This is an optimization exercise on Yosys and OpenROAD, whose aim is small area, a short achievable clock period and few clock cycles per item, not a production implementation. Function was checked by simulation only, so behaviour that the tests miss may differ from the original. No activity file was given, so power comes from the tool's default toggle rates.

[config.mk]
export PLATFORM = sky130hd
export DESIGN_NAME = deskew_top
export DESIGN_NICKNAME = deskew_top
export VERILOG_FILES = /design/flow/design.v
export SDC_FILE = /design/flow/constraint.sdc
export NUM_CORES = 4
export LEC_CHECK = 0
export CAP_MARGIN = 20
export CORE_MARGIN = 2
export CORE_UTILIZATION = 40
export PLACE_DENSITY = 0.6
export SLEW_MARGIN = 20
[constraint.sdc]
create_clock -name core_clock -period 9.0 [get_ports {clk}]
set_input_delay 1.8000 -clock core_clock [delete_from_list [all_inputs] [get_ports {clk}]]
set_output_delay 1.8000 -clock core_clock [all_outputs]
set_load 0.01 [all_outputs]
[design.v]
module m00_acc_wrapper
  (BYPASS_0,
   B_0,
   CE_0,
   CLK_0,
   Q_0,
   SCLR_0);
   input BYPASS_0;
   input [7:0] B_0;
   input       CE_0;
   input       CLK_0;
   output reg [28:0] Q_0;
   input	     SCLR_0;
   always @(posedge CLK_0)
     begin
	if (SCLR_0)
	  Q_0 <= 29'd0;
	else if (CE_0)
	  Q_0 <= BYPASS_0 ? {21'd0, B_0} : Q_0 + {21'd0, B_0};
     end
endmodule
module subtract_wrapper
  (A_0,
   B_0,
   CE_0,
   CLK_0,
   S_0);
   input [12:0] A_0;
   input [12:0] B_0;
   input	CE_0;
   input	CLK_0;
   output reg [12:0] S_0;
   always @(posedge CLK_0)
     if (CE_0)
       S_0 <= A_0 + B_0;
endmodule
module signed_fixed_point_mult_wrapper
  (A_0,
   B_0,
   CLK_0,
   P_0);
   input signed [12:0] A_0;
   input signed [12:0] B_0;
   input	       CLK_0;
   output signed [25:0] P_0;
   reg signed [12:0]	a_r;
   reg signed [12:0]	b_r;
   reg signed [25:0]	p_r;
   reg signed [25:0]	p_2r;
   always @(posedge CLK_0)
     begin
	a_r <= A_0;
	b_r <= B_0;
	p_r <= a_r * b_r;
	p_2r <= p_r;
     end
   assign P_0 = p_2r;
endmodule
module m02_multiplier_wrapper
  (A_0,
   B_0,
   CE_0,
   CLK_0,
   P_0);
   input [23:0] A_0;
   input [8:0]	B_0;
   input	CE_0;
   input	CLK_0;
   output [32:0] P_0;
   reg signed [23:0] a_r;
   reg signed [9:0]  b_r;
   reg signed [32:0] p_r;
   reg signed [32:0] p_2r;
   always @(posedge CLK_0)
     if (CE_0)
       begin
	  a_r <= A_0;
	  b_r <= {1'b0, B_0};
	  p_r <= a_r * b_r;
	  p_2r <= p_r;
       end
   assign P_0 = p_2r;
endmodule
module mult_p_wrapper
  (A_0,
   B_0,
   CE_0,
   CLK_0,
   P_0);
   input [8:0] A_0;
   input [8:0] B_0;
   input       CE_0;
   input       CLK_0;
   output [17:0] P_0;
   reg signed [8:0] a_r;
   reg signed [8:0] b_r;
   reg signed [17:0] p_r;
   reg signed [17:0] p_2r;
   always @(posedge CLK_0)
     if (CE_0)
       begin
	  a_r <= A_0;
	  b_r <= B_0;
	  p_r <= a_r * b_r;
	  p_2r <= p_r;
       end
   assign P_0 = p_2r;
endmodule
module divider_wrapper
  (M_AXIS_DOUT_0_tdata,
   M_AXIS_DOUT_0_tuser,
   M_AXIS_DOUT_0_tvalid,
   S_AXIS_DIVIDEND_0_tdata,
   S_AXIS_DIVIDEND_0_tvalid,
   S_AXIS_DIVISOR_0_tdata,
   S_AXIS_DIVISOR_0_tvalid,
   aclk_0,
   rst_n);
   output [31:0] M_AXIS_DOUT_0_tdata;
   output [0:0]	 M_AXIS_DOUT_0_tuser;
   output	 M_AXIS_DOUT_0_tvalid;
   input [31:0]	 S_AXIS_DIVIDEND_0_tdata;
   input	 S_AXIS_DIVIDEND_0_tvalid;
   input [31:0]	 S_AXIS_DIVISOR_0_tdata;
   input	 S_AXIS_DIVISOR_0_tvalid;
   input	 aclk_0;
   input	 rst_n;
   localparam IDLE = 2'd0, GET_B = 2'd1, RUN = 2'd2, OUT_B = 2'd3;
   reg [1:0]	 st;
   reg [5:0]	 cnt;
   reg [28:0]	 dvs;
   reg [31:0]	 qa;	 
   reg [31:0]	 qb;
   reg [29:0]	 ra;	 
   reg [29:0]	 rb;
   reg		 vld;
   reg [31:0]	 dout;
   reg		 dz;
   wire [29:0]	 ra_sh = {ra[28:0], qa[31]};
   wire [29:0]	 rb_sh = {rb[28:0], qb[31]};
   wire [30:0]	 ra_sub = {1'b0, ra_sh} - {2'b00, dvs};
   wire [30:0]	 rb_sub = {1'b0, rb_sh} - {2'b00, dvs};
   always @(posedge aclk_0 or negedge rst_n)
     if (~rst_n)
       begin
	  st  <= IDLE;
	  vld <= 1'b0;
	  cnt <= 6'd0;
	  dvs <= 29'd0;
	  qa  <= 32'd0;
	  qb  <= 32'd0;
	  ra  <= 30'd0;
	  rb  <= 30'd0;
	  dout <= 32'd0;
	  dz  <= 1'b0;
       end
     else
     begin
	vld <= 1'b0;
	case (st)
	  IDLE:
	    if (S_AXIS_DIVIDEND_0_tvalid & S_AXIS_DIVISOR_0_tvalid)
	      begin
		 qa  <= {S_AXIS_DIVIDEND_0_tdata[28:0], 3'b000};
		 dvs <= S_AXIS_DIVISOR_0_tdata[28:0];
		 ra  <= 30'd0;
		 rb  <= 30'd0;
		 cnt <= 6'd0;
		 st  <= GET_B;
	      end
	  GET_B:
	    begin
	       qb <= {S_AXIS_DIVIDEND_0_tdata[28:0], 3'b000};
	       st <= RUN;
	    end
	  RUN:
	    begin
	       ra <= ra_sub[30] ? ra_sh : ra_sub[29:0];
	       qa <= {qa[30:0], ~ra_sub[30]};
	       rb <= rb_sub[30] ? rb_sh : rb_sub[29:0];
	       qb <= {qb[30:0], ~rb_sub[30]};
	       cnt <= cnt + 6'd1;
	       if (cnt == 6'd31)
		 st <= OUT_B;
	    end
	  OUT_B:
	    st <= IDLE;
	endcase
	if (st == RUN && cnt == 6'd31)
	  begin
	     vld  <= 1'b1;
	     dout <= {qa[30:0], ~ra_sub[30]};
	     dz   <= (dvs == 29'd0);
	  end
	else if (st == OUT_B)
	  begin
	     vld  <= 1'b1;
	     dout <= qb;
	  end
     end
   assign M_AXIS_DOUT_0_tdata = dout;
   assign M_AXIS_DOUT_0_tuser = dz;
   assign M_AXIS_DOUT_0_tvalid = vld;
endmodule
module skew_divider_wrapper
  (M_AXIS_DOUT_0_tdata,
   M_AXIS_DOUT_0_tvalid,
   S_AXIS_DIVIDEND_0_tdata,
   S_AXIS_DIVIDEND_0_tready,
   S_AXIS_DIVIDEND_0_tvalid,
   S_AXIS_DIVISOR_0_tdata,
   S_AXIS_DIVISOR_0_tready,
   S_AXIS_DIVISOR_0_tvalid,
   aclk_0,
   aclken_0,
   rst_n);
   output [47:0] M_AXIS_DOUT_0_tdata;
   output	 M_AXIS_DOUT_0_tvalid;
   input [39:0]	 S_AXIS_DIVIDEND_0_tdata;
   output	 S_AXIS_DIVIDEND_0_tready;
   input	 S_AXIS_DIVIDEND_0_tvalid;
   input [39:0]	 S_AXIS_DIVISOR_0_tdata;
   output	 S_AXIS_DIVISOR_0_tready;
   input	 S_AXIS_DIVISOR_0_tvalid;
   input	 aclk_0;
   input	 aclken_0;
   input	 rst_n;
   reg		 busy;
   reg [5:0]	 cnt;
   reg [32:0]	 dvs;	 
   reg [41:0]	 q;	 
   reg [33:0]	 r;
   reg		 neg;
   reg		 vld;
   reg [41:0]	 dout;
   wire [32:0]	 dvd_in = S_AXIS_DIVIDEND_0_tdata[32:0];
   wire [32:0]	 dvs_in = S_AXIS_DIVISOR_0_tdata[32:0];
   wire [32:0]	 dvd_abs = dvd_in[32] ? (~dvd_in + 33'd1) : dvd_in;
   wire [32:0]	 dvs_abs = dvs_in[32] ? (~dvs_in + 33'd1) : dvs_in;
   wire [33:0]	 r_sh = {r[32:0], q[41]};
   wire [34:0]	 r_sub = {1'b0, r_sh} - {2'b00, dvs};
   wire [41:0]	 q_next = {q[40:0], ~r_sub[34]};
   always @(posedge aclk_0 or negedge rst_n)
     if (~rst_n)
       begin
	  busy <= 1'b0;
	  vld  <= 1'b0;
	  cnt  <= 6'd0;
	  dvs  <= 33'd0;
	  q    <= 42'd0;
	  r    <= 34'd0;
	  neg  <= 1'b0;
	  dout <= 42'd0;
       end
     else if (aclken_0)
       begin
	  vld <= 1'b0;
	  if (!busy)
	    begin
	       if (S_AXIS_DIVIDEND_0_tvalid & S_AXIS_DIVISOR_0_tvalid)
		 begin
		    busy <= 1'b1;
		    q    <= {dvd_abs, 9'd0};
		    dvs  <= dvs_abs;
		    neg  <= dvd_in[32] ^ dvs_in[32];
		    r    <= 34'd0;
		    cnt  <= 6'd0;
		 end
	    end
	  else
	    begin
	       r   <= r_sub[34] ? r_sh : r_sub[33:0];
	       q   <= q_next;
	       cnt <= cnt + 6'd1;
	       if (cnt == 6'd41)
		 begin
		    busy <= 1'b0;
		    vld  <= 1'b1;
		    dout <= neg ? (~q_next + 42'd1) : q_next;
		 end
	    end
       end
   assign S_AXIS_DIVIDEND_0_tready = ~busy;
   assign S_AXIS_DIVISOR_0_tready = ~busy;
   assign M_AXIS_DOUT_0_tdata = {{6{dout[41]}}, dout};
   assign M_AXIS_DOUT_0_tvalid = vld;
endmodule
module addr_counter (
		     clk,
		     rst_n,
		     en,
		     sclr,
		     count_out
		     );
   localparam CNT_WIDTH = 9;
   input      clk;
   input      rst_n;
   input      sclr;
   input      en;
   output [CNT_WIDTH-1 : 0] count_out;
   reg [CNT_WIDTH-1 : 0]    cnt_r;
   always @(posedge clk or negedge rst_n)
     begin
	if(rst_n == 1'b0)
	  cnt_r <= 0;
	else if(sclr == 1'b1)
	  cnt_r <= 0;
	else if(en == 1'b1)
	  cnt_r <= cnt_r + 1;
	else
	  cnt_r <= cnt_r;
     end
   assign count_out = cnt_r;
endmodule  
module addr_acc (clk,
		 rst_n,
		 en,
		 sclr,
		 offset,
		 x_in,
		 incr,
		 addr_out
		 );
   input clk;
   input rst_n;
   input en;
   input sclr;
   input [8:0] incr;
   input [8:0] x_in;
   input [16:0] offset;
   output [16:0] addr_out;
   reg [17:0]	     y_addr_acc;
   wire [17:0]	     adder0_out;
   wire [16:0]	     adder0_in0;
   wire [17:0]	     adder1_out;
   wire [17:0]	     adder2_out;
   assign adder0_in0 = {8'h00, incr};
   assign adder0_out = y_addr_acc[16:0] + adder0_in0;
   always @(posedge clk or negedge rst_n)
     begin
	if(~rst_n)
	  y_addr_acc <= 0;
	else begin
	   if(sclr)
	     y_addr_acc <= 0;
	   else if(en)
	     y_addr_acc <= adder0_out;
	end
     end  
   assign adder1_out = y_addr_acc[16:0] + {8'h00, x_in};
   assign adder2_out = adder1_out[16:0] + offset;
   assign addr_out = adder2_out[16:0];
endmodule  
module addr_gen ( 
		 clk,
		 rst_n,
		 en,
		 sclr,
		 img_dim,
		 addr_out,
		 addr_offset,
		 x_cnt,
		 y_cnt
		 );
   input clk;
   input rst_n;
   input en;
   input sclr;
   input [8:0] img_dim;
   input [16:0]	addr_offset;
   output [16:0] addr_out;
   output [8:0]	 x_cnt;
   output [8:0]	 y_cnt;
   wire		 y_cnt_sclr;
   wire		 x_cnt_en;
   wire		 y_cmp_out;
   wire [8:0]	 x_cnt_out;
   wire [8:0]	 y_cnt_out;
   assign y_cmp_out = (y_cnt_out == img_dim);
   assign y_cnt_sclr = sclr | y_cmp_out;
   assign x_cnt_en = en & y_cmp_out;
   assign x_cnt = x_cnt_out;
   assign y_cnt = y_cnt_out;
   addr_counter u_x_cnt0(.clk(clk),
			 .rst_n(rst_n),
			 .en(y_cmp_out),
			 .sclr(sclr),
			 .count_out(x_cnt_out)
			 );
   addr_counter u_y_cnt0(.clk(clk),           
			 .rst_n(rst_n),       
   			 .en(en),       
   			 .sclr(y_cnt_sclr),         
   			 .count_out(y_cnt_out)
   			 );                   
   addr_acc u_addr_acc0 (.clk(clk),
			 .rst_n(rst_n),
			 .en(en),
			 .sclr(y_cmp_out),
			 .x_in(x_cnt_out),
			 .offset(addr_offset),
			 .incr(img_dim),
			 .addr_out(addr_out)
			 );
endmodule  
module skew_acc (
     clk,
		 rst_n,
		 en,
		 sclr,
		 offset,
		 x_in,
		 incr,
		 acc_out
		 );
   input clk;
   input rst_n;
   input en;
   input sclr;
   input [23:0] incr;
   input [7:0] x_in;
   input [23:0] offset;
   output [23:0] acc_out;
   reg [23:0]	     y_skew_acc;
   wire [23:0]	   adder0_out;
   wire [23:0]	   adder0_in0;
   wire [23:0]	   adder1_out;
   wire [23:0]	   adder2_out;
   assign adder0_in0 = incr;
   assign adder0_out = y_skew_acc + adder0_in0;
   always @(posedge clk or negedge rst_n)
     begin
	if(~rst_n)
	  y_skew_acc <= 0;
	else begin
	   if(sclr)
	     y_skew_acc <= 0;
	   else if(en)
	     y_skew_acc <= adder0_out;
	end
     end  
   assign adder1_out = y_skew_acc + {7'h00, x_in, 9'h000};
   assign adder2_out = adder1_out + offset;
   assign acc_out = adder2_out;
endmodule  
module xp_gen ( 
	       clk,
	       rst_n,
	       en,
	       sclr,
	       img_dim,
	       incr_in,
	       xp_out,
	       acc_offset,
	       x_cnt_xp,
	       y_cnt_xp
	       );
   input clk;
   input rst_n;
   input en;
   input sclr;
   input [8:0] img_dim;
   input [23:0]	incr_in;
   input [23:0]	acc_offset;
   output [23:0] xp_out;
   output [8:0]	 x_cnt_xp;
   output [8:0]	 y_cnt_xp;
   wire		 y_cnt_sclr;
   wire		 x_cnt_en;
   wire		 y_cmp_out;
   wire [8:0]	 x_cnt_out;
   wire [8:0]	 y_cnt_out;
   assign y_cmp_out = (y_cnt_out == img_dim);
   assign y_cnt_sclr = sclr | y_cmp_out;
   assign x_cnt_en = y_cmp_out;
   assign x_cnt_xp = x_cnt_out;
   assign y_cnt_xp = y_cnt_out;
   addr_counter u_x_cnt0(.clk(clk),
			 .rst_n(rst_n),
			 .en(x_cnt_en),
			 .sclr(sclr),
			 .count_out(x_cnt_out)
			 );
   addr_counter u_y_cnt0(.clk(clk),           
			 .rst_n(rst_n),       
   			 .en(en),       
   			 .sclr(y_cnt_sclr),         
   			 .count_out(y_cnt_out)
   			 );                   
   skew_acc u_skew_acc0 (.clk(clk),
			 .rst_n(rst_n),
			 .en(en),
			 .sclr(y_cmp_out),
			 .x_in(x_cnt_out),
			 .offset(acc_offset),
			 .incr(incr_in),
			 .acc_out(xp_out)
			 );
endmodule  
module fifo (
	     clk      ,  
	     rst      ,  
	     sclr     ,  
	     data_in  ,  
	     rd_en    ,  
	     wr_en    ,  
	     data_out ,  
	     empty    ,  
	     full        
	     );
   parameter DATA_WIDTH = 8;
   parameter ADDR_WIDTH = 8;
   parameter FIFO_DEPTH = (1 << ADDR_WIDTH);
   input     clk;
   input     rst;
   input     sclr;
   input     rd_en;
   input     wr_en;
   input [DATA_WIDTH-1:0] data_in;
   output		  full;
   output		  empty;
   output [DATA_WIDTH-1:0] data_out;
   reg [DATA_WIDTH-1:0]	   mem [0:FIFO_DEPTH-1];
   reg [ADDR_WIDTH-1:0]	   wr_pointer;
   reg [ADDR_WIDTH-1:0]	   rd_pointer;
   reg [ADDR_WIDTH:0]	   status_cnt;
   reg [DATA_WIDTH-1:0]	   data_out;
   assign full = (status_cnt == FIFO_DEPTH);
   assign empty = (status_cnt == 0);
   always @ (posedge clk)
     begin : WRITE_POINTER
	if (~rst) begin
	   wr_pointer <= 0;
	end
	else if(sclr) begin
	   wr_pointer <= 0;
	end
	else if (wr_en & ~full) begin
	   mem[wr_pointer] <= data_in;
	   wr_pointer <= wr_pointer + 1;
	end
     end
   always @ (posedge clk)
     begin : READ_POINTER
	if (~rst) begin
	   data_out <= 0;
	   rd_pointer <= 0;
	end
	else if(sclr) begin
	   data_out <= 0;
	   rd_pointer <= 0;
	end
	else if (rd_en & ~empty) begin
	   data_out <= mem[rd_pointer];
	   rd_pointer <= rd_pointer + 1;
	end
     end
   always @ (posedge clk)
     begin : STATUS_COUNTER
	if (~rst)
	  status_cnt <= 0;
	else if(sclr)
	  status_cnt <= 0;
	else if (rd_en && !(wr_en && !full) && (status_cnt != 0))
	  status_cnt <= status_cnt - 1;
	else if (wr_en && !(rd_en && !empty) && (status_cnt != FIFO_DEPTH))
	  status_cnt <= status_cnt + 1;
     end
endmodule
(* use_dsp = "yes" *) module mult_accum
  #(parameter A_IN_WIDTH = 8,
    parameter B_IN_WIDTH = 8,
    parameter ACC_OUT_WIDTH = 29)
   (
    input [A_IN_WIDTH-1 : 0]	     dataa,
    input [B_IN_WIDTH-1 : 0]	     datab,
    input			     clk, aclr, clken, sload,
    output reg [ACC_OUT_WIDTH-1 : 0] mac_out
    );
   reg [A_IN_WIDTH-1 : 0]	     dataa_reg;
   reg [B_IN_WIDTH-1 : 0]	     datab_reg;
   reg				     sload_reg;
   reg [ACC_OUT_WIDTH-1 : 0]	     old_result;
   wire [ACC_OUT_WIDTH-1 : 0]	     multa;
   assign multa = dataa_reg * datab_reg;
   always @ (mac_out, sload_reg)
     begin
	if (sload_reg)
	  old_result <= 0;
	else
	  old_result <= mac_out;
     end
   always @ (posedge clk)
     begin
	if (aclr)
	  begin
	     dataa_reg <= 0;
	     datab_reg <= 0;
	     sload_reg <= 0;
	     mac_out <= 0;
	  end
	else if (clken)
	  begin
	     dataa_reg <= dataa;
	     datab_reg <= datab;
	     sload_reg <= sload;
	     mac_out <= old_result + multa;
	  end
     end
endmodule  
(* use_dsp = "yes" *) module signed_mult_accum
  #(parameter A_IN_WIDTH = 8,
    parameter B_IN_WIDTH = 8,
    parameter ACC_OUT_WIDTH = 29)
   (
    dataa,
    datab,
    clk,
    aclr,
    clken,
    mac_out
    );
   input signed [A_IN_WIDTH-1 : 0] dataa;
   input signed [B_IN_WIDTH-1 : 0] datab;
   input			   clk, aclr, clken;
   output signed [ACC_OUT_WIDTH-1 : 0] mac_out;
   reg signed [A_IN_WIDTH-1 : 0]	     dataa_reg;
   reg signed [B_IN_WIDTH-1 : 0]	     datab_reg;
   reg signed [ACC_OUT_WIDTH-1 : 0]	     old_result;
   reg signed [ACC_OUT_WIDTH-1 : 0]	     mac_out_r;
   reg signed [ACC_OUT_WIDTH-1 : 0]	     mac_out_2r;
   reg signed [ACC_OUT_WIDTH-1 : 0]	     mac_out_3r;
   always @ (posedge clk)
     begin
	if (aclr)
	  begin
	     dataa_reg <= 0;
	     datab_reg <= 0;
	     mac_out_r <= 0;
	     mac_out_2r <= 0;
	     mac_out_3r <= 0;
	  end
	else if (clken)
	  begin
	     dataa_reg <= dataa;
	     datab_reg <= datab;
	     mac_out_r <= mac_out_r + dataa_reg * datab_reg; 
	     mac_out_2r <= mac_out_r;	     
	     mac_out_3r <= mac_out_2r;
	  end
     end
   assign mac_out = mac_out_3r;
endmodule  
module sign_inverter  #(parameter WIDTH = 8) (
					      clk,
					      rst_n,
					      a_in,
					      b_out
					      );
   input clk;
   input rst_n;
   input [WIDTH-1 : 0] a_in;
   output reg [WIDTH-1 : 0] b_out;
   wire [WIDTH-1 : 0]	    a_in_inverted;
   assign a_in_inverted = ~a_in;
   always @(posedge clk or negedge rst_n)
     begin
	if(~rst_n)
	  b_out <= 0;
	else
	  b_out <= a_in_inverted + 1;
     end
endmodule  
module bram_if_ctrl ( 
		     clk,
		     rst_n,
		     en,
		     wr,
		     rdata_rdy,
		     rdata_out,
		     wdata_in,
		     rdata_in,
		     enb,
		     web,
		     wdata_out,
		     addr_in,
		     addrb
		     );
   input clk;
   input rst_n;
   input wr;
   input en;
   output enb;
   output web;
   input [7:0] wdata_in;
   output [7:0]	wdata_out;   
   output [7:0]	rdata_out;
   output [16:0] addrb;
   input [16:0]	 addr_in;
   input [7:0]	 rdata_in;
   output reg	 rdata_rdy;
   assign rdata_out = rdata_in;
   assign wdata_out = wdata_in;
   assign addrb = addr_in;
   assign enb = en;
   wire		 read_reg;
   always @(posedge clk or negedge rst_n)
     if(~rst_n)
       rdata_rdy <= 1'b0;
     else
       rdata_rdy <= read_reg;
   assign read_reg = en & (~wr);
   assign web = wr & en;
endmodule  
module deskew_datapath_top(
			   clk,
			   rst_n,
			   img_dim,
			   in_img_start_addr,
			   out_img_start_addr,
			   sclr,
			   x_fifo_wr,
			   y_fifo_wr,
			   bram_en,
			   bram_wr,
			   addr_gen_en,
			   x_fifo_rd,
			   y_fifo_rd,
			   p_fifo_rd,
			   m00_en,
			   m01_en,
			   m10_en,
			   m00_r_en,
			   m01_r_en,
			   m10_r_en,
			   div_sel,
			   dividend_valid,
			   divisor_valid,
			   x_mc_en,
			   y_mc_en,
			   mu11_mac_enable_en,
			   mu02_mac_enable_en,
			   mu11_r_en,
			   mu02_r_en,
			   skew_dividend_vld,
			   skew_divisor_vld,
			   skew_r_en,
			   m02_mult_en,
			   m02_r_en,
			   bram_addr_sel,
			   xp_gen_en,
			   xp_r_en,
			   py_r_en,
			   p2_addr_en,
			   p1_addr_en,
			   p_rd_addr_sel,
			   calc_p1_addr_en,
			   p1_r_en,
			   p2_r_en,
			   p_r_en,
			   p_val_sel,
			   img_addr_sel,
			   sub_p1_p2_en,
			   p_mult_en,
			   x_cnt_out,
			   y_cnt_out,
			   xp_x_cnt_out,
			   xp_y_cnt_out,
			   x_fifo_full,
			   y_fifo_full,
			   p_fifo_full,
			   xp_r_out,
			   skew_vld,
			   skew_dvd_rdy_out,
			   skew_dvs_rdy_out,
			   div_res_vld,
			   rdata,
			   enb,
			   web,
			   wdata,
			   addr
			   );
   localparam	DATA_WIDTH = 8;
   localparam	ADDR_WIDTH = 17;
   input	clk;
   input	rst_n;
   input	sclr;
   input	x_fifo_wr;
   input	y_fifo_wr;
   input	bram_en;
   input	bram_wr;
   input	addr_gen_en;
   input	x_fifo_rd;
   input	y_fifo_rd;
   input	p_fifo_rd;
   input	m00_en;
   input	m01_en;
   input	m10_en;
   input	m00_r_en;
   input	m01_r_en;
   input	m10_r_en;
   input	div_sel;
   input	dividend_valid;
   input	divisor_valid;
   input	x_mc_en;
   input	y_mc_en;
   input	mu11_mac_enable_en;
   input	mu02_mac_enable_en;
   input	mu11_r_en;
   input	mu02_r_en;
   input	skew_dividend_vld;
   input	skew_divisor_vld;
   input	skew_r_en;
   input	m02_mult_en;
   input	m02_r_en;
   input	bram_addr_sel;
   input	xp_gen_en;
   input	xp_r_en;
   input	py_r_en;
   input	p2_addr_en;
   input	p1_addr_en;
   input	p_rd_addr_sel;
   input	calc_p1_addr_en;
   input	p1_r_en;
   input	p2_r_en;
   input	p_r_en;
   input	p_val_sel;
   input	img_addr_sel;
   input	sub_p1_p2_en;
   input	p_mult_en;   
   input [8 : 0] img_dim;
   input [16:0]	 in_img_start_addr;
   input [16:0]	 out_img_start_addr;
   input [DATA_WIDTH-1 : 0] rdata;   
   output [DATA_WIDTH-1 : 0] wdata;
   output [16 : 0]	     addr;
   output		     enb;
   output		     web;
   output [8:0]		     x_cnt_out;
   output [8:0]		     y_cnt_out;
   output [8:0]		     xp_x_cnt_out;
   output [8:0]		     xp_y_cnt_out;
   output [14:0]	     xp_r_out;
   output		     skew_vld;
   output		     skew_dvd_rdy_out;
   output		     skew_dvs_rdy_out;
   output		     div_res_vld;
   output		     x_fifo_full;
   output		     y_fifo_full;
   output		     p_fifo_full;
   wire			     rdata_rdy;
   wire [DATA_WIDTH-1 : 0]   rdata_out;
   wire [DATA_WIDTH-1 : 0]   wdata_in;
   wire [DATA_WIDTH-1 : 0]   rdata_in;
   wire			     enb_w;
   wire			     web_w;
   wire [DATA_WIDTH-1 : 0]   wdata_out;
   wire [16 : 0]	     addr_in;
   wire [16 : 0]	     addrb;
   wire [8 : 0]		     x_cnt;
   wire [8 : 0]		     y_cnt;
   wire [8 : 0]		     x_cnt_xp;
   wire [8 : 0]		     y_cnt_xp;
   wire [7 : 0]		     x_rdata;
   wire [7 : 0]		     y_rdata;
   wire [12 : 0]	     x_rdata_padded;
   wire [12 : 0]	     y_rdata_padded;
   wire [7:0]		     p_rdata;
   reg [28:0]		     m00_r;
   reg [28:0]		     m10_r;
   reg [28:0]		     m01_r;
   wire [28:0]		     m00;
   wire [28:0]		     m10;
   wire [28:0]		     m01;
   wire [31:0]		     dividend;
   wire [31:0]		     divisor;
   wire [31:0]		     divider_out;
   reg [31:0]		     divider_out_r;
   reg [12:0]		     x_mc_r;
   reg [12:0]		     y_mc_r;
   wire [12:0]		     x_mc_sign_inverter_out;
   wire [12:0]		     y_mc_sign_inverter_out;
   wire [12:0]		     subtract_out_x;  
   wire [12:0]		     subtract_out_y;  
   wire [25:0]		     mu11_mult_out;  
   wire [25:0]		     mu02_mult_out;  
   wire [8:0]		     p_rdata_mu_padded;  
   wire [39:0]		     mu11_mac_out;
   wire [39:0]		     mu02_mac_out; 
   reg [33:0]		     mu11_r;
   reg [33:0]		     mu02_r;
   wire [39:0]		     mu11_padded;
   wire [39:0]		     mu02_padded;
   wire [47:0]		     skew;
   reg [23:0]		     skew_r;  
   reg [23:0]		     skew_2r;
   wire			     skew_dvd_rdy;
   wire			     skew_dvs_rdy;
   reg			     skew_dvd_rdy_reg;
   reg			     skew_dvs_rdy_reg;
   wire [23:0]		     skew_half;
   wire [23:0]		     skew_sign_inverter_out;
   wire [32:0]		     m02_mult_out;
   reg [23:0]		     m02_r;
   wire [16:0]		     addr_mux_out;
   reg [23:0]		     xp_r;
   wire [23:0]		     xp_out;
   wire [7:0]		     x1;
   wire [7:0]		     y2;
   reg [7:0]		     py_r;
   wire [16:0]		     img_start_addr;
   wire [16:0]		     p1_addr_out;
   reg [16:0]		     p1_addr_out_r;
   reg [16:0]		     p1_addr_r;
   reg [16:0]		     p2_addr_r;
   wire signed [8:0]	     p1_padded;
   wire signed [8:0]	     p2_padded;
   wire [16:0]		     p_rd_addr;
   reg [7:0]		     p1_r;
   reg [7:0]		     p2_r;
   wire signed [8:0]	     p1_p2_subtracted;
   reg  signed [8:0]	     p1_p2_subtracted_r;
   wire [8:0]		     xp_x1;
   wire signed [17:0]	     p_mult_out;
   wire signed [17:0]	     p1_r_padded;
   wire signed [17:0]	     p_new;
   wire [7:0]		     p;
   reg [7:0]		     p_r;
   bram_if_ctrl 
     bram_if_ctrl_i(
  		    .clk(clk),
		    .rst_n(rst_n),
		    .en(bram_en),
		    .wr(bram_wr),
		    .rdata_rdy(rdata_rdy),
		    .rdata_out(rdata_out),
		    .wdata_in(wdata_in),
		    .rdata_in(rdata_in),
		    .enb(enb_w),
		    .web(web_w),
		    .wdata_out(wdata_out),
		    .addr_in(addr_mux_out),
		    .addrb(addrb)
		    );
   assign img_start_addr = img_addr_sel ? out_img_start_addr : in_img_start_addr;
   addr_gen 
     addr_gen_i(
		.clk(clk),
		.rst_n(rst_n),
		.en(addr_gen_en),
		.sclr(sclr),
		.img_dim(img_dim),
		.addr_offset(img_start_addr),
		.addr_out(addr_in),
		.x_cnt(x_cnt),
		.y_cnt(y_cnt)
		);
   assign addr_mux_out = bram_addr_sel ? p_rd_addr : addr_in;
   fifo #(.ADDR_WIDTH(3)) 
   x_fifo(
  	  .clk(clk), 
	  .rst(rst_n), 
	  .data_in(x_cnt), 
	  .rd_en(x_fifo_rd), 
	  .wr_en(x_fifo_wr), 
	  .data_out(x_rdata), 
	  .empty(), 
	  .full(x_fifo_full),
	  .sclr(sclr) 
	  );
   fifo #(.ADDR_WIDTH(3)) 
   y_fifo(
   	  .clk(clk), 
	  .rst(rst_n), 
	  .data_in(y_cnt), 
	  .rd_en(y_fifo_rd), 
	  .wr_en(y_fifo_wr), 
	  .data_out(y_rdata), 
	  .empty(), 
	  .full(y_fifo_full),
	  .sclr(sclr) 
	  );
   fifo #(.ADDR_WIDTH(3)) 
   p_fifo(
   	  .clk(clk), 
	  .rst(rst_n), 
	  .data_in(rdata_out), 
	  .rd_en(p_fifo_rd), 
	  .wr_en(rdata_rdy), 
	  .data_out(p_rdata), 
	  .empty(), 
	  .full(p_fifo_full),
	  .sclr(sclr)   
	  );
   m00_acc_wrapper 
     m00_i(
	   .BYPASS_0(0),
	   .B_0(p_rdata),
	   .CE_0(m00_en),
	   .CLK_0(clk),
	   .Q_0(m00),
	   .SCLR_0(sclr) 
	   );
   mult_accum #(.A_IN_WIDTH(8),
		.B_IN_WIDTH(8),
		.ACC_OUT_WIDTH(29))
   m10_i(
	 .dataa(x_rdata),
	 .datab(p_rdata),
	 .clk(clk),
	 .aclr(sclr),
	 .clken(m10_en),
	 .sload(0),
	 .mac_out(m10)
	 );
   mult_accum #(.A_IN_WIDTH(8),
		.B_IN_WIDTH(8),
		.ACC_OUT_WIDTH(29))
   m01_i(
	 .dataa(y_rdata),
	 .datab(p_rdata),
	 .clk(clk),
	 .aclr(sclr),
	 .clken(m01_en),
	 .sload(0),
	 .mac_out(m01)
	 );
   assign x_rdata_padded = {2'h0, x_rdata, 3'h0};
   assign y_rdata_padded = {2'h0, y_rdata, 3'h0};   
   assign mu11_padded = {{6{mu11_r[33]}}, mu11_r};
   assign mu02_padded = {{6{mu02_r[33]}}, mu02_r};
   assign p_rdata_mu_padded = {1'b0, p_rdata};
   assign enb = enb_w;
   assign web = web_w;
   assign wdata = wdata_out;
   assign addr = addrb;
   assign rdata_in = rdata;
   always @(posedge clk or negedge rst_n)
     begin
	if(~rst_n)
	  m00_r <= 0;
	else if (m00_r_en)
	  m00_r <= m00;
	else
	  m00_r <= m00_r;
     end
   always @(posedge clk or negedge rst_n)
     begin
	if(~rst_n)
	  m10_r <= 0;
	else if (m10_r_en)
	  m10_r <= m10;
	else
	  m10_r <= m10_r;
     end
   always @(posedge clk or negedge rst_n)
     begin
	if(~rst_n)
	  m01_r <= 0;
	else if (m01_r_en)
	  m01_r <= m01;
	else
	  m01_r <= m01_r;
     end
   assign dividend = div_sel ? {3'h0, m01_r} : {3'h0, m10_r};
   assign divisor = {3'h0, m00_r};
   always @(posedge clk or negedge rst_n)
     begin
	if(~rst_n)
	  x_mc_r <= 0;
	else if (x_mc_en)
	  x_mc_r <= divider_out_r[28 : 0];
	else
	  x_mc_r <= x_mc_r;
     end 
   always @(posedge clk or negedge rst_n)
     begin
	if(~rst_n)
	  y_mc_r <= 0;
	else if (y_mc_en)
	  y_mc_r <= divider_out_r[28 : 0];
	else
	  y_mc_r <= y_mc_r;
     end 
   divider_wrapper mc_divider_i(
				.M_AXIS_DOUT_0_tdata(divider_out),
				.M_AXIS_DOUT_0_tuser(),
				.M_AXIS_DOUT_0_tvalid(div_res_vld),
				.S_AXIS_DIVIDEND_0_tdata(dividend),
				.S_AXIS_DIVIDEND_0_tvalid(dividend_valid),
				.S_AXIS_DIVISOR_0_tdata(divisor),
				.S_AXIS_DIVISOR_0_tvalid(divisor_valid),
				.aclk_0(clk),
				.rst_n(rst_n)
				);
   always @(posedge clk or negedge rst_n)
     begin
	if(~rst_n)
	  divider_out_r <= 0;
	else if (div_res_vld)
	  divider_out_r <= divider_out;
	else
	  divider_out_r <= divider_out_r;
     end 
   sign_inverter #(.WIDTH(13)) x_mc_sign_inverter_i(
						    .clk(clk),
						    .rst_n(rst_n),
						    .a_in(x_mc_r),
						    .b_out(x_mc_sign_inverter_out)
						    );
   sign_inverter #(.WIDTH(13)) y_mc_sign_inverter_i(
						    .clk(clk),
						    .rst_n(rst_n),
						    .a_in(y_mc_r),
						    .b_out(y_mc_sign_inverter_out)
						    );
   subtract_wrapper subtract_x_xmc(
				   .A_0(x_rdata_padded),
				   .B_0(x_mc_sign_inverter_out),
				   .CE_0(1),
				   .CLK_0(clk),
				   .S_0(subtract_out_x)
				   );
   subtract_wrapper subtract_y_ymc(
				   .A_0(y_rdata_padded),
				   .B_0(y_mc_sign_inverter_out),
				   .CE_0(1),
				   .CLK_0(clk),
				   .S_0(subtract_out_y)
				   );
   signed_fixed_point_mult_wrapper mu11_mult_i(
					       .A_0(subtract_out_x),
					       .B_0(subtract_out_y),
					       .CLK_0(clk),
					       .P_0(mu11_mult_out)
					       );
   signed_fixed_point_mult_wrapper mu02_mult_i(
					       .A_0(subtract_out_y),
					       .B_0(subtract_out_y),
					       .CLK_0(clk),
					       .P_0(mu02_mult_out)
					       );   
   signed_mult_accum #(.A_IN_WIDTH(9),
		       .B_IN_WIDTH(26),
		       .ACC_OUT_WIDTH(40))
   mu11_mac_i(
              .dataa(p_rdata_mu_padded),
              .datab(mu11_mult_out),
              .clk(clk),
              .aclr(sclr),
              .clken(mu11_mac_enable_en),
              .mac_out(mu11_mac_out)
              );   
   signed_mult_accum #(.A_IN_WIDTH(9),
		       .B_IN_WIDTH(26),
		       .ACC_OUT_WIDTH(40))
   mu02_mac_i(
              .dataa(p_rdata_mu_padded),
              .datab(mu02_mult_out),
              .clk(clk),
              .aclr(sclr),
              .clken(mu02_mac_enable_en),
              .mac_out(mu02_mac_out)
              );
   skew_divider_wrapper skew_divider_i(
				       .M_AXIS_DOUT_0_tdata(skew),
				       .M_AXIS_DOUT_0_tvalid(skew_vld),
				       .S_AXIS_DIVIDEND_0_tdata(mu11_padded),
				       .S_AXIS_DIVIDEND_0_tvalid(skew_dividend_vld),
				       .S_AXIS_DIVISOR_0_tdata(mu02_padded),
				       .S_AXIS_DIVISOR_0_tvalid(skew_divisor_vld),
				       .S_AXIS_DIVISOR_0_tready(skew_dvs_rdy),
				       .S_AXIS_DIVIDEND_0_tready(skew_dvd_rdy),
				       .aclk_0(clk),
				       .aclken_0(1'b1),
				       .rst_n(rst_n)
				       );
   always @(posedge clk or negedge rst_n)
     begin
	if(~rst_n)
	  begin
             skew_dvd_rdy_reg <= 0;
	     skew_dvs_rdy_reg <= 0;
	  end
	else
	  begin
             skew_dvd_rdy_reg <= skew_dvd_rdy;
	     skew_dvs_rdy_reg <= skew_dvs_rdy;
	  end
     end        
   always @(posedge clk or negedge rst_n)
     begin
	if(~rst_n)
          mu11_r <= 0;
	else if (mu11_r_en)
          mu11_r <= mu11_mac_out[39:6];
	else
          mu11_r <= mu11_r;
     end        
   always @(posedge clk or negedge rst_n)
     begin
	if(~rst_n)
          mu02_r <= 0;
	else if (mu02_r_en)
          mu02_r <= mu02_mac_out[39:6];
	else
          mu02_r <= mu02_r;
     end    
   always @(posedge clk or negedge rst_n)
     begin
	if(~rst_n)
          skew_r <= 0;
	else if(skew_vld)
	  skew_r <= skew[23:0];
	else
          skew_r <= skew_r;
     end
   always @(posedge clk or negedge rst_n)
     begin
	if(~rst_n)
	  skew_2r <= 0;
	else if (skew_r_en)
	  skew_2r <= skew_r;
	else
	  skew_2r <= skew_2r;
     end
   assign skew_half = {skew_2r[23], skew_2r[23:1]};
   sign_inverter #(.WIDTH(24)) skew_sign_inverter_i(
						    .clk(clk),
						    .rst_n(rst_n),
						    .a_in(skew_half),
						    .b_out(skew_sign_inverter_out)
						    );
   m02_multiplier_wrapper m02_mult_i(
				     .A_0(skew_sign_inverter_out),
				     .B_0(img_dim),
				     .CE_0(m02_mult_en),
				     .CLK_0(clk),
				     .P_0(m02_mult_out)
				     );
   always @(posedge clk or negedge rst_n)
     begin
	if(~rst_n)
          m02_r <= 0;
	else if(m02_r_en)
          m02_r <= m02_mult_out[23:0];
	else
          m02_r <= m02_r;
     end 
   xp_gen xp_gen_i(
		   .clk(clk),
		   .rst_n(rst_n),
		   .en(xp_gen_en),
		   .sclr(sclr),
		   .img_dim(img_dim),
		   .incr_in(skew_r),
		   .acc_offset(m02_r),
		   .xp_out(xp_out),
		   .x_cnt_xp(x_cnt_xp),
		   .y_cnt_xp(y_cnt_xp)   
		   );    
   always @(posedge clk or negedge rst_n)
     begin
	if(~rst_n)
          xp_r <= 0;
	else if(xp_r_en)   
          xp_r <= xp_out;
	else
          xp_r <= xp_r;
     end 
   always @(posedge clk or negedge rst_n)
     begin
	if(~rst_n)
          py_r <= 0;
	else if(py_r_en)   
          py_r <= y_cnt_xp;
	else
          py_r <= py_r;
     end    
   assign x1 = xp_r[16:9];
   assign y2 = py_r + 1;
   assign p1_addr_out = {9'h000, x1} + y2*img_dim + in_img_start_addr;
   always @(posedge clk or negedge rst_n)
     begin
	if(~rst_n)
          p1_addr_out_r <= 0;
	else if(calc_p1_addr_en)   
          p1_addr_out_r <= p1_addr_out;
	else
          p1_addr_out_r <= p1_addr_out_r;
     end  
   always @(posedge clk or negedge rst_n)
     begin
	if(~rst_n)
          p1_addr_r <= 0;
	else if(p1_addr_en)
          p1_addr_r <= p1_addr_out_r;
	else
          p1_addr_r <= p1_addr_r;
     end  
   always @(posedge clk or negedge rst_n)
     begin
	if(~rst_n)
          p2_addr_r <= 0;
	else if(p2_addr_en)
          p2_addr_r <= p1_addr_out_r + 1;
	else     
          p2_addr_r <= p2_addr_r;
     end  
   assign p_rd_addr = ~p_rd_addr_sel ? p1_addr_r : p2_addr_r;
   always @(posedge clk or negedge rst_n)
     begin
	if(~rst_n)
          p1_r <= 0;
	else if(p1_r_en)
          p1_r <= p_rdata;
	else
          p1_r <= p1_r;
     end
   always @(posedge clk or negedge rst_n)
     begin
	if(~rst_n)
          p2_r <= 0;
	else if(p2_r_en)
          p2_r <= p_rdata;
	else     
          p2_r <= p2_r;
     end
   assign p1_padded = {1'b0, p1_r};
   assign p2_padded = {1'b0, p2_r};
   assign p1_p2_subtracted = p1_padded - p2_padded;
   always @(posedge clk or negedge rst_n)
     begin
	if(~rst_n)
          p1_p2_subtracted_r <= 0;
	else if(sub_p1_p2_en)
          p1_p2_subtracted_r <= p1_p2_subtracted;
	else     
          p1_p2_subtracted_r <= p1_p2_subtracted_r;
     end
   assign xp_x1 = xp_r[8:0];
   mult_p_wrapper mult_p_i(
			   .A_0(xp_x1),
			   .B_0(p1_p2_subtracted_r),
			   .CE_0(p_mult_en),
			   .CLK_0(clk),
			   .P_0(p_mult_out)
			   );
   assign p1_r_padded = {1'b0, p1_r, 9'h000};
   assign p_new = p_mult_out + p1_r_padded;
   assign p = p_val_sel ? p_new[16:9] : 8'h00;
   always @(posedge clk or negedge rst_n)
     begin
	if(~rst_n)
          p_r <= 0;
	else if(p_r_en)
          p_r <= p;
	else     
          p_r <= p_r;
     end
   assign wdata_in = p_r;
   assign x_cnt_out = x_cnt;
   assign y_cnt_out = y_cnt;
   assign xp_x_cnt_out = x_cnt_xp;
   assign xp_y_cnt_out = y_cnt_xp;
   assign xp_r_out = xp_r[23:9];
   assign skew_dvd_rdy_out = skew_dvd_rdy_reg;
   assign skew_dvs_rdy_out = skew_dvs_rdy_reg;   
endmodule  
module rw_reg_wrapper  
  #(parameter REG_ADDR = 8'h00, parameter RST_DATA = 0)
   ( 
    clk,
    rst_n,
    data_in,
    write_en,
    data_out,
    addr_in
    );
   localparam REG_DATA_WIDTH = 32;
   localparam REG_ADDR_WIDTH = 8;
   input clk;
   input rst_n;
   input write_en;
   input [REG_ADDR_WIDTH-1 : 0] addr_in;
   input [REG_DATA_WIDTH-1 : 0] data_in;
   output reg [REG_DATA_WIDTH-1 : 0] data_out;
   wire comp_addr_out;
   wire en;
   assign comp_addr_out = (addr_in == REG_ADDR) ? 1 : 0;
   assign en = write_en & comp_addr_out;
   always @(posedge clk or negedge rst_n)
     begin
       if (~rst_n)
	 data_out <= RST_DATA;
       else if (en)
	 data_out <= data_in;
     end
endmodule  
module cfg_reg_wrapper
  #(parameter REG_ADDR = 0, parameter REG_ADDR_WIDTH = 8)
   (clk,
    rst_n,
    set,
    write_en,
    addr_in,
    pulse_out);
   input			clk;
   input			rst_n;
   input			set;
   input			write_en;
   input [REG_ADDR_WIDTH-1 : 0]	addr_in;
   output 			pulse_out;
   wire comp_addr_out;
   wire en;
   wire	next_reg_val;
   reg	reg_val;
   reg	reg_val_r;  
   assign comp_addr_out = (addr_in == REG_ADDR) ? 1 : 0;
   assign en = write_en & comp_addr_out;
   assign next_reg_val = en && set;
   always @(posedge clk or negedge rst_n)
     if(~rst_n)
       reg_val <= 0;
     else
       reg_val <= next_reg_val;
   always @(posedge clk or negedge rst_n)
     if(~rst_n)
       reg_val_r <= 0;
     else
       reg_val_r <= reg_val;
   assign pulse_out = ~reg_val & reg_val_r;
endmodule  
module irq_reg_wrapper
  #(parameter ACK_REG_ADDR = 0, parameter REG_ADDR_WIDTH = 8)
   (clk,
    rst_n,
    set,
    ack_in,
    write_en,
    addr_in,
    data_out,
    ack_out);
   input			clk;
   input			rst_n;
   input			set;
   input			ack_in;
   input			write_en;
   input [REG_ADDR_WIDTH-1 : 0]	addr_in;
   output 			data_out;
   output			ack_out;
  wire				comp_addr_out;
  wire				ack_en;
  wire				clr;
  reg				data_out_r;
   assign comp_addr_out = (addr_in == ACK_REG_ADDR) ? 1 : 0;
   assign ack_en = write_en & comp_addr_out;
   assign clr = ack_en && ack_in;
   assign ack_out = comp_addr_out && clr;
   always @(posedge clk or negedge rst_n)
     if(~rst_n)
       data_out_r <= 1'b0;
     else 
       begin
	  if(clr)
	    data_out_r <= 1'b0;
	  else if(set)
	    data_out_r <= 1'b1;
	  else
	    data_out_r <= data_out_r;
       end
   assign data_out = data_out_r;
endmodule  
module deskew_reg_block(
                        clk,
                        rst_n,
                        read_reg,
                        write_reg,
                        reg_wdata,
                        reg_rdata,
                        reg_raddr,
                        reg_waddr,
                        mem_acc_err,
                        err_size,
                        done,
                        idle,
                        mem_acc_err_ack,
                        err_size_ack,
                        done_ack,
                        img_w_l,
                        start_addr_in,
                        start_addr_out,
                        start_deskew,
                        soft_rst
                        );
   localparam                        REG_DATA_WIDTH = 32;
   localparam                        REG_ADDR_WIDTH = 8;
   localparam                        DSQW_CFG = 8'h00;
   localparam                        START_ADDR = 8'h04;
   localparam                        IMG_DIM = 8'h08;
   localparam                        DSQW_STAT = 8'h0c;
   localparam                        DSQW_ACK = 8'h10;
   input                             clk;
   input                             rst_n;
   input                             write_reg;
   input                             read_reg;
   input [REG_DATA_WIDTH-1 : 0]      reg_wdata;
   input [REG_ADDR_WIDTH-1 : 0]      reg_waddr;
   input [REG_ADDR_WIDTH-1 : 0]      reg_raddr;
   input                             mem_acc_err;
   input                             err_size;
   input                             done;
   input                             idle;
   output [8 : 0]                    img_w_l;
   output [16 : 0]                   start_addr_in;
   output [16 : 0]                   start_addr_out;
   output                            start_deskew;
   output                            soft_rst;
   output reg [REG_DATA_WIDTH-1 : 0] reg_rdata;
   output                         mem_acc_err_ack;
   output                         err_size_ack;
   output                         done_ack;
   wire [REG_DATA_WIDTH-1 : 0]        start_addr;
   wire [REG_DATA_WIDTH-1 : 0]        img_dim;
   wire [REG_DATA_WIDTH-1 : 0]       dsqw_stat_w;
   reg [REG_DATA_WIDTH-1 : 0]        dsqw_stat;
   wire                              reg_wdata_0;
   wire                              reg_wdata_1;
   assign reg_wdata_0 = reg_wdata[0];
   assign reg_wdata_1 = reg_wdata[1];
   wire                              mem_acc_err_w;
   wire                              err_size_w;
   wire                              done_w;
   reg                               idle_r;
   assign img_w_l = img_dim[8:0];
   assign start_addr_in = {start_addr[14:0], 2'b00};
   assign start_addr_out = {start_addr[30:16], 2'b00};
   wire [REG_DATA_WIDTH-1 : 0]       mux_out;
   wire [REG_DATA_WIDTH-1 : 0]       rdata_next;
   assign mux_out    = reg_raddr == START_ADDR ? start_addr :
                       reg_raddr == IMG_DIM ? img_dim :
                       reg_raddr == DSQW_STAT ? dsqw_stat :
                       32'h00000000;
   assign rdata_next = read_reg ? mux_out : reg_rdata;
   always @(posedge clk or negedge rst_n)
     begin
        if (~rst_n)
          reg_rdata <= 32'h00000000;
        else
          reg_rdata <= rdata_next;
     end
   rw_reg_wrapper
     #(.REG_ADDR(START_ADDR)) START_ADDR_reg (.clk(clk),
                                              .rst_n(rst_n),
                                              .data_in(reg_wdata),
                                              .write_en(write_reg),
                                              .data_out(start_addr),
                                              .addr_in(reg_waddr)
                                              );
   rw_reg_wrapper
     #(.REG_ADDR(IMG_DIM), .RST_DATA(256)) IMG_DIM_reg (.clk(clk),
                                        .rst_n(rst_n),
                                        .data_in(reg_wdata),
                                        .write_en(write_reg),
                                        .data_out(img_dim),
                                        .addr_in(reg_waddr)
                                        );
   cfg_reg_wrapper
     #(.REG_ADDR(DSQW_CFG)) START_DSQW_reg_field (.clk(clk),
                                                   .rst_n(rst_n),
                                                   .set(reg_wdata_0),
                                                   .write_en(write_reg),
                                                   .addr_in(reg_waddr),
                                                   .pulse_out(start_deskew)
                                                   );
   cfg_reg_wrapper
     #(.REG_ADDR(DSQW_CFG)) SOFT_RST_reg_field (.clk(clk),
                                                 .rst_n(rst_n),
                                                 .set(reg_wdata_1),
                                                 .write_en(write_reg),
                                                 .addr_in(reg_waddr),
                                                 .pulse_out(soft_rst)
                                                 );
   irq_reg_wrapper
     #(.ACK_REG_ADDR(DSQW_ACK)) MEM_ACC_ERR_reg_field(.clk(clk),
                                                      .rst_n(rst_n),
                                                      .set(mem_acc_err),
                                                      .ack_in(reg_wdata[3]),
                                                      .write_en(write_reg),
                                                      .addr_in(reg_waddr),
                                                      .data_out(mem_acc_err_w),
                                                      .ack_out(mem_acc_err_ack)
                                                      );
   irq_reg_wrapper
     #(.ACK_REG_ADDR(DSQW_ACK)) ERR_SIZE_reg_field(.clk(clk),
                                                   .rst_n(rst_n),
                                                   .set(err_size),
                                                   .ack_in(reg_wdata[2]),
                                                   .write_en(write_reg),
                                                   .addr_in(reg_waddr),
                                                   .data_out(err_size_w),
                                                   .ack_out(err_size_ack)
                                                   );
   irq_reg_wrapper
     #(.ACK_REG_ADDR(DSQW_ACK)) DONE_reg_field(.clk(clk),
                                               .rst_n(rst_n),
                                               .set(done),
                                               .ack_in(reg_wdata[2]),
                                               .write_en(write_reg),
                                               .addr_in(reg_waddr),
                                               .data_out(done_w),
                                               .ack_out(done_ack)
                                               );
   always @ (posedge clk or negedge rst_n)
     if(~rst_n)
       idle_r <= 1'b0;
     else
       idle_r <= idle;
   assign dsqw_stat_w = {28'h0000000,
                         mem_acc_err_w,
                         err_size_w,
                         done_w,
                         idle_r};
   always @ (posedge clk)
   begin
    if(~rst_n)
        dsqw_stat <= 0;
    else
        dsqw_stat <= dsqw_stat_w;
   end
endmodule  
module axi_lite_bridge #(parameter REG_ADDR_WIDTH = 32)(
                                                        axis_clk,
                                                        axis_rst_n,
                                                        axis_waddr,
                                                        axis_waddr_valid,
                                                        axis_waddr_ready,
                                                        axis_wdata,
                                                        axis_wdata_valid,
                                                        axis_wdata_ready,
                                                        axis_bresp,
                                                        axis_bresp_valid,
                                                        axis_bresp_ready,
                                                        axis_raddr,
                                                        axis_raddr_valid,
                                                        axis_raddr_ready,
                                                        axis_rdata,
                                                        axis_rdata_valid,
                                                        axis_rdata_ready,
                                                        axis_rresp,
                                                        write_reg,
                                                        read_reg,
                                                        reg_wdata,
                                                        reg_rdata,
                                                        reg_waddr,
                                                        reg_raddr
                                                        );
   localparam                        REG_DATA_WIDTH = 32;
   localparam                        BRAM_ADDR_WIDTH = 17;
   localparam                        BRAM_DATA_WIDTH = 8;
   localparam [1:0]                   
                                     WAIT_WREQ = 2'b00,
                                     WAIT_WDATA = 2'b01,
                                     SEND_BRESP = 2'b10,
                                     AXI_WR_BOOT = 2'b11;
   localparam [1:0]                   
                                     WAIT_RREQ = 2'b00,
                                     WAIT_RDATA = 2'b01,
                                     SEND_RRESP = 2'b10,
                                     AXI_RD_BOOT = 2'b11;
   input                             axis_clk;
   input                             axis_rst_n;
   input [REG_ADDR_WIDTH-1 : 0]      axis_waddr;
   input                             axis_waddr_valid;
   input [REG_DATA_WIDTH-1 : 0]      axis_wdata;
   input                             axis_wdata_valid;
   input                             axis_bresp_ready;
   input [REG_ADDR_WIDTH-1 : 0]      axis_raddr;
   input                             axis_raddr_valid;
   input                             axis_rdata_ready;
   input [REG_DATA_WIDTH-1 : 0]      reg_rdata;
   output reg                        axis_waddr_ready;
   output reg                        axis_wdata_ready;
   output reg [1:0]                  axis_bresp;
   output reg                        axis_bresp_valid;
   output reg                        axis_raddr_ready;
   output [REG_DATA_WIDTH-1: 0]      axis_rdata;
   output reg                        axis_rdata_valid;
   output reg [1:0]                  axis_rresp;
   output reg                        read_reg;
   output reg                        write_reg;
   output reg [REG_DATA_WIDTH-1 : 0] reg_wdata;
   output reg [REG_ADDR_WIDTH-1 : 0] reg_waddr;
   output reg [REG_ADDR_WIDTH-1 : 0] reg_raddr;
   wire [REG_DATA_WIDTH-1 : 0]       rdata_w;
   reg [1:0]                         axi_w_ns;  
   reg [1:0]                         axi_w_cs;  
   reg [1:0]                         axi_r_ns;  
   reg [1:0]                         axi_r_cs;  
   always @(posedge axis_clk or negedge axis_rst_n)
     begin
        if(~axis_rst_n)
          axi_r_cs <= AXI_RD_BOOT;
        else
          axi_r_cs <= axi_r_ns;
     end
   always@(*)
     if(~axis_rst_n)
       axi_r_ns = WAIT_RREQ;
     else
       begin
          case(axi_r_cs)
            WAIT_RREQ:
              begin
                 if(axis_raddr_valid)
                   axi_r_ns = WAIT_RDATA;
                 else
                   axi_r_ns = WAIT_RREQ;
              end
            WAIT_RDATA:
              begin
                 if(reg_raddr[1:0] == 2'b00 && reg_raddr < 16'h11)
                   axi_r_ns = SEND_RRESP;
                 else if(axis_rdata_ready)
                   axi_r_ns = WAIT_RREQ;
                 else
                   axi_r_ns = WAIT_RDATA;
              end
            SEND_RRESP:
              begin
                 if(axis_rdata_ready)
                   axi_r_ns = WAIT_RREQ;
                 else
                   axi_r_ns = SEND_RRESP;
              end
            default:
              axi_r_ns = WAIT_RREQ;
          endcase  
       end  
   always @(posedge axis_clk or negedge axis_rst_n)
     begin
        if(~axis_rst_n)
          begin
             axis_rdata_valid <= 0;
             axis_raddr_ready <= 1;
             axis_rresp <= 0;
             read_reg <= 0;
             reg_raddr <= 0;
          end
        else
          begin
             case (axi_r_cs)
               WAIT_RREQ:
                 begin
                    axis_rdata_valid <= 0;
                    if(axis_raddr_valid)
		      begin
			 axis_raddr_ready <= 0;
			 reg_raddr <= axis_raddr;
		      end
                    read_reg <= 0;
                 end
               WAIT_RDATA:
                 begin
                    if(axis_raddr[1:0] == 2'b00 && axis_raddr < 16'h11)
                      read_reg <= 1;
                    else begin
                       axis_rresp <= 2'b10;
                       axis_rdata_valid <= 1;
                    end
                 end  
               SEND_RRESP:
                 begin
                    axis_rresp <= 2'b00;
                    axis_rdata_valid <= 1;
                    read_reg <= 1'b0;
                    if(axis_rdata_ready)
                      axis_raddr_ready <= 1'b1;
                 end
               default:
                 begin
                    axis_rdata_valid <= 0;
                    axis_raddr_ready <= 1;
                 end
             endcase  
          end
     end
   always @(posedge axis_clk or negedge axis_rst_n)
     begin
        if(~axis_rst_n)
          axi_w_cs <= AXI_WR_BOOT;
        else
          axi_w_cs <= axi_w_ns;
     end
   always @(*)
     if(~axis_rst_n)
       axi_w_ns = AXI_WR_BOOT;
     else
       begin
          case (axi_w_cs)
            WAIT_WREQ:
              begin
                 if(axis_waddr_valid == 1)
                   if(axis_wdata_valid == 1)
                     axi_w_ns = SEND_BRESP;
                   else
                     axi_w_ns = WAIT_WDATA;
                 else
                   axi_w_ns = WAIT_WREQ;
              end
            WAIT_WDATA:
              begin
                 if(axis_wdata_valid)
                   axi_w_ns = SEND_BRESP;
                 else
                   axi_w_ns = WAIT_WDATA;
              end
            SEND_BRESP:
              begin
                 if(axis_bresp_ready)
                   axi_w_ns = WAIT_WREQ;
                 else
                   axi_w_ns = SEND_BRESP;
              end
            default:
              axi_w_ns = WAIT_WREQ;
          endcase  
       end
   always @(posedge axis_clk)
     if(~axis_rst_n)
       begin
          axis_waddr_ready <= 0;
          axis_wdata_ready <= 0;
          axis_bresp <= 0;
          axis_bresp_valid <= 0;
          write_reg <= 0;
          reg_wdata <= 0;
          reg_waddr <= 0;
       end
     else
       begin
          axis_waddr_ready <= 0;
          axis_wdata_ready <= 0;
          axis_bresp <= 0;
          axis_bresp_valid <= 0;
          write_reg <= 0;
          case(axi_w_cs)
            WAIT_WREQ:
              begin
                 if(axis_waddr_valid)
                   begin
                      reg_waddr <= axis_waddr;
                      axis_waddr_ready <= 1'b1;
                      if(axis_wdata_valid) begin
                         reg_wdata <= axis_wdata;
                         axis_wdata_ready <= 1'b1;
                      end
                   end
              end
            WAIT_WDATA:
              begin
                 if(axis_wdata_valid) begin
                    reg_wdata <= axis_wdata;
                    axis_wdata_ready <= 1;
                 end
              end
            SEND_BRESP:
              begin
                 axis_bresp_valid <= 1'b1;
                 if(reg_waddr[1:0] == 2'b00 && reg_waddr < 8'h11)
                   begin
                      axis_bresp <= 2'b00;
                      write_reg <= 1'b1;
                   end
                 else
                   begin
                      axis_bresp <= 2'b10;
                   end
              end  
            default:
              begin
                 axis_waddr_ready <= 1'b0;
                 axis_bresp_valid <= 1'b0;
                 axis_wdata_ready <= 1'b0;
              end
          endcase  
       end
   assign axis_rdata = reg_rdata;
endmodule  
(* use_dsp = "yes" *) module dim_mult  
#(parameter A_IN_WIDTH = 9,
  parameter B_IN_WIDTH = 9)
        (
	     clk,
	     rst_n,
	     a_in,
	     b_in,
	     en,
	     done,
	     p_out
	     );
   localparam P_OUT_WIDTH = A_IN_WIDTH + B_IN_WIDTH;
   input      clk;
   input      rst_n;
   input      en;
   output     done;
   input [A_IN_WIDTH - 1 : 0] a_in;
   input [B_IN_WIDTH - 1 : 0] b_in;
   output [P_OUT_WIDTH - 1 : 0] p_out;
   reg					 en_r;
   reg					 en_2r;
   reg					 en_3r;
   reg					 en_4r;   
   reg					 mult_result_r;
   reg					 mult_result_2r;
   reg					 mult_result_3r;
   reg [A_IN_WIDTH-1 : 0]		 a_in_reg;
   reg [B_IN_WIDTH-1 : 0]		 b_in_reg;   
   always @ (posedge clk)
     begin
	if(~rst_n) begin
	   en_r 	  <= 0;
	   en_2r 	  <= 0;
	   en_3r 	  <= 0;
	   en_4r 	  <= 0;	   
	   mult_result_r  <= 0;
	   mult_result_2r <= 0;
	   mult_result_3r <= 0;
	   a_in_reg 	  <= 0;
	   b_in_reg 	  <= 0;
	end
	else begin
	   a_in_reg <= a_in;
	   b_in_reg <= b_in;
	   en_r <= en;
	   en_2r <= en_r;
	   en_3r <= en_2r;
	   en_4r <= en_3r;
	   mult_result_3r <= mult_result_2r;	   
	   mult_result_2r <= mult_result_r;
	   mult_result_r <= a_in_reg * b_in_reg;
	end
     end
   assign p_out = mult_result_3r;
   assign done = en_4r;
endmodule  
module cfg_check
  #(parameter IMG_DIM_WIDTH = 9,
    parameter ADDR_WIDTH = 17)
        (
	     clk,
	     rst_n,
	     img_dim,
	     in_img_start_addr,
	     out_img_start_addr,
	     cfg_check_en,
	     cfg_ok,
	     cfg_check_done
	     );
   input clk;
   input rst_n;
   input [IMG_DIM_WIDTH-1 : 0]	img_dim;
   input [ADDR_WIDTH-1 : 0]	in_img_start_addr;
   input [ADDR_WIDTH-1 : 0]	out_img_start_addr;
   input cfg_check_en;
   output reg cfg_ok;
   output reg cfg_check_done;
   localparam IDLE = 0,
	      WAIT_MULT = 1,
	      CHECK_CFG = 2;
   reg [1:0]  cfg_ns;
   reg [1:0]  cfg_cs;
   reg	      mult_en;
   wire	      mult_done;
   wire [IMG_DIM_WIDTH*2-1:0] p_out;
   reg  [IMG_DIM_WIDTH*2-1:0] img_len_r;
   always @ (posedge clk or negedge rst_n)
     begin
	if(~rst_n)
	  cfg_cs <= IDLE;
	else
	  cfg_cs <= cfg_ns;
     end
   always @ (*) begin
	   cfg_check_done = 0;
	   cfg_ok = 0;
	   cfg_ns = IDLE;
	   mult_en = 0;
	   case (cfg_cs)
	     IDLE:
	       begin
		  cfg_check_done = 0;
		  if(cfg_check_en)
		    begin
		       mult_en = 1;
		       cfg_ns = WAIT_MULT;
		    end
		  else
		    cfg_ns = IDLE;
	       end
	     WAIT_MULT:
	       begin
		  mult_en = 0;
		  if(mult_done) begin
		     cfg_ns = CHECK_CFG;
		  end
		  else begin
		     cfg_ns = WAIT_MULT;
		  end
	       end
	     CHECK_CFG:
	       begin
		  if( (img_dim < 16)                                              ||   
		      ( in_img_start_addr == out_img_start_addr)                  ||
		      (in_img_start_addr + img_len_r  > ({ADDR_WIDTH{1'b1}} + 1)) ||
		      (out_img_start_addr + img_len_r > ({ADDR_WIDTH{1'b1}} + 1))
		      )
		    cfg_ok = 0;
		  else if (in_img_start_addr < out_img_start_addr)
		    begin
		       if(in_img_start_addr + img_len_r >= out_img_start_addr)
			 cfg_ok = 0;
		       else
			 cfg_ok = 1;
		    end
		  else if (in_img_start_addr > out_img_start_addr)
		    begin
		       if(out_img_start_addr + img_len_r >= in_img_start_addr)
			 cfg_ok = 0;
		       else
			 cfg_ok = 1;
		    end
		  else
		    cfg_ok = 1;
		  cfg_check_done = 1;
		  cfg_ns = IDLE;
	       end  
	       default: 
	       begin
	           cfg_check_done = 0;
	           cfg_ok = 0;
	           cfg_ns = IDLE;
	           mult_en = 0;
	       end
	   endcase  
     end  
   always @ (posedge clk or negedge rst_n)
     begin
	if (~rst_n)
	  img_len_r = 0;
	else if (mult_done)
	  img_len_r = p_out;
	else
	  img_len_r = img_len_r;
     end
   dim_mult #(.A_IN_WIDTH(IMG_DIM_WIDTH),
	      .B_IN_WIDTH(IMG_DIM_WIDTH))
   mult_i (
	   .clk(clk),
	   .rst_n(rst_n),
	   .a_in(img_dim),
	   .b_in(img_dim),
	   .p_out(p_out),
	   .en(mult_en),
	   .done(mult_done)
	   );
endmodule  
module cfg_fsm (
		clk,
		rst_n,
		dskw_start_in,
		dskw_done_in,
		soft_rst,
		in_img_start_addr,
		out_img_start_addr,
		img_dim,
		err_size,
		dskw_start_out,
		idle
		);
   input clk;
   input rst_n;
   input dskw_start_in;
   input soft_rst;
   input dskw_done_in;
   input [16:0] in_img_start_addr;
   input [16:0] out_img_start_addr;
   input [8:0]	img_dim;
   output reg err_size;
   output reg dskw_start_out;
   output reg idle;
   localparam WAIT_START = 0,
	      CONFIG_CHECK = 1,
	      DSKW_START = 2,
	      DSKW_DONE = 3,
	      DEAD = 7;
   reg [2:0]  ctrl_ns;
   reg [2:0]  ctrl_cs;
   wire	      cfg_ok;
   wire	      cfg_check_done;
   reg	      cfg_check_en;   
   always @(posedge clk or negedge rst_n)
     begin
	if(~rst_n)
	  ctrl_cs <= WAIT_START;
	else
	  ctrl_cs <= ctrl_ns;
     end
   always @ (*)
     begin
	     ctrl_ns = ctrl_cs;
	     cfg_check_en = 0;
	     err_size = 0;
	     dskw_start_out = 0;
	     idle = 0;
	     case(ctrl_cs)
	       WAIT_START:
		 begin
		    idle = 1;
		    if(~dskw_done_in & dskw_start_in)
		      begin
			 cfg_check_en = 1;
			 ctrl_ns = CONFIG_CHECK;
		      end
		    else
		      begin
			 ctrl_ns = WAIT_START;
		      end
		 end  
	       CONFIG_CHECK:
		 begin
		    idle = 0;
		    if(cfg_check_done)
		      begin
			 cfg_check_en = 0;
			 if(cfg_ok)
			   begin
			      ctrl_ns = DSKW_START;
			   end
			 else
			   begin
			      ctrl_ns = DEAD;
			      err_size = 1;
			   end
		      end
		 end  
	       DSKW_START:
		 begin
		    dskw_start_out = 1;
		    ctrl_ns = DSKW_DONE;
		 end
	       DSKW_DONE:
		 begin
		    dskw_start_out = 0;
		    if(dskw_done_in)
		      begin
			 ctrl_ns = WAIT_START;
		      end
		 end
	       DEAD:
		 begin
		    idle = 1;
		    if(soft_rst)
		      ctrl_ns = WAIT_START;
		    else
		      ctrl_ns = DEAD;
		 end
	       default:
		 begin
		    ctrl_ns = DEAD;
		 end
	     endcase  
     end  
   cfg_check #(.IMG_DIM_WIDTH (9),
	       .ADDR_WIDTH (17))
   cfg_check_i(
	       .clk(clk),
	       .rst_n(rst_n),
	       .img_dim(img_dim),
	       .in_img_start_addr(in_img_start_addr),
	       .out_img_start_addr(out_img_start_addr),
	       .cfg_check_en(cfg_check_en),
	       .cfg_ok(cfg_ok),
	       .cfg_check_done(cfg_check_done)
	       );
endmodule  
module dsqw_irq_ctrl(
		     clk,
		     rst_n,
		     dsqw_done,
		     err_size,
		     mem_acc_err,
		     dsqw_done_ack,
		     err_size_ack,
		     mem_acc_err_ack,
		     dsqw_done_out,
		     err_size_out,
		     mem_acc_err_out,
		     dsqw_irq
		     );
   input clk;
   input rst_n;
   input dsqw_done;
   input err_size;
   input mem_acc_err;
   input dsqw_done_ack;
   input err_size_ack;
   input mem_acc_err_ack;
   output reg dsqw_irq;
   output     dsqw_done_out;
   output     err_size_out;
   output     mem_acc_err_out;
   reg dsqw_done_r;
   reg err_size_r;
   reg mem_acc_err_r;
   always @ (posedge clk or negedge rst_n)
     begin
	if(~rst_n)
	  dsqw_irq = 0;
	else
	  dsqw_irq = dsqw_done_r | err_size_r | mem_acc_err_r;
     end
   always @ (posedge clk or negedge rst_n)
     begin
	if(~rst_n)
	  dsqw_done_r = 0;
	else
	  begin
	     if(dsqw_done_ack)
	       dsqw_done_r = 0;
	     else if(dsqw_done)
	       dsqw_done_r = 1;
	     else
	       dsqw_done_r = dsqw_done_r;
	  end
     end
   always @ (posedge clk or negedge rst_n)
     begin
	if(~rst_n)
	  err_size_r = 0;
	else
	  begin
	     if(err_size_ack)
	       err_size_r = 0;
	     else if(err_size)
	       err_size_r = 1;
	     else
	       err_size_r = err_size_r;
	  end
     end  
   always @ (posedge clk or negedge rst_n)
     begin
	if(~rst_n)
	  mem_acc_err_r = 0;
	else
	  begin
	     if(mem_acc_err_ack)
	       mem_acc_err_r = 0;
	     else if(mem_acc_err)
	       mem_acc_err_r = 1;
	     else
	       mem_acc_err_r = mem_acc_err_r;
	  end
     end  
   assign dsqw_done_out = dsqw_done_r;
   assign err_size_out = err_size_r;
   assign mem_acc_err_out = mem_acc_err_r;
endmodule  
module deskew_fsm(
                  clk,
                  rst_n,
                  img_dim,
                  start_deskew,
                  x_cnt,
                  y_cnt,
                  x_cnt_xp,
                  y_cnt_xp,
                  xp_r,
                  skew_vld_in,
		  skew_dvd_rdy,
		  skew_dvs_rdy,
                  div_res_vld,
                  deskew_done_out,
                  sclr_out,
                  x_fifo_wr_out,
                  y_fifo_wr_out,
                  bram_en_out,
                  bram_wr_out,
                  addr_gen_en_out,
                  x_fifo_rd_out,
                  y_fifo_rd_out,
                  p_fifo_rd_out,
                  m00_en_out,
                  m01_en_out,
                  m10_en_out,
                  m00_r_en_out,
                  m01_r_en_out,
                  m10_r_en_out,
                  div_sel_out,
                  dividend_valid_out,
                  divisor_valid_out,
                  x_mc_en_out,
                  y_mc_en_out,
                  mu11_mac_enable_en_out,
                  mu02_mac_enable_en_out,
                  mu11_r_en_out,
                  mu02_r_en_out,
                  skew_dividend_vld_out,
                  skew_divisor_vld_out,
                  skew_r_en_out,
                  m02_mult_en_out,
                  m02_r_en_out,
                  bram_addr_sel_out,
                  xp_gen_en_out,
                  xp_r_en_out,
                  py_r_en_out,
                  p1_addr_en_out,
                  p2_addr_en_out,
                  p_rd_addr_sel_out,
                  calc_p1_addr_en_out,
                  p1_r_en_out,
                  p2_r_en_out,
                  p_r_en_out,
                  p_val_sel_out,
                  img_addr_sel_out,
                  sub_p1_p2_en_out,
                  p_mult_en_out
                  );
   input          clk;
   input          rst_n;
   input [8 : 0]  img_dim;
   input          start_deskew;
   input          skew_vld_in;
   input	  skew_dvd_rdy;
   input	  skew_dvs_rdy;
   input signed [14:0] xp_r;
   input               div_res_vld;
   input [8 : 0]       x_cnt;
   input [8 : 0]       y_cnt;
   input [8 : 0]       x_cnt_xp;
   input [8 : 0]       y_cnt_xp;
   output              deskew_done_out;
   output           sclr_out;
   output           x_fifo_wr_out;
   output           y_fifo_wr_out;
   output           bram_en_out;
   output           bram_wr_out;
   output           addr_gen_en_out;
   output           x_fifo_rd_out;
   output           y_fifo_rd_out;
   output           p_fifo_rd_out;
   output           m00_en_out;
   output           m01_en_out;
   output           m10_en_out;
   output           m00_r_en_out;
   output           m01_r_en_out;
   output           m10_r_en_out;
   output           div_sel_out;
   output           dividend_valid_out;
   output           divisor_valid_out;
   output           x_mc_en_out;
   output           y_mc_en_out;
   output           mu11_mac_enable_en_out;
   output           mu02_mac_enable_en_out;
   output           mu11_r_en_out;
   output           mu02_r_en_out;
   output           skew_dividend_vld_out;
   output           skew_divisor_vld_out;
   output           skew_r_en_out;
   output           m02_mult_en_out;
   output           m02_r_en_out;
   output           bram_addr_sel_out;
   output           xp_gen_en_out;
   output           xp_r_en_out;
   output           py_r_en_out;
   output           p2_addr_en_out;
   output           p1_addr_en_out;
   output           p_rd_addr_sel_out;
   output           calc_p1_addr_en_out;
   output           p1_r_en_out;
   output           p2_r_en_out;
   output           p_r_en_out;
   output           p_val_sel_out;
   output           img_addr_sel_out;
   output           sub_p1_p2_en_out;
   output           p_mult_en_out;
   reg           sclr_reg;
   reg           x_fifo_wr_reg;
   reg           y_fifo_wr_reg;
   reg           bram_en_reg;
   reg           bram_wr_reg;
   reg           addr_gen_en_reg;
   reg           x_fifo_rd_reg;
   reg           y_fifo_rd_reg;
   reg           p_fifo_rd_reg;
   reg           m00_en_reg;
   reg           m01_en_reg;
   reg           m10_en_reg;
   reg           m00_r_en_reg;
   reg           m01_r_en_reg;
   reg           m10_r_en_reg;
   reg           div_sel_reg;
   reg           dividend_valid_reg;
   reg           divisor_valid_reg;
   reg           x_mc_en_reg;
   reg           y_mc_en_reg;
   reg           mu11_mac_enable_en_reg;
   reg           mu02_mac_enable_en_reg;
   reg           mu11_r_en_reg;
   reg           mu02_r_en_reg;
   reg           skew_dividend_vld_reg;
   reg           skew_divisor_vld_reg;
   reg           skew_r_en_reg;
   reg           m02_mult_en_reg;
   reg           m02_r_en_reg;
   reg           bram_addr_sel_reg;
   reg           xp_gen_en_reg;
   reg           xp_r_en_reg;
   reg           py_r_en_reg;
   reg           p2_addr_en_reg;
   reg           p1_addr_en_reg;
   reg           p_rd_addr_sel_reg;
   reg           calc_p1_addr_en_reg;
   reg           p1_r_en_reg;
   reg           p2_r_en_reg;
   reg           p_r_en_reg;
   reg           p_val_sel_reg;
   reg           img_addr_sel_reg;
   reg           sub_p1_p2_en_reg;
   reg           p_mult_en_reg;
   reg          deskew_done_reg;
   reg           sclr;
   reg           x_fifo_wr;
   reg           y_fifo_wr;
   reg           bram_en;
   reg           bram_wr;
   reg           addr_gen_en;
   reg           x_fifo_rd;
   reg           y_fifo_rd;
   reg           p_fifo_rd;
   reg           m00_en;
   reg           m01_en;
   reg           m10_en;
   reg           m00_r_en;
   reg           m01_r_en;
   reg           m10_r_en;
   reg           div_sel;
   reg           dividend_valid;
   reg           divisor_valid;
   reg           x_mc_en;
   reg           y_mc_en;
   reg           mu11_mac_enable_en;
   reg           mu02_mac_enable_en;
   reg           mu11_r_en;
   reg           mu02_r_en;
   reg           skew_dividend_vld;
   reg           skew_divisor_vld;
   reg           skew_r_en;
   reg           m02_mult_en;
   reg           m02_r_en;
   reg           bram_addr_sel;
   reg           xp_gen_en;
   reg           xp_r_en;
   reg           py_r_en;
   reg           p2_addr_en;
   reg           p1_addr_en;
   reg           p_rd_addr_sel;
   reg           calc_p1_addr_en;
   reg           p1_r_en;
   reg           p2_r_en;
   reg           p_r_en;
   reg           p_val_sel;
   reg           img_addr_sel;
   reg           sub_p1_p2_en;
   reg           p_mult_en;
   reg                 deskew_done;
   localparam [5 : 0]   
                       WAIT_START       = 0,
                       START_ADDR_GEN   = 1,
                       RD0_NULL         = 2,
                       FEED_DATA        = 3,
                       ACCUMULATE       = 4,
                       RD_DONE          = 5,
                       WAIT_FIFO_RD     = 6,
                       FEED_DONE        = 7,
                       M00_DONE         = 8,
                       M00_OUT          = 9,
                       WAIT_0           = 10,
                       M_DONE           = 11,
                       ALL_DONE         = 12,
                       X_MC_START       = 13,
                       Y_MC_START       = 14,
                       WAIT_X_MC        = 15,
                       WAIT_Y_MC        = 16,
                       Y_MC_DONE        = 17,
                       MU_READ          = 18,
                       FEED_SUB         = 19,
                       RD1_NULL         = 20,
                       RD2_NULL         = 21,
                       RD3_NULL         = 22,
                       RD4_NULL         = 23,
                       MU_ACC           = 24,
                       MU_RD_DONE       = 25,
                       SUB_FEED_DONE    = 26,
                       MU_DLY0          = 27,
                       MU_DLY1          = 28,
                       MU_DLY2          = 29,
                       MU_LAST          = 30,
                       WAIT_MU0         = 31,
                       WAIT_MU1         = 32,
                       WAIT_MU2         = 33,
                       MU_CALC_DONE     = 34,
                       MU_VALID         = 35,
                       WAIT_SKEW_DONE   = 36,
                       WAIT_SKEW_INVERT = 37,
                       M02_MULT_EN      = 38,
                       M02_MULT_NULL0   = 39,
                       M02_MULT_NULL1   = 40,
                       M02_MULT_NULL2   = 41,
                       STORE_M02        = 42,
                       M02_DONE         = 43,
                       NEXT_XP          = 44,
                       NEXT_P_ADDR      = 45,
                       P1_P2_ADDR       = 46,
                       READ_P1          = 47,
                       READ_P2          = 48,
                       GET_P1_P2        = 49,
                       GET_P1_DONE      = 50,
                       GET_P2_DONE      = 51,
                       GET_P1_P2_DONE   = 52,
                       CALC_NEXT_P      = 53,
                       WAIT_P_MULT_0    = 54,
                       WAIT_P_MULT_1    = 55,
                       NEXT_P_RDY       = 56,
                       WRITE_NEXT_P     = 57,
                       NEXT_P_IN_IMG    = 58;
   reg [5 : 0]         dskw_cs;   
   reg [5 : 0]         dskw_ns;   
   always @(posedge clk or negedge rst_n)
     begin
        if(~rst_n)
          dskw_cs <= WAIT_START;
        else
          dskw_cs <= dskw_ns;
     end
   always @(posedge clk or negedge rst_n)
     begin
      if(~rst_n)
        begin
          sclr_reg <= 0;
          x_fifo_wr_reg <= 0;
          y_fifo_wr_reg <= 0;
          bram_en_reg <= 0;
          bram_wr_reg <= 0;
          addr_gen_en_reg <= 0;
          x_fifo_rd_reg <= 0;
          y_fifo_rd_reg <= 0;
          p_fifo_rd_reg <= 0;
          m00_en_reg <= 0;
          m01_en_reg <= 0;
          m10_en_reg <= 0;
          m00_r_en_reg <= 0;
          m01_r_en_reg <= 0;
          m10_r_en_reg <= 0;
          div_sel_reg <= 0;
          dividend_valid_reg <= 0;
          divisor_valid_reg <= 0;
          x_mc_en_reg <= 0;
          y_mc_en_reg <= 0;
          mu11_mac_enable_en_reg <= 0;
          mu02_mac_enable_en_reg <= 0;
          mu11_r_en_reg <= 0;
          mu02_r_en_reg <= 0;
          skew_dividend_vld_reg <= 0;
          skew_divisor_vld_reg <= 0;
          skew_r_en_reg <= 0;
          m02_mult_en_reg <= 0;
          m02_r_en_reg <= 0;
          bram_addr_sel_reg <= 0;
          xp_gen_en_reg <= 0;
          xp_r_en_reg <= 0;
          py_r_en_reg <= 0;
          p2_addr_en_reg <= 0;
          p1_addr_en_reg <= 0;
          p_rd_addr_sel_reg <= 0;
          calc_p1_addr_en_reg <= 0;
          p1_r_en_reg <= 0;
          p2_r_en_reg <= 0;
          p_r_en_reg <= 0;
          p_val_sel_reg <= 0;
          img_addr_sel_reg <= 0;
          sub_p1_p2_en_reg <= 0;
          p_mult_en_reg <= 0; 
          deskew_done_reg <= 0;
        end
    else
      begin
        sclr_reg <=                   sclr;
        x_fifo_wr_reg <=              x_fifo_wr;
        y_fifo_wr_reg <=              y_fifo_wr;
        bram_en_reg <=                bram_en;
        bram_wr_reg <=                bram_wr;
        addr_gen_en_reg <=            addr_gen_en;
        x_fifo_rd_reg <=              x_fifo_rd;
        y_fifo_rd_reg <=              y_fifo_rd;
        p_fifo_rd_reg <=              p_fifo_rd;
        m00_en_reg <=                 m00_en;
        m01_en_reg <=                 m01_en;
        m10_en_reg <=                 m10_en;
        m00_r_en_reg <=               m00_r_en;
        m01_r_en_reg <=               m01_r_en;
        m10_r_en_reg <=               m10_r_en;
        div_sel_reg <=                div_sel;
        dividend_valid_reg <=         dividend_valid;
        divisor_valid_reg <=          divisor_valid;
        x_mc_en_reg <=                x_mc_en;
        y_mc_en_reg <=                y_mc_en;
        mu11_mac_enable_en_reg <=     mu11_mac_enable_en;
        mu02_mac_enable_en_reg <=     mu02_mac_enable_en;
        mu11_r_en_reg <=              mu11_r_en;
        mu02_r_en_reg <=              mu02_r_en;
        skew_dividend_vld_reg <=      skew_dividend_vld;
        skew_divisor_vld_reg <=       skew_divisor_vld;
        skew_r_en_reg <=              skew_r_en;
        m02_mult_en_reg <=            m02_mult_en;
        m02_r_en_reg <=               m02_r_en;
        bram_addr_sel_reg <=          bram_addr_sel;
        xp_gen_en_reg <=              xp_gen_en;
        xp_r_en_reg <=                xp_r_en;
        py_r_en_reg <=                py_r_en;
        p2_addr_en_reg <=             p2_addr_en;
        p1_addr_en_reg <=             p1_addr_en;
        p_rd_addr_sel_reg <=          p_rd_addr_sel;
        calc_p1_addr_en_reg <=        calc_p1_addr_en;
        p1_r_en_reg <=                p1_r_en;
        p2_r_en_reg <=                p2_r_en;
        p_r_en_reg <=                 p_r_en;
        p_val_sel_reg <=              p_val_sel;
        img_addr_sel_reg <=           img_addr_sel;
        sub_p1_p2_en_reg <=           sub_p1_p2_en;
        p_mult_en_reg <=              p_mult_en;
        deskew_done_reg  <= deskew_done;
      end
     end
   always @(*)
     begin
        dskw_ns = dskw_cs;
        sclr =                   sclr_reg;
        x_fifo_wr =              x_fifo_wr_reg;
        y_fifo_wr =              y_fifo_wr_reg;
        bram_en =                bram_en_reg;
        bram_wr =                bram_wr_reg;
        addr_gen_en =            addr_gen_en_reg;
        x_fifo_rd =              x_fifo_rd_reg;
        y_fifo_rd =              y_fifo_rd_reg;
        p_fifo_rd =              p_fifo_rd_reg;
        m00_en =                 m00_en_reg;
        m01_en =                 m01_en_reg;
        m10_en =                 m10_en_reg;
        m00_r_en =               m00_r_en_reg;
        m01_r_en =               m01_r_en_reg;
        m10_r_en =               m10_r_en_reg;
        div_sel =                div_sel_reg;
        dividend_valid =         dividend_valid_reg;
        divisor_valid =          divisor_valid_reg;
        x_mc_en =                x_mc_en_reg;
        y_mc_en =                y_mc_en_reg;
        mu11_mac_enable_en =     mu11_mac_enable_en_reg;
        mu02_mac_enable_en =     mu02_mac_enable_en_reg;
        mu11_r_en =              mu11_r_en_reg;
        mu02_r_en =              mu02_r_en_reg;
        skew_dividend_vld =      skew_dividend_vld_reg;
        skew_divisor_vld =       skew_divisor_vld_reg;
        skew_r_en =              skew_r_en_reg;
        m02_mult_en =            m02_mult_en_reg;
        m02_r_en =               m02_r_en_reg;
        bram_addr_sel =          bram_addr_sel_reg;
        xp_gen_en =              xp_gen_en_reg;
        xp_r_en =                xp_r_en_reg;
        py_r_en =                py_r_en_reg;
        p2_addr_en =             p2_addr_en_reg;
        p1_addr_en =             p1_addr_en_reg;
        p_rd_addr_sel =          p_rd_addr_sel_reg;
        calc_p1_addr_en =        calc_p1_addr_en_reg;
        p1_r_en =                p1_r_en_reg;
        p2_r_en =                p2_r_en_reg;
        p_r_en =                 p_r_en_reg;
        p_val_sel =              p_val_sel_reg;
        img_addr_sel =           img_addr_sel_reg;
        sub_p1_p2_en =           sub_p1_p2_en_reg;
        p_mult_en =              p_mult_en_reg;
        deskew_done =            0;
        case(dskw_cs)
          WAIT_START:
            begin
               deskew_done = 0;
               if(start_deskew == 1)
                 begin
                    sclr = 1;
                    bram_addr_sel = 0;
                    dskw_ns = START_ADDR_GEN;
                 end
               else
                 dskw_ns = WAIT_START;
            end
          START_ADDR_GEN:
            begin
               sclr = 0;
               x_fifo_wr = 1;
               y_fifo_wr = 1;
               bram_en = 1;
               addr_gen_en = 1;
               img_addr_sel = 0;
               dskw_ns = RD0_NULL;
            end
          RD0_NULL:
            begin
               dskw_ns = FEED_DATA;
            end
          FEED_DATA:
            begin
               x_fifo_rd = 1;
               y_fifo_rd = 1;
               p_fifo_rd = 1;
               dskw_ns = ACCUMULATE;
            end
          ACCUMULATE:
            begin
               m00_en = 1;
               m01_en = 1;
               m10_en = 1;
               m00_r_en = 1;
               m01_r_en = 1;
               m10_r_en = 1;
               if(x_cnt == (img_dim-1) && y_cnt == (img_dim-2))
                 dskw_ns = RD_DONE;
               else
                 dskw_ns = ACCUMULATE;
            end
          RD_DONE:
            begin
               bram_en = 0;
               addr_gen_en = 0;
               x_fifo_wr = 0;
               y_fifo_wr = 0;
               dskw_ns = WAIT_FIFO_RD;
            end
          WAIT_FIFO_RD:
            begin
               dskw_ns = FEED_DONE;
            end
          FEED_DONE:
            begin
               x_fifo_rd = 0;
               y_fifo_rd = 0;
               p_fifo_rd = 0;
               dskw_ns = M00_DONE;
            end
          M00_DONE:
            begin
               m00_en = 0;
               dskw_ns = M00_OUT;
            end
          M00_OUT:
            begin
               m00_r_en = 0;
               dskw_ns = WAIT_0;
            end
          WAIT_0:
            begin
               dskw_ns = M_DONE;
            end
          M_DONE:
            begin
               m01_en = 0;
               m10_en = 0;
               dskw_ns = ALL_DONE;
            end
          ALL_DONE:
            begin
               m01_r_en = 0;
               m10_r_en = 0;
               dskw_ns = X_MC_START;
            end
          X_MC_START:
            begin
               div_sel = 0;
               dividend_valid = 1;
               divisor_valid = 1;
               dskw_ns = Y_MC_START;
            end
          Y_MC_START:
            begin
               div_sel = 1;
               dskw_ns = WAIT_X_MC;
            end
          WAIT_X_MC:
            begin
               dividend_valid = 0;
               divisor_valid = 0;
               if (div_res_vld)
                 begin
                    x_mc_en = 1;
                    dskw_ns = WAIT_Y_MC;
                 end
               else
                 dskw_ns = WAIT_X_MC;
            end
          WAIT_Y_MC:
            begin
               x_mc_en = 0;
               y_mc_en = 1;
               dskw_ns = Y_MC_DONE;
            end
          Y_MC_DONE:
            begin
               y_mc_en = 0;
               sclr = 1;
               dskw_ns = MU_READ;
            end
          MU_READ:
            begin
               sclr = 0;
               x_fifo_wr = 1;
               y_fifo_wr = 1;
               bram_en = 1;
               addr_gen_en = 1;
               dskw_ns = FEED_SUB;
            end
          FEED_SUB:
            begin
               x_fifo_rd = 1;
               y_fifo_rd = 1;
               dskw_ns = RD1_NULL;
            end
          RD1_NULL:
            begin
               dskw_ns = RD2_NULL;
            end
          RD2_NULL:
            begin
               dskw_ns = RD3_NULL;
            end
          RD3_NULL:
            begin
               dskw_ns = RD4_NULL;
            end
          RD4_NULL:
            begin
               p_fifo_rd = 1;
               dskw_ns = MU_ACC;
            end
          MU_ACC:
            begin
               mu11_mac_enable_en = 1;
               mu02_mac_enable_en = 1;
               mu11_r_en = 1;
               mu02_r_en = 1;
               if(x_cnt == (img_dim-1) && y_cnt == (img_dim-2))
                 dskw_ns = MU_RD_DONE;
               else
                 dskw_ns = MU_ACC;
            end
          MU_RD_DONE:
            begin
               bram_en = 0;
               addr_gen_en = 0;
               x_fifo_wr = 0;
               y_fifo_wr = 0;
               dskw_ns = SUB_FEED_DONE;
            end
          SUB_FEED_DONE:
            begin
               x_fifo_rd = 0;
               y_fifo_rd = 0;
               dskw_ns = MU_DLY0;
            end
          MU_DLY0:
            begin
               dskw_ns = MU_DLY1;
            end
          MU_DLY1:
            begin
               dskw_ns = MU_DLY2;
            end
          MU_DLY2:
            begin
               dskw_ns = MU_LAST;
            end
          MU_LAST:
            begin
               p_fifo_rd = 0;
               dskw_ns = WAIT_MU0;
            end
          WAIT_MU0:
            begin
               dskw_ns = WAIT_MU1;
            end
          WAIT_MU1:
            begin
               dskw_ns = WAIT_MU2;
            end
          WAIT_MU2:
            begin
               dskw_ns = MU_CALC_DONE;
            end
          MU_CALC_DONE:
            begin
               mu11_mac_enable_en = 0;
               mu02_mac_enable_en = 0;
               dskw_ns = MU_VALID;
            end
          MU_VALID:
            begin
               mu11_r_en = 0;
               mu02_r_en = 0;
               skew_dividend_vld = 1;
               skew_divisor_vld  = 1;
	       if(skew_dvs_rdy & skew_dvd_rdy)
		 dskw_ns = WAIT_SKEW_DONE;
	       else
		 dskw_ns = MU_VALID;
            end
          WAIT_SKEW_DONE:
            begin
               skew_dividend_vld = 0;
               skew_divisor_vld  = 0;
               if(skew_vld_in == 1)
                 begin
                    dskw_ns = WAIT_SKEW_INVERT;
                    skew_r_en = 1;
                 end
               else
                 dskw_ns = WAIT_SKEW_DONE;
            end
          WAIT_SKEW_INVERT:
            begin
               skew_r_en = 0;
               dskw_ns = M02_MULT_EN;
            end
          M02_MULT_EN:
            begin
               m02_mult_en = 1;
               dskw_ns = M02_MULT_NULL0;
            end
          M02_MULT_NULL0:
            begin
               dskw_ns = M02_MULT_NULL1;
            end
          M02_MULT_NULL1:
            begin
               dskw_ns = M02_MULT_NULL2;
            end
          M02_MULT_NULL2:
            begin
               dskw_ns = STORE_M02;
            end
          STORE_M02:
            begin
               m02_mult_en = 0;
               m02_r_en = 1;
               dskw_ns = M02_DONE;
            end
          M02_DONE:
            begin
               m02_r_en = 0;
               sclr = 1;
               img_addr_sel = 1;
               dskw_ns = NEXT_XP;
            end
          NEXT_XP:
            begin
               xp_gen_en = 1;
               xp_r_en = 1;
               py_r_en = 1;
               addr_gen_en = 0;
               sclr = 0;
               bram_en = 0;
               bram_wr = 0;
               bram_addr_sel = 1;
               dskw_ns = NEXT_P_ADDR;
            end
          NEXT_P_ADDR:
            begin
               xp_gen_en = 0;
               xp_r_en = 0;
               py_r_en = 0;
               dskw_ns = NEXT_P_IN_IMG;
            end
          NEXT_P_IN_IMG:
            begin
               if(xp_r < (img_dim-1) && xp_r[14] != 1)  
                 begin
                    calc_p1_addr_en = 1;
                    dskw_ns = P1_P2_ADDR;
                 end
               else
                 begin
                    p_val_sel = 0;
                    p_r_en = 1;
                    dskw_ns = WRITE_NEXT_P;
                 end
            end
          P1_P2_ADDR:
            begin
               calc_p1_addr_en = 0;
               p1_addr_en = 1;
               p2_addr_en = 1;
               p_rd_addr_sel = 0;
               dskw_ns = READ_P1;
            end
          READ_P1:
            begin
               p1_addr_en = 0;
               p2_addr_en = 0;
               bram_en = 1;
               dskw_ns = READ_P2;
            end
          READ_P2:
            begin
               p_rd_addr_sel = 1;
               dskw_ns = GET_P1_P2;
            end
          GET_P1_P2:
            begin
               bram_en = 0;
               p_fifo_rd = 1;
               dskw_ns = GET_P1_DONE;
            end
          GET_P1_DONE:
            begin
               p1_r_en = 1;
               dskw_ns = GET_P2_DONE;
            end
          GET_P2_DONE:
            begin
               p1_r_en = 0;
               p2_r_en = 1;
               p_fifo_rd = 0;
               dskw_ns = GET_P1_P2_DONE;
            end
          GET_P1_P2_DONE:
            begin
               p2_r_en = 0;
               sub_p1_p2_en = 1;
               dskw_ns = CALC_NEXT_P;
            end
          CALC_NEXT_P:
            begin
               sub_p1_p2_en = 0;
               p_mult_en = 1;
               dskw_ns = WAIT_P_MULT_0;
            end
          WAIT_P_MULT_0:
            begin
               dskw_ns = WAIT_P_MULT_1;
            end
          WAIT_P_MULT_1:
            begin
               dskw_ns = NEXT_P_RDY;
            end
          NEXT_P_RDY:
            begin
               p_mult_en = 0;
               p_val_sel = 1;
               p_r_en = 1;
               dskw_ns = WRITE_NEXT_P;
            end
          WRITE_NEXT_P:
            begin
               p_r_en = 0;
               if(x_cnt_xp == (img_dim-1) && y_cnt_xp == (img_dim-2)) begin
                  dskw_ns = WAIT_START;  
                  deskew_done = 1;
               end
               else begin
                  dskw_ns = NEXT_XP;
                  bram_en = 1;
                  bram_wr = 1;
                  bram_addr_sel = 0;
                  addr_gen_en = 1;
               end
            end
          default:
            begin
               dskw_ns            = WAIT_START;
               deskew_done        = 0;
               sclr               = 0;
               x_fifo_wr          = 0;
               y_fifo_wr          = 0;
               bram_en            = 0;
               bram_wr            = 0;
               addr_gen_en        = 0;
               x_fifo_rd          = 0;
               y_fifo_rd          = 0;
               p_fifo_rd          = 0;
               m00_en             = 0;
               m01_en             = 0;
               m10_en             = 0;
               m00_r_en           = 0;
               m01_r_en           = 0;
               m10_r_en           = 0;
               div_sel            = 0;
               dividend_valid     = 0;
               divisor_valid      = 0;
               x_mc_en            = 0;
               y_mc_en            = 0;
               mu11_mac_enable_en = 0;
               mu02_mac_enable_en = 0;
               skew_dividend_vld  = 0;
               skew_divisor_vld   = 0;
               skew_r_en          = 0;
               mu11_r_en          = 0;
               mu02_r_en          = 1;
               m02_mult_en        = 0;
               m02_r_en           = 0;
               bram_addr_sel      = 0;
               xp_gen_en          = 0;
               xp_r_en            = 0;
               py_r_en            = 0;
               p2_addr_en         = 0;
               p1_addr_en         = 0;
               p_rd_addr_sel      = 0;
               calc_p1_addr_en    = 0;
               p1_r_en            = 0;
               p2_r_en            = 0;
               p_r_en             = 0;
               p_val_sel          = 0;
               img_addr_sel       = 0;
               sub_p1_p2_en       = 0;
               p_mult_en          = 0;
            end
        endcase  
     end
   assign deskew_done_out = deskew_done_reg;
   assign sclr_out =                 sclr_reg;        
   assign x_fifo_wr_out =            x_fifo_wr_reg;        
   assign y_fifo_wr_out =            y_fifo_wr_reg;        
   assign bram_en_out =              bram_en_reg;        
   assign bram_wr_out =              bram_wr_reg;        
   assign addr_gen_en_out =          addr_gen_en_reg;        
   assign x_fifo_rd_out =            x_fifo_rd_reg;        
   assign y_fifo_rd_out =            y_fifo_rd_reg;        
   assign p_fifo_rd_out =            p_fifo_rd_reg;        
   assign m00_en_out =               m00_en_reg;        
   assign m01_en_out =               m01_en_reg;        
   assign m10_en_out =               m10_en_reg;        
   assign m00_r_en_out =             m00_r_en_reg;        
   assign m01_r_en_out =             m01_r_en_reg;        
   assign m10_r_en_out =             m10_r_en_reg;        
   assign div_sel_out =              div_sel_reg;        
   assign dividend_valid_out =       dividend_valid_reg;        
   assign divisor_valid_out =        divisor_valid_reg;        
   assign x_mc_en_out =              x_mc_en_reg;        
   assign y_mc_en_out =              y_mc_en_reg;        
   assign mu11_mac_enable_en_out =   mu11_mac_enable_en_reg;        
   assign mu02_mac_enable_en_out =   mu02_mac_enable_en_reg;        
   assign mu11_r_en_out =            mu11_r_en_reg;        
   assign mu02_r_en_out =            mu02_r_en_reg;        
   assign skew_dividend_vld_out =    skew_dividend_vld_reg;        
   assign skew_divisor_vld_out =     skew_divisor_vld_reg;        
   assign skew_r_en_out =            skew_r_en_reg;        
   assign m02_mult_en_out =          m02_mult_en_reg;        
   assign m02_r_en_out =             m02_r_en_reg;        
   assign bram_addr_sel_out =        bram_addr_sel_reg;        
   assign xp_gen_en_out =            xp_gen_en_reg;        
   assign xp_r_en_out =              xp_r_en_reg;        
   assign py_r_en_out =              py_r_en_reg;        
   assign p2_addr_en_out =           p2_addr_en_reg;        
   assign p1_addr_en_out =           p1_addr_en_reg;        
   assign p_rd_addr_sel_out =        p_rd_addr_sel_reg;        
   assign calc_p1_addr_en_out =      calc_p1_addr_en_reg;        
   assign p1_r_en_out =              p1_r_en_reg;        
   assign p2_r_en_out =              p2_r_en_reg;        
   assign p_r_en_out =               p_r_en_reg;        
   assign p_val_sel_out =            p_val_sel_reg;        
   assign img_addr_sel_out =         img_addr_sel_reg;        
   assign sub_p1_p2_en_out =         sub_p1_p2_en_reg;        
   assign p_mult_en_out =            p_mult_en_reg;        
endmodule
module dsqw_ctrl(
		 clk,
		 rst_n,
		 img_dim,
		 in_img_start_addr,
		 out_img_start_addr,
		 dsqw_done_ack,
		 err_size_ack,
		 mem_acc_err_ack,
		 start_dsqw,
		 soft_rst,
		 dsqw_idle,
		 dsqw_done,
		 err_size,
		 mem_acc_err,
		 dsqw_irq,
		 x_cnt,
		 y_cnt,
		 x_cnt_xp,
		 y_cnt_xp,
		 xp_r,
		 x_fifo_full,
		 y_fifo_full,
		 p_fifo_full,
		 skew_vld_in,
		 skew_dvd_rdy,
		 skew_dvs_rdy,
		 div_res_vld,
		 sclr,
		 x_fifo_wr,
		 y_fifo_wr,
		 bram_en,
		 bram_wr,
		 addr_gen_en,
		 x_fifo_rd,
		 y_fifo_rd,
		 p_fifo_rd,
		 m00_en,
		 m01_en,
		 m10_en,
		 m00_r_en,
		 m01_r_en,
		 m10_r_en,
		 div_sel,
		 dividend_valid,
		 divisor_valid,
		 x_mc_en,
		 y_mc_en,
		 mu11_mac_enable_en,
		 mu02_mac_enable_en,
		 mu11_r_en,
		 mu02_r_en,
		 skew_dividend_vld,
		 skew_divisor_vld,
		 skew_r_en,
		 m02_mult_en,
		 m02_r_en,
		 bram_addr_sel,
		 xp_gen_en,
		 xp_r_en,
		 py_r_en,
		 p2_addr_en,
		 p1_addr_en,
		 p_rd_addr_sel,
		 calc_p1_addr_en,
		 p1_r_en,
		 p2_r_en,
		 p_r_en,
		 p_val_sel,
		 img_addr_sel,
		 sub_p1_p2_en,
		 p_mult_en
		 );
   input  clk;
   input  rst_n;
   input signed [14:0] xp_r;   
   input [8:0]	       img_dim;
   input [16:0]	       in_img_start_addr;
   input [16:0]	       out_img_start_addr;
   input	       dsqw_done_ack;
   input	       err_size_ack;
   input	       mem_acc_err_ack;
   input	       start_dsqw;
   input	       soft_rst;
   input [8:0]	       x_cnt;
   input [8:0]	       y_cnt;
   input [8:0]	       x_cnt_xp;
   input [8:0]	       y_cnt_xp;
   input	       x_fifo_full;
   input	       y_fifo_full;
   input	       p_fifo_full;
   input	       skew_vld_in;
   input	       skew_dvd_rdy;
   input	       skew_dvs_rdy;
   input	       div_res_vld;
   output	       dsqw_idle;
   output	       dsqw_done;
   output	       err_size;
   output	       mem_acc_err;
   output	       dsqw_irq;
   output	       sclr;
   output	       x_fifo_wr;
   output	       y_fifo_wr;
   output	       bram_en;
   output	       bram_wr;
   output	       addr_gen_en;
   output	       x_fifo_rd;
   output	       y_fifo_rd;
   output	       p_fifo_rd;
   output	       m00_en;
   output	       m01_en;
   output	       m10_en;
   output	       m00_r_en;
   output	       m01_r_en;
   output	       m10_r_en;
   output	       div_sel;
   output	       dividend_valid;
   output	       divisor_valid;
   output	       x_mc_en;
   output	       y_mc_en;
   output	       mu11_mac_enable_en;
   output	       mu02_mac_enable_en;
   output	       mu11_r_en;
   output	       mu02_r_en;
   output	       skew_dividend_vld;
   output	       skew_divisor_vld;
   output	       skew_r_en;
   output	       m02_mult_en;
   output	       m02_r_en;
   output	       bram_addr_sel;
   output	       xp_gen_en;
   output	       xp_r_en;
   output	       py_r_en;
   output	       p2_addr_en;
   output	       p1_addr_en;
   output	       p_rd_addr_sel;
   output	       calc_p1_addr_en;
   output	       p1_r_en;
   output	       p2_r_en;
   output	       p_r_en;
   output	       p_val_sel;
   output	       img_addr_sel;
   output	       sub_p1_p2_en;
   output	       p_mult_en;
   wire		       err_size_w;
   wire		       start_deskew_fsm;
   wire		       dsqw_done_w;
   wire		       dsqw_done_out_w;
   wire		       mem_acc_err_w;
   cfg_fsm u_cfg_fsm(
		     .clk(clk),
		     .rst_n(rst_n),
		     .dskw_start_in(start_dsqw),
		     .soft_rst(soft_rst),
		     .dskw_done_in(dsqw_done_out_w),  
		     .in_img_start_addr(in_img_start_addr),
		     .out_img_start_addr(out_img_start_addr),
		     .img_dim(img_dim),
		     .err_size(err_size_w),  
		     .dskw_start_out(start_deskew_fsm),  
		     .idle(dsqw_idle)
		     );
   dsqw_irq_ctrl u_irq_ctrl(
			    .clk(clk),
			    .rst_n(rst_n),
			    .dsqw_done(dsqw_done_w),
			    .err_size(err_size_w),
			    .mem_acc_err(mem_acc_err_w),
			    .dsqw_done_out(dsqw_done_out_w),
			    .err_size_out(err_size),
			    .mem_acc_err_out(mem_acc_err),
			    .dsqw_irq(dsqw_irq),
			    .dsqw_done_ack(dsqw_done_ack),
			    .err_size_ack(err_size_ack),
			    .mem_acc_err_ack(mem_acc_err_ack)
			    );
   assign dsqw_done = dsqw_done_out_w;   
   assign mem_acc_err_w = x_fifo_full | y_fifo_full | p_fifo_full;
   deskew_fsm deskew_fsm_i(
			   .clk(clk),
			   .rst_n(rst_n),
			   .img_dim(img_dim),
			   .start_deskew(start_deskew_fsm),
			   .x_cnt(x_cnt),
			   .y_cnt(y_cnt),
			   .x_cnt_xp(x_cnt_xp),
			   .y_cnt_xp(y_cnt_xp),
			   .xp_r(xp_r),
			   .skew_vld_in(skew_vld_in),
			   .skew_dvd_rdy(skew_dvd_rdy),
			   .skew_dvs_rdy(skew_dvs_rdy),
			   .div_res_vld(div_res_vld),
			   .deskew_done_out(dsqw_done_w),
			   .sclr_out(sclr),
			   .x_fifo_wr_out(x_fifo_wr),
			   .y_fifo_wr_out(y_fifo_wr),
			   .bram_en_out(bram_en),
			   .bram_wr_out(bram_wr),
			   .addr_gen_en_out(addr_gen_en),
			   .x_fifo_rd_out(x_fifo_rd),
			   .y_fifo_rd_out(y_fifo_rd),
			   .p_fifo_rd_out(p_fifo_rd),
			   .m00_en_out(m00_en),
			   .m01_en_out(m01_en),
			   .m10_en_out(m10_en),
			   .m00_r_en_out(m00_r_en),
			   .m01_r_en_out(m01_r_en),
			   .m10_r_en_out(m10_r_en),
			   .div_sel_out(div_sel),
			   .dividend_valid_out(dividend_valid),
			   .divisor_valid_out(divisor_valid),
			   .x_mc_en_out(x_mc_en),
			   .y_mc_en_out(y_mc_en),
			   .mu11_mac_enable_en_out(mu11_mac_enable_en),
			   .mu02_mac_enable_en_out(mu02_mac_enable_en),
			   .mu11_r_en_out(mu11_r_en),
			   .mu02_r_en_out(mu02_r_en),
			   .skew_dividend_vld_out(skew_dividend_vld),
			   .skew_divisor_vld_out(skew_divisor_vld),
			   .skew_r_en_out(skew_r_en),
			   .m02_mult_en_out(m02_mult_en),
			   .m02_r_en_out(m02_r_en),
			   .bram_addr_sel_out(bram_addr_sel),
			   .xp_gen_en_out(xp_gen_en),
			   .xp_r_en_out(xp_r_en),
			   .py_r_en_out(py_r_en),
			   .p2_addr_en_out(p2_addr_en),
			   .p1_addr_en_out(p1_addr_en),
			   .p_rd_addr_sel_out(p_rd_addr_sel),
			   .calc_p1_addr_en_out(calc_p1_addr_en),
			   .p1_r_en_out(p1_r_en),
			   .p2_r_en_out(p2_r_en),
			   .p_r_en_out(p_r_en),
			   .p_val_sel_out(p_val_sel),
			   .img_addr_sel_out(img_addr_sel),
			   .sub_p1_p2_en_out(sub_p1_p2_en),
			   .p_mult_en_out(p_mult_en)
			   );
endmodule  
module deskew_control_path #(parameter REG_ADDR_WIDTH = 8)
            (
			    clk,
			    rst_n,
			    x_cnt,
			    y_cnt,
			    x_cnt_xp,
			    y_cnt_xp,
			    xp_r,
			    x_fifo_full,
			    y_fifo_full,
			    p_fifo_full,
			    skew_vld_in,
			    skew_dvd_rdy,
			    skew_dvs_rdy,
			    div_res_vld,
			    img_dim,
			    in_img_start_addr,
			    out_img_start_addr,
			    sclr,
			    x_fifo_wr,
			    y_fifo_wr,
			    bram_en,
			    bram_wr,
			    addr_gen_en,
			    x_fifo_rd,
			    y_fifo_rd,
			    p_fifo_rd,
			    m00_en,
			    m01_en,
			    m10_en,
			    m00_r_en,
			    m01_r_en,
			    m10_r_en,
			    div_sel,
			    dividend_valid,
			    divisor_valid,
			    x_mc_en,
			    y_mc_en,
			    mu11_mac_enable_en,
			    mu02_mac_enable_en,
			    mu11_r_en,
			    mu02_r_en,
			    skew_dividend_vld,
			    skew_divisor_vld,
			    skew_r_en,
			    m02_mult_en,
			    m02_r_en,
			    bram_addr_sel,
			    xp_gen_en,
			    xp_r_en,
			    py_r_en,
			    p2_addr_en,
			    p1_addr_en,
			    p_rd_addr_sel,
			    calc_p1_addr_en,
			    p1_r_en,
			    p2_r_en,
			    p_r_en,
			    p_val_sel,
			    img_addr_sel,
			    sub_p1_p2_en,
			    p_mult_en,
			    dsqw_irq,
                            axis_waddr_ready,
			    axis_wdata_ready,
                            axis_bresp,
                            axis_bresp_valid,
                            axis_raddr_ready,
                            axis_rdata,
                            axis_rdata_valid,
                            axis_rresp,
                            axis_waddr,
                            axis_waddr_valid,
                            axis_wdata,
                            axis_wdata_valid,
                            axis_bresp_ready,
                            axis_raddr,
                            axis_raddr_valid,
                            axis_rdata_ready
			    );
   input clk;
   input rst_n;
   input [8:0] x_cnt;
   input [8:0] y_cnt;
   input [8:0] x_cnt_xp;
   input [8:0] y_cnt_xp;
   input [14:0]	xp_r;
   input	x_fifo_full;
   input	y_fifo_full;
   input	p_fifo_full;
   input	skew_vld_in;
   input	skew_dvd_rdy;
   input	skew_dvs_rdy;
   input	div_res_vld;
   output [8:0]	img_dim;
   output [16:0] in_img_start_addr;
   output [16:0] out_img_start_addr;
   output	 sclr;
   output	 x_fifo_wr;
   output	 y_fifo_wr;
   output	 bram_en;
   output	 bram_wr;
   output	 addr_gen_en;
   output	 x_fifo_rd;
   output	 y_fifo_rd;
   output	 p_fifo_rd;
   output	 m00_en;
   output	 m01_en;
   output	 m10_en;
   output	 m00_r_en;
   output	 m01_r_en;
   output	 m10_r_en;
   output	 div_sel;
   output	 dividend_valid;
   output	 divisor_valid;
   output	 x_mc_en;
   output	 y_mc_en;
   output	 mu11_mac_enable_en;
   output	 mu02_mac_enable_en;
   output	 mu11_r_en;
   output	 mu02_r_en;
   output	 skew_dividend_vld;
   output	 skew_divisor_vld;
   output	 skew_r_en;
   output	 m02_mult_en;
   output	 m02_r_en;
   output	 bram_addr_sel;
   output	 xp_gen_en;
   output	 xp_r_en;
   output	 py_r_en;
   output	 p2_addr_en;
   output	 p1_addr_en;
   output	 p_rd_addr_sel;
   output	 calc_p1_addr_en;
   output	 p1_r_en;
   output	 p2_r_en;
   output	 p_r_en;
   output	 p_val_sel;
   output	 img_addr_sel;
   output	 sub_p1_p2_en;
   output	 p_mult_en;
   output	 dsqw_irq;
   output	 axis_waddr_ready;
   output	 axis_wdata_ready;
   output [1:0]	 axis_bresp;
   output	 axis_bresp_valid;
   output	 axis_raddr_ready;
   output [31:0] axis_rdata;
   output	 axis_rdata_valid;
   output [1:0]	 axis_rresp;
   input [REG_ADDR_WIDTH -1 :0]	 axis_waddr;
   input	 axis_waddr_valid;
   input [31:0]	 axis_wdata;
   input	 axis_wdata_valid;
   input	 axis_bresp_ready;
   input [REG_ADDR_WIDTH-1 :0]	 axis_raddr;
   input	 axis_raddr_valid;
   input	 axis_rdata_ready;
   wire		 deskew_done;
   wire		 deskew_done_ack;
   wire		 deskew_idle;
   wire		 mem_acc_err;
   wire		 mem_acc_err_ack;
   wire		 err_size;
   wire		 err_size_ack;
   wire [8:0]	 img_dim;
   wire [16:0]	 in_img_start_addr;
   wire [16:0]	 out_img_start_addr;
   wire		 start_deskew;
   wire		 soft_rst;
   wire		 read_reg;       
   wire		 write_reg;      
   wire [31:0]	 reg_wdata;      
   wire [31:0]	 reg_rdata;      
   wire [7:0]	 reg_raddr;      
   wire [7:0]	 reg_waddr;
   axi_lite_bridge #(.REG_ADDR_WIDTH (REG_ADDR_WIDTH ))u_axi (
			  .axis_clk(clk),
			  .axis_rst_n(rst_n),
			  .axis_waddr(axis_waddr),
			  .axis_waddr_valid(axis_waddr_valid), 
			  .axis_waddr_ready(axis_waddr_ready), 
			  .axis_wdata(      axis_wdata),       
			  .axis_wdata_valid(axis_wdata_valid), 
			  .axis_wdata_ready(axis_wdata_ready), 
			  .axis_bresp(      axis_bresp),       
			  .axis_bresp_valid(axis_bresp_valid), 
			  .axis_bresp_ready(axis_bresp_ready), 
			  .axis_raddr(      axis_raddr),       
			  .axis_raddr_valid(axis_raddr_valid), 
			  .axis_raddr_ready(axis_raddr_ready), 
			  .axis_rdata(      axis_rdata),       
			  .axis_rdata_valid(axis_rdata_valid), 
			  .axis_rdata_ready(axis_rdata_ready), 
			  .axis_rresp(      axis_rresp),
			  .write_reg(write_reg),
			  .read_reg( read_reg), 
			  .reg_wdata(reg_wdata),
			  .reg_rdata(reg_rdata),
			  .reg_waddr(reg_waddr),
			  .reg_raddr(reg_raddr)
			  );
   deskew_reg_block u_reg_blk (
			       .clk(      clk),             
			       .rst_n(    rst_n),          
			       .read_reg( read_reg),       
			       .write_reg(write_reg),      
			       .reg_wdata(reg_wdata),      
			       .reg_rdata(reg_rdata),      
			       .reg_raddr(reg_raddr),      
			       .reg_waddr(reg_waddr),      
			       .mem_acc_err(mem_acc_err),    
			       .err_size(err_size),       
			       .done(deskew_done),           
			       .idle(deskew_idle),           
			       .mem_acc_err_ack(mem_acc_err_ack),
			       .err_size_ack(err_size_ack),   
			       .done_ack(deskew_done_ack),       
			       .img_w_l(img_dim),        
   			       .start_addr_in(in_img_start_addr),  
   			       .start_addr_out(out_img_start_addr), 
     			       .start_deskew(start_deskew),   
   			       .soft_rst(soft_rst)
			       );
     dsqw_ctrl u_dsqw_ctrl (
			    .clk(clk),
			    .rst_n(rst_n),
			    .img_dim(img_dim),
			    .in_img_start_addr(in_img_start_addr),
			    .out_img_start_addr(out_img_start_addr),
			    .dsqw_done_ack(deskew_done_ack),
			    .err_size_ack(err_size_ack),
			    .mem_acc_err_ack(mem_acc_err_ack),
			    .start_dsqw(start_deskew),
			    .soft_rst(soft_rst),
			    .dsqw_idle(deskew_idle),
			    .dsqw_done(deskew_done),
			    .err_size(err_size),
			    .mem_acc_err(mem_acc_err),
			    .dsqw_irq(dsqw_irq),
			    .x_cnt(x_cnt),
			    .y_cnt(y_cnt),
			    .x_cnt_xp(x_cnt_xp),
			    .y_cnt_xp(y_cnt_xp),
			    .xp_r(xp_r),
			    .x_fifo_full(x_fifo_full),
			    .y_fifo_full(y_fifo_full),
			    .p_fifo_full(p_fifo_full),
			    .skew_vld_in(skew_vld_in),
			    .skew_dvd_rdy(skew_dvd_rdy),
			    .skew_dvs_rdy(skew_dvs_rdy),
			    .div_res_vld(div_res_vld),
			    .sclr(sclr),
			    .x_fifo_wr(x_fifo_wr),
			    .y_fifo_wr(y_fifo_wr),
			    .bram_en(bram_en),
			    .bram_wr(bram_wr),
			    .addr_gen_en(addr_gen_en),
			    .x_fifo_rd(x_fifo_rd),
			    .y_fifo_rd(y_fifo_rd),
			    .p_fifo_rd(p_fifo_rd),
			    .m00_en(m00_en),
			    .m01_en(m01_en),
			    .m10_en(m10_en),
			    .m00_r_en(m00_r_en),
			    .m01_r_en(m01_r_en),
			    .m10_r_en(m10_r_en),
			    .div_sel(div_sel),
			    .dividend_valid(dividend_valid),
			    .divisor_valid(divisor_valid),
			    .x_mc_en(x_mc_en),
			    .y_mc_en(y_mc_en),
			    .mu11_mac_enable_en(mu11_mac_enable_en),
			    .mu02_mac_enable_en(mu02_mac_enable_en),
			    .mu11_r_en(mu11_r_en),
			    .mu02_r_en(mu02_r_en),
			    .skew_dividend_vld(skew_dividend_vld),
			    .skew_divisor_vld(skew_divisor_vld),
			    .skew_r_en(skew_r_en),
			    .m02_mult_en(m02_mult_en),
			    .m02_r_en(m02_r_en),
			    .bram_addr_sel(bram_addr_sel),
			    .xp_gen_en(xp_gen_en),
			    .xp_r_en(xp_r_en),
			    .py_r_en(py_r_en),
			    .p2_addr_en(p2_addr_en),
			    .p1_addr_en(p1_addr_en),
			    .p_rd_addr_sel(p_rd_addr_sel),
			    .calc_p1_addr_en(calc_p1_addr_en),
			    .p1_r_en(p1_r_en),
			    .p2_r_en(p2_r_en),
			    .p_r_en(p_r_en),
			    .p_val_sel(p_val_sel),
			    .img_addr_sel(img_addr_sel),
			    .sub_p1_p2_en(sub_p1_p2_en),
			    .p_mult_en(p_mult_en)  
			    );
endmodule  
module deskew_top(
		  clk,
		  resetn,
		  axis_waddr,
		  axis_waddr_valid,
		  axis_waddr_ready,
		  axis_wdata,
		  axis_wdata_valid,
		  axis_wdata_ready,
		  axis_bresp,
		  axis_bresp_valid,
		  axis_bresp_ready,
		  axis_raddr,
		  axis_raddr_valid,
		  axis_raddr_ready,
		  axis_rdata,
		  axis_rdata_valid,
		  axis_rdata_ready,
		  axis_rresp,
		  deskew_irq,
          bram_resetn,   
		  paddr,         
		  pwdata,        
		  prdata,        
		  pen,           
		  pwen           
		  );
   localparam			  REG_DATA_WIDTH = 32;
   localparam			  REG_ADDR_WIDTH = 8;
   localparam			  BRAM_ADDR_WIDTH = 17;
   localparam			  BRAM_DATA_WIDTH = 8;
   input			  clk;
   input			  resetn;
   input [REG_ADDR_WIDTH-1 : 0]	  axis_waddr;
   input			  axis_waddr_valid;
   input [REG_DATA_WIDTH-1 : 0]	  axis_wdata;
   input			  axis_wdata_valid;
   input			  axis_bresp_ready;
   input [REG_ADDR_WIDTH-1 : 0]	  axis_raddr;
   input			  axis_raddr_valid;
   input			  axis_rdata_ready;
   input [BRAM_DATA_WIDTH-1 : 0]  prdata;
   output			  axis_waddr_ready;
   output			  axis_wdata_ready;
   output [1:0]			  axis_bresp;
   output			  axis_bresp_valid;
   output			  axis_raddr_ready;
   output [REG_DATA_WIDTH-1: 0]	  axis_rdata;
   output			  axis_rdata_valid;
   output [1:0]			  axis_rresp;
   output			  deskew_irq;
   output			  bram_resetn;
   output [BRAM_ADDR_WIDTH-1 : 0] paddr;
   output [BRAM_DATA_WIDTH-1 : 0] pwdata;
   output			  pen;
   output			  pwen;
   wire [8:0]			  x_cnt;
   wire [8:0]			  y_cnt;
   wire [8:0]			  x_cnt_xp;
   wire [8:0]			  y_cnt_xp;
   wire [14:0]			  xp_r;
   wire				  x_fifo_full;
   wire				  y_fifo_full;
   wire				  p_fifo_full;
   wire				  skew_vld_in;
   wire				  skew_dvd_rdy;
   wire				  skew_dvs_rdy;
   wire				  div_res_vld;
   wire [8:0]			  img_dim;
   wire [16:0]			  in_img_start_addr;
   wire [16:0]			  out_img_start_addr;
   wire				  sclr;
   wire				  x_fifo_wr;
   wire				  y_fifo_wr;
   wire				  bram_en;
   wire				  bram_wr;
   wire				  addr_gen_en;
   wire				  x_fifo_rd;
   wire				  y_fifo_rd;
   wire				  p_fifo_rd;
   wire				  m00_en;
   wire				  m01_en;
   wire				  m10_en;
   wire				  m00_r_en;
   wire				  m01_r_en;
   wire				  m10_r_en;
   wire				  div_sel;
   wire				  dividend_valid;
   wire				  divisor_valid;
   wire				  x_mc_en;
   wire				  y_mc_en;
   wire				  mu11_mac_enable_en;
   wire				  mu02_mac_enable_en;
   wire				  mu11_r_en;
   wire				  mu02_r_en;
   wire				  skew_dividend_vld;
   wire				  skew_divisor_vld;
   wire				  skew_r_en;
   wire				  m02_mult_en;
   wire				  m02_r_en;
   wire				  bram_addr_sel;
   wire				  xp_gen_en;
   wire				  xp_r_en;
   wire				  py_r_en;
   wire				  p2_addr_en;
   wire				  p1_addr_en;
   wire				  p_rd_addr_sel;
   wire				  calc_p1_addr_en;
   wire				  p1_r_en;
   wire				  p2_r_en;
   wire				  p_r_en;
   wire				  p_val_sel;
   wire				  img_addr_sel;
   wire				  sub_p1_p2_en;
   wire				  p_mult_en;
   wire				  dsqw_irq;
   deskew_control_path#(.REG_ADDR_WIDTH(REG_ADDR_WIDTH))
    u_deskew_control_path (
  					     .clk(clk),
					     .rst_n(resetn),
   					     .x_cnt(x_cnt),
					     .y_cnt(y_cnt),
					     .x_cnt_xp(x_cnt_xp),
					     .y_cnt_xp(y_cnt_xp),
					     .xp_r(xp_r),
					     .x_fifo_full(x_fifo_full),
					     .y_fifo_full(y_fifo_full),
					     .p_fifo_full(p_fifo_full),
					     .skew_vld_in(skew_vld_in),
					     .skew_dvd_rdy(skew_dvd_rdy),
					     .skew_dvs_rdy(skew_dvs_rdy),
					     .div_res_vld(div_res_vld),
					     .img_dim(img_dim),
					     .in_img_start_addr(in_img_start_addr),
					     .out_img_start_addr(out_img_start_addr),
					     .sclr(sclr),
					     .x_fifo_wr(x_fifo_wr),
					     .y_fifo_wr(y_fifo_wr),
					     .bram_en(bram_en),
					     .bram_wr(bram_wr),
					     .addr_gen_en(addr_gen_en),
					     .x_fifo_rd(x_fifo_rd),
					     .y_fifo_rd(y_fifo_rd),
					     .p_fifo_rd(p_fifo_rd),
					     .m00_en(m00_en),
					     .m01_en(m01_en),
					     .m10_en(m10_en),
					     .m00_r_en(m00_r_en),
					     .m01_r_en(m01_r_en),
					     .m10_r_en(m10_r_en),
					     .div_sel(div_sel),
					     .dividend_valid(dividend_valid),
					     .divisor_valid(divisor_valid),
					     .x_mc_en(x_mc_en),
					     .y_mc_en(y_mc_en),
					     .mu11_mac_enable_en(mu11_mac_enable_en),
					     .mu02_mac_enable_en(mu02_mac_enable_en),
					     .mu11_r_en(mu11_r_en),
					     .mu02_r_en(mu02_r_en),
					     .skew_dividend_vld(skew_dividend_vld),
					     .skew_divisor_vld(skew_divisor_vld),
					     .skew_r_en(skew_r_en),
					     .m02_mult_en(m02_mult_en),
					     .m02_r_en(m02_r_en),
					     .bram_addr_sel(bram_addr_sel),
					     .xp_gen_en(xp_gen_en),
					     .xp_r_en(xp_r_en),
					     .py_r_en(py_r_en),
    					     .p2_addr_en(p2_addr_en),
					     .p1_addr_en(p1_addr_en),
					     .p_rd_addr_sel(p_rd_addr_sel),
					     .calc_p1_addr_en(calc_p1_addr_en),
					     .p1_r_en(p1_r_en),
					     .p2_r_en(p2_r_en),
					     .p_r_en(p_r_en),
					     .p_val_sel(p_val_sel),
					     .img_addr_sel(img_addr_sel),
					     .sub_p1_p2_en(sub_p1_p2_en),
					     .p_mult_en(p_mult_en),
					     .dsqw_irq(deskew_irq),
					     .axis_waddr_ready(axis_waddr_ready),
					     .axis_wdata_ready(axis_wdata_ready),
					     .axis_bresp(axis_bresp),
					     .axis_bresp_valid(axis_bresp_valid),
					     .axis_raddr_ready(axis_raddr_ready),
					     .axis_rdata(axis_rdata),
					     .axis_rdata_valid(axis_rdata_valid),
					     .axis_rresp(axis_rresp),
					     .axis_waddr(axis_waddr),
					     .axis_waddr_valid(axis_waddr_valid),
					     .axis_wdata(axis_wdata),
					     .axis_wdata_valid(axis_wdata_valid),
					     .axis_bresp_ready(axis_bresp_ready),
					     .axis_raddr(axis_raddr),
					     .axis_raddr_valid(axis_raddr_valid),
					     .axis_rdata_ready(axis_rdata_ready)
					     );
   deskew_datapath_top u_deskew_datapath_top(
					     .clk(clk),
					     .rst_n(resetn),
					     .img_dim(img_dim),
					     .in_img_start_addr(in_img_start_addr),
					     .out_img_start_addr(out_img_start_addr),
					     .sclr(sclr),
   					     .x_fifo_wr(x_fifo_wr),
					     .y_fifo_wr(y_fifo_wr),
					     .bram_en(bram_en),
					     .bram_wr(bram_wr),
					     .addr_gen_en(addr_gen_en),
					     .x_fifo_rd(x_fifo_rd),
					     .y_fifo_rd(y_fifo_rd),
					     .p_fifo_rd(p_fifo_rd),
					     .m00_en(m00_en),
					     .m01_en(m01_en),
					     .m10_en(m10_en),
					     .m00_r_en(m00_r_en),
					     .m01_r_en(m01_r_en),
					     .m10_r_en(m10_r_en),
					     .div_sel(div_sel),
					     .dividend_valid(dividend_valid),
					     .divisor_valid(divisor_valid),
					     .x_mc_en(x_mc_en),
					     .y_mc_en(y_mc_en),
					     .mu11_mac_enable_en(mu11_mac_enable_en),
					     .mu02_mac_enable_en(mu02_mac_enable_en),
					     .mu11_r_en(mu11_r_en),
					     .mu02_r_en(mu02_r_en),
					     .skew_dividend_vld(skew_dividend_vld),
					     .skew_divisor_vld(skew_divisor_vld),
					     .skew_r_en(skew_r_en),
					     .m02_mult_en(m02_mult_en),
					     .m02_r_en(m02_r_en),
					     .bram_addr_sel(bram_addr_sel),
					     .xp_gen_en(xp_gen_en),
					     .xp_r_en(xp_r_en),
					     .p2_addr_en(p2_addr_en),
					     .p1_addr_en(p1_addr_en),
					     .p_rd_addr_sel(p_rd_addr_sel),
					     .calc_p1_addr_en(calc_p1_addr_en),
					     .p1_r_en(p1_r_en),
					     .p2_r_en(p2_r_en),
					     .py_r_en(py_r_en),					     
					     .p_r_en(p_r_en),
					     .p_val_sel(p_val_sel),
					     .img_addr_sel(img_addr_sel),
					     .sub_p1_p2_en(sub_p1_p2_en),
					     .p_mult_en(p_mult_en),
					     .x_cnt_out(x_cnt),
					     .y_cnt_out(y_cnt),
					     .xp_x_cnt_out(x_cnt_xp),
					     .xp_y_cnt_out(y_cnt_xp),
					     .x_fifo_full(x_fifo_full),
					     .y_fifo_full(y_fifo_full),
					     .p_fifo_full(p_fifo_full),
					     .xp_r_out(xp_r),
					     .skew_vld(skew_vld_in),
					     .skew_dvd_rdy_out(skew_dvd_rdy),
					     .skew_dvs_rdy_out(skew_dvs_rdy),
					     .div_res_vld(div_res_vld),
      					     .rdata(prdata),
					     .enb(pen),
					     .web(pwen),
					     .wdata(pwdata),
					     .addr(paddr)
					     );
   assign bram_resetn = ~resetn;
endmodule  
[run.sh]
#!/bin/bash
# synth_recipe.tcl (not shown) runs the flow's synth.tcl, then flattens the netlist and writes it again
# the make line also repeats each setting of config.mk as NAME=value (left out here)
make -C /OpenROAD-flow-scripts/flow DESIGN_CONFIG=/design/flow/config.mk WORK_HOME=/design/flow/orfs CLKGATE_MAP_FILE= SYNTH_SCRIPT=/design/flow/synth_recipe.tcl finish
==> run summary <==
Run status
The flow ran to the end and the layout has no timing, DRC or antenna violations.

Route
For this block, the via count after detailed routing is 88700. For this run, the detailed router's first-pass iteration total came to 6. The sum of routed wire length over all layers is 311000 um. In the final routing, the length of wire on met1 measures approximately 140000 um. The final routed DRC violation total is 0. The violation count after the first detailed-routing iteration is about 5300. The count of nets left with antenna violations once routing finished came out at 0.

The met3 layer wire length in the routed design is 14700 um. The highest layer touched by signal routing is met5. The via density per instance is 5.09. The routed length on met2 is approximately 140000 um.

Clock network
The number of setup buffers added after CTS is 0. The TritonCTS clock tree is done. After clock tree synthesis, the clock-pin slew on the worst setup and hold paths is around 60 ps. The quantity of gates resized following cts is 0. The clock latency of the later-clocked register in the worst-skew pair is a little over 900 ps.

After clock tree synthesis, the flow added hold-fix buffers numbering 0. The number of sinks driven by the clock tree is 1940. The longest clock path from root to sink contains 4 buffers. The number of levels the H-tree was split into is 4. The TritonCTS buffer count is between 200 and 250.

Power
Dividing total power by cell area gives a power density of about 180 mW/mm^2. The overall power is between 20 and 30 mW. The net switching share of the total power is 0.322. The analysis attributes to cell leakage a power of slightly below 70 nW. The share of total power dissipated in combinational logic is 0.230.

The worst-case vdd ir drop is 0.205 mV. The switching component of the power is a little over 8 mW. Internal power comes to roughly 17 mW.

Global routing
The first global-routing pass estimated ~500000 um of wire. The initial antenna violation count is 15. Entering global routing, the biggest net connects 147 pins. Across every metal layer, demand over resource in global routing totals 0.188.

Floorplanning
The total core area is approximately 0.33 mm^2. The number of top-level pins is about 130. The floorplan step set the die width to between 500 and 600 um. The die boundary height is about 580 um. After floorplanning, the core was divided into 210 placement rows. The initial utilization of the core area, before any placement, comes to 0.401. The total die area is between 0.3 and 0.4 mm^2.

Worst setup path
STA puts the critical path data arrival time at 5950 ps. The critical path launch point type is a flip-flop. The largest individual stage delay along the critical path comes from the cell dfrtp_1. The critical path goes through o21ai_0 -> fa_1 -> fa_1 -> a21o_1 -> a21oi_1 -> o21bai_1 -> a21oi_1 -> o21bai_1 -> a21oi_1 -> o21ai_0 -> a21o_1 -> a21oi_1 -> xor2_1 -> o21ai_0 -> clkdlybuf4s50_1. The endpoint class of the critical path is a primary output.

Among the stages of the critical path, the cell type that occurs most often is a21oi_1. Along the worst path, the maximum fanout reaches 31. The setup slack on the worst flop-to-flop path is 2030 ps. At the worst endpoint, the required time is around 7200 ps. The worst stage delay on the critical path is 950 ps.

Timing
The total count of max-transition violations in the final report is 0. The pin slew with the least headroom to its limit is 1140 ps. The worst path needs roughly 7700 ps of the cycle, external delays included. The final number of hold-violating endpoints is 0.

Between clock sinks in the finished design, the worst skew comes to 102 ps. In this run the tightest slew margin relative to its limit is 0.240. Of the available clock period, the critical path in the final layout requires 0.861. The final worst-path setup slack is about 1300 ps. The final sum of negative setup slack is 0 ps.

Logic synthesis
During synthesis, Yosys emitted a total of 36 warnings. The mean post-synth cell area is 10.1 um^2. The number of enable-type register cells in the synthesized netlist is between 300 and 400. After synthesis the cells add up to approximately 0.13 mm^2. The share of the Yosys chip area taken by registers is 0.358. Synthesis inferred approximately 1900 register bits. The most used flip-flop cell after synthesis is dfrtp_1. The gate count after technology mapping is between 10000 and 15000. The share of the synthesized area in the top cell type is 0.188. The synthesized design spends more area on one cell type than any other, namely dfrtp_1. The fraction of synthesis flops using an asynchronous set or reset pin is 0.511.

Hold path
The type of the tightest min-delay check is reg -> reg.

Cells and area
The final core utilization is 0.443. Leaving out fill and tap cells, the most frequent cell in the layout is inv_1. For this run, the post-layout net count is around 15000. Relative to the synthesized area, the layout overhead comes to 10.3%. In the layout the commonest cells are 1515 x inv_1, 1119 x nand2_1, 1055 x fa_1. The fraction of final layout cells sized beyond drive strength 1 is 0.0822.

Placed design
The number of buffers added on ports is 130. The setup slack after placement is 2050 ps.

Flow run
The max-capacitance violation count is 0.
Testbench counts, summed over its fixed seeds: cycles 847,850, pixels 51,045.
-- power groups by stage --
stage,Sequential (mW),Combinational [mW],Clock (mW)
2_1_floorplan,10.0,4.26,0
5_1_grt,10.4,6.55,9.97
3_5_place_dp,10.5,5.90,0
6_report,10.3,5.88,9.37
3_3_place_gp,10.5,5.86,0
4_1_cts,10.3,5.93,9.63
-- per-layer routing --
metal  vias to the layer above  global-route usage
met3                       410              0.0279
met4                         2              0.0550
met2                      1651               0.301
li1                      42600                   -
met1                     43900               0.262
met5                         -                   0
-- cell type report --
type | instances | area [um^2] | area share
Timing Repair Buffer | 272 | 2380 | 0.0165
Inverter | 1522 | 5710 | 0.0395
Clock inverter | 100 | 1220 | 0.00846
Tap cell | 4346 | 5440 | 0.0376
Sequential cell | 1940 | 46900 | 0.325
Clock buffer | 313 | 6400 | 0.0442
Antenna cell | 7 | 17.5 | 0.000121
Multi-Input combinational cell | 8934 | 76500 | 0.529
-- cell families after synthesis --
family          Yosys count  share of synthesized area
simple gates           3482                      0.124
buf+inv                2065                     0.0594
flops                  1940                      0.358
compound gates         1925                     0.0909
fa+ha+maj              1893                      0.241
mux                     941                     0.0806
xor+xnor                687                     0.0459
other cells               2                  0.0000573
-- final timing paths --
| check | start | endpoint | cells after the start |
|---|---|---|---|
| setup / recovery | flip-flop | paddr[13] | 15 |
| hold / removal | u_deskew_datapath_top.mu02_mult_i.p_r[22] | u_deskew_datapath_top.mu02_mult_i.p_2r[22] | 0 |
| setup reg to reg | u_deskew_datapath_top.mu11_mult_i.b_r[2] | u_deskew_datapath_top.mu02_mult_i.p_r[25] | 21 |
| hold reg to reg | u_deskew_datapath_top.mu02_mult_i.p_r[22] | u_deskew_datapath_top.mu02_mult_i.p_2r[22] | 0 |
| max in group asynchronous | resetn | async pin | 4 |
| min in group asynchronous | resetn | u_deskew_datapath_top.skew_divider_i.dvs[19] | 1 |
-- cell usage after synthesis (431+ instances only) --
cell type and n:
ha_1 838, dfxtp_1 641, and2_1 648, o21ai_0 541
nand2_1 1119, mux2_2 431, mux2i_1 462, dfrtp_1 986
inv_1 1514, nor2_1 1020, a21oi_1 557, fa_1 1055
clkbuf_1 447
-- through the flow --
| stage | hold slack, ps | cell area (um^2) | std cells |
|---|---|---|---|
| 2_1_floorplan | 310 | 131000 | 12900 |
| 3_3_place_gp | 310 | 137000 | 17000 |
| 3_5_place_dp | 312 | 137000 | 17000 |
| 4_1_cts | 282 | 145000 | 17400 |
| 5_1_grt | 283 | 145000 | 17400 |
| 6_report | 291 | 145000 | 17400 |
-- critical path, delay by kind of cell (launching register included) --
kind                     cells  cell delay, ps
flip-flops                   1             950
adder cells (fa/ha/maj)      2            1050
buffers and inverters        1             630
XOR/XNOR                     1              90
AO/OA/AOI/OAI               11            2290
Figure 1. Clock wires, drivers and flops.
Drawn at 1 px/um.
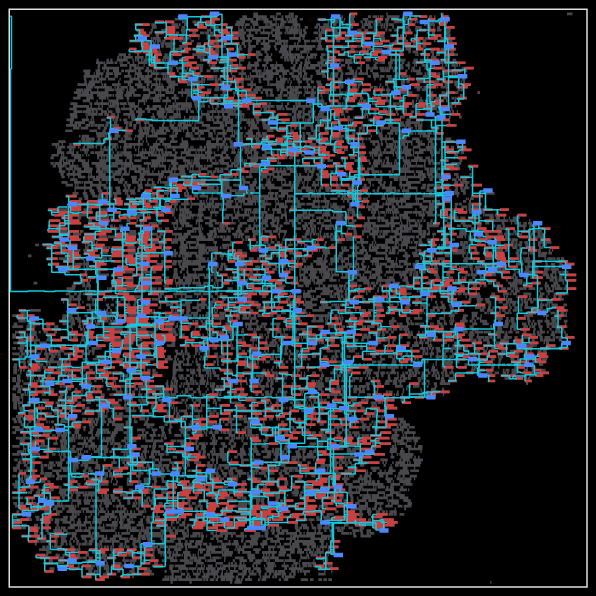
Blue shows clock-net drivers, count 222. Red shows flip-flops, count 1940. Cyan shows clock wires, length 26.7 mm.
Position of the flops: spread over the die. There are 223 routed clock nets.

Figure 2. PDN straps and rails.
Pins as bars on the die edge.
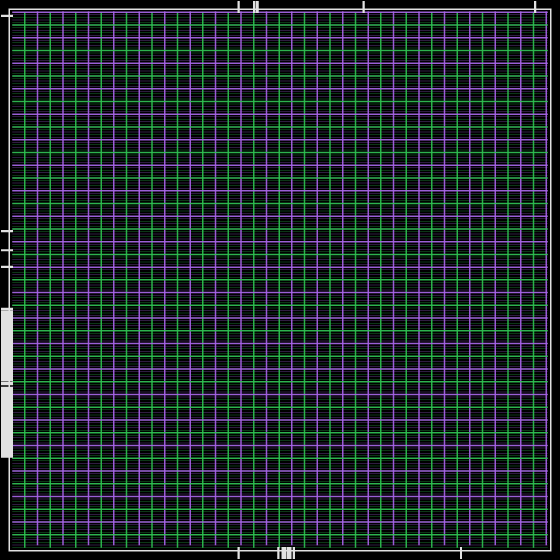
Purple shows VDD. Green shows VSS.
211 met1 rails follow the rows. 42 straps on met4. The core has 210 rows. 133 signal pins sit on the boundary. 42 straps on met5.

Figure 3. Signal wires on met1.
Drawn at 1 px/um. Supply wires on this layer in grey.
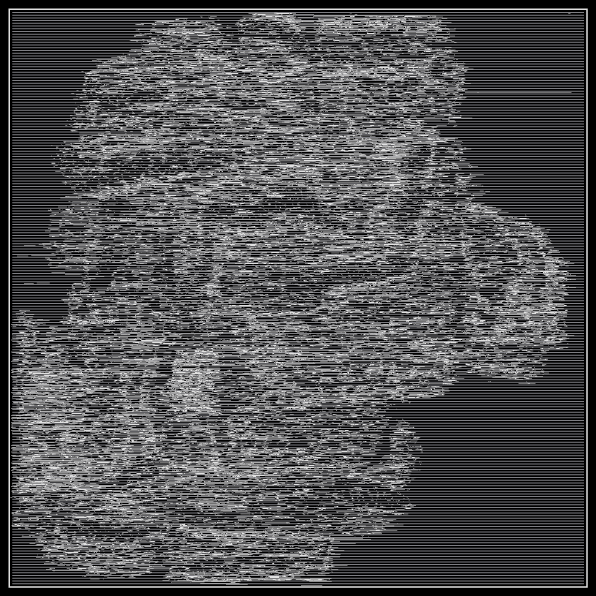
The layer carries 144 mm of wire. The layer holds 46% of the routed length. 13943 nets have wire on it. The longest straight run is 130 um.

afterwards: timing with drivers on the ports:
No port has a modelled driver above. Below, the same layout with a new extraction and two added sets of constraints.
Step 1 sets driving cells, clkbuf_16 on the clock port and buf_2 on the other inputs (assumed; they add their load-dependent delay and slew).
Step 2 also shifts input and output timing later by t, the mid clock arrival at the registers, as if the neighbouring blocks saw the same clock.
Three values: ideal, step 1, step 2; two values: the first two.
t (ns): 0.957
setup WS [ns]: 1.252 / 1.160 / 2.027
slew at the worst register clock pin (ns): 0.07 / 0.07
worst data-port slew with drivers (ns): 0.33
After both steps this run still meets setup and hold. For this run, drivers alone change the setup slack by -0.092 ns; drivers and shift together by +0.775 ns.
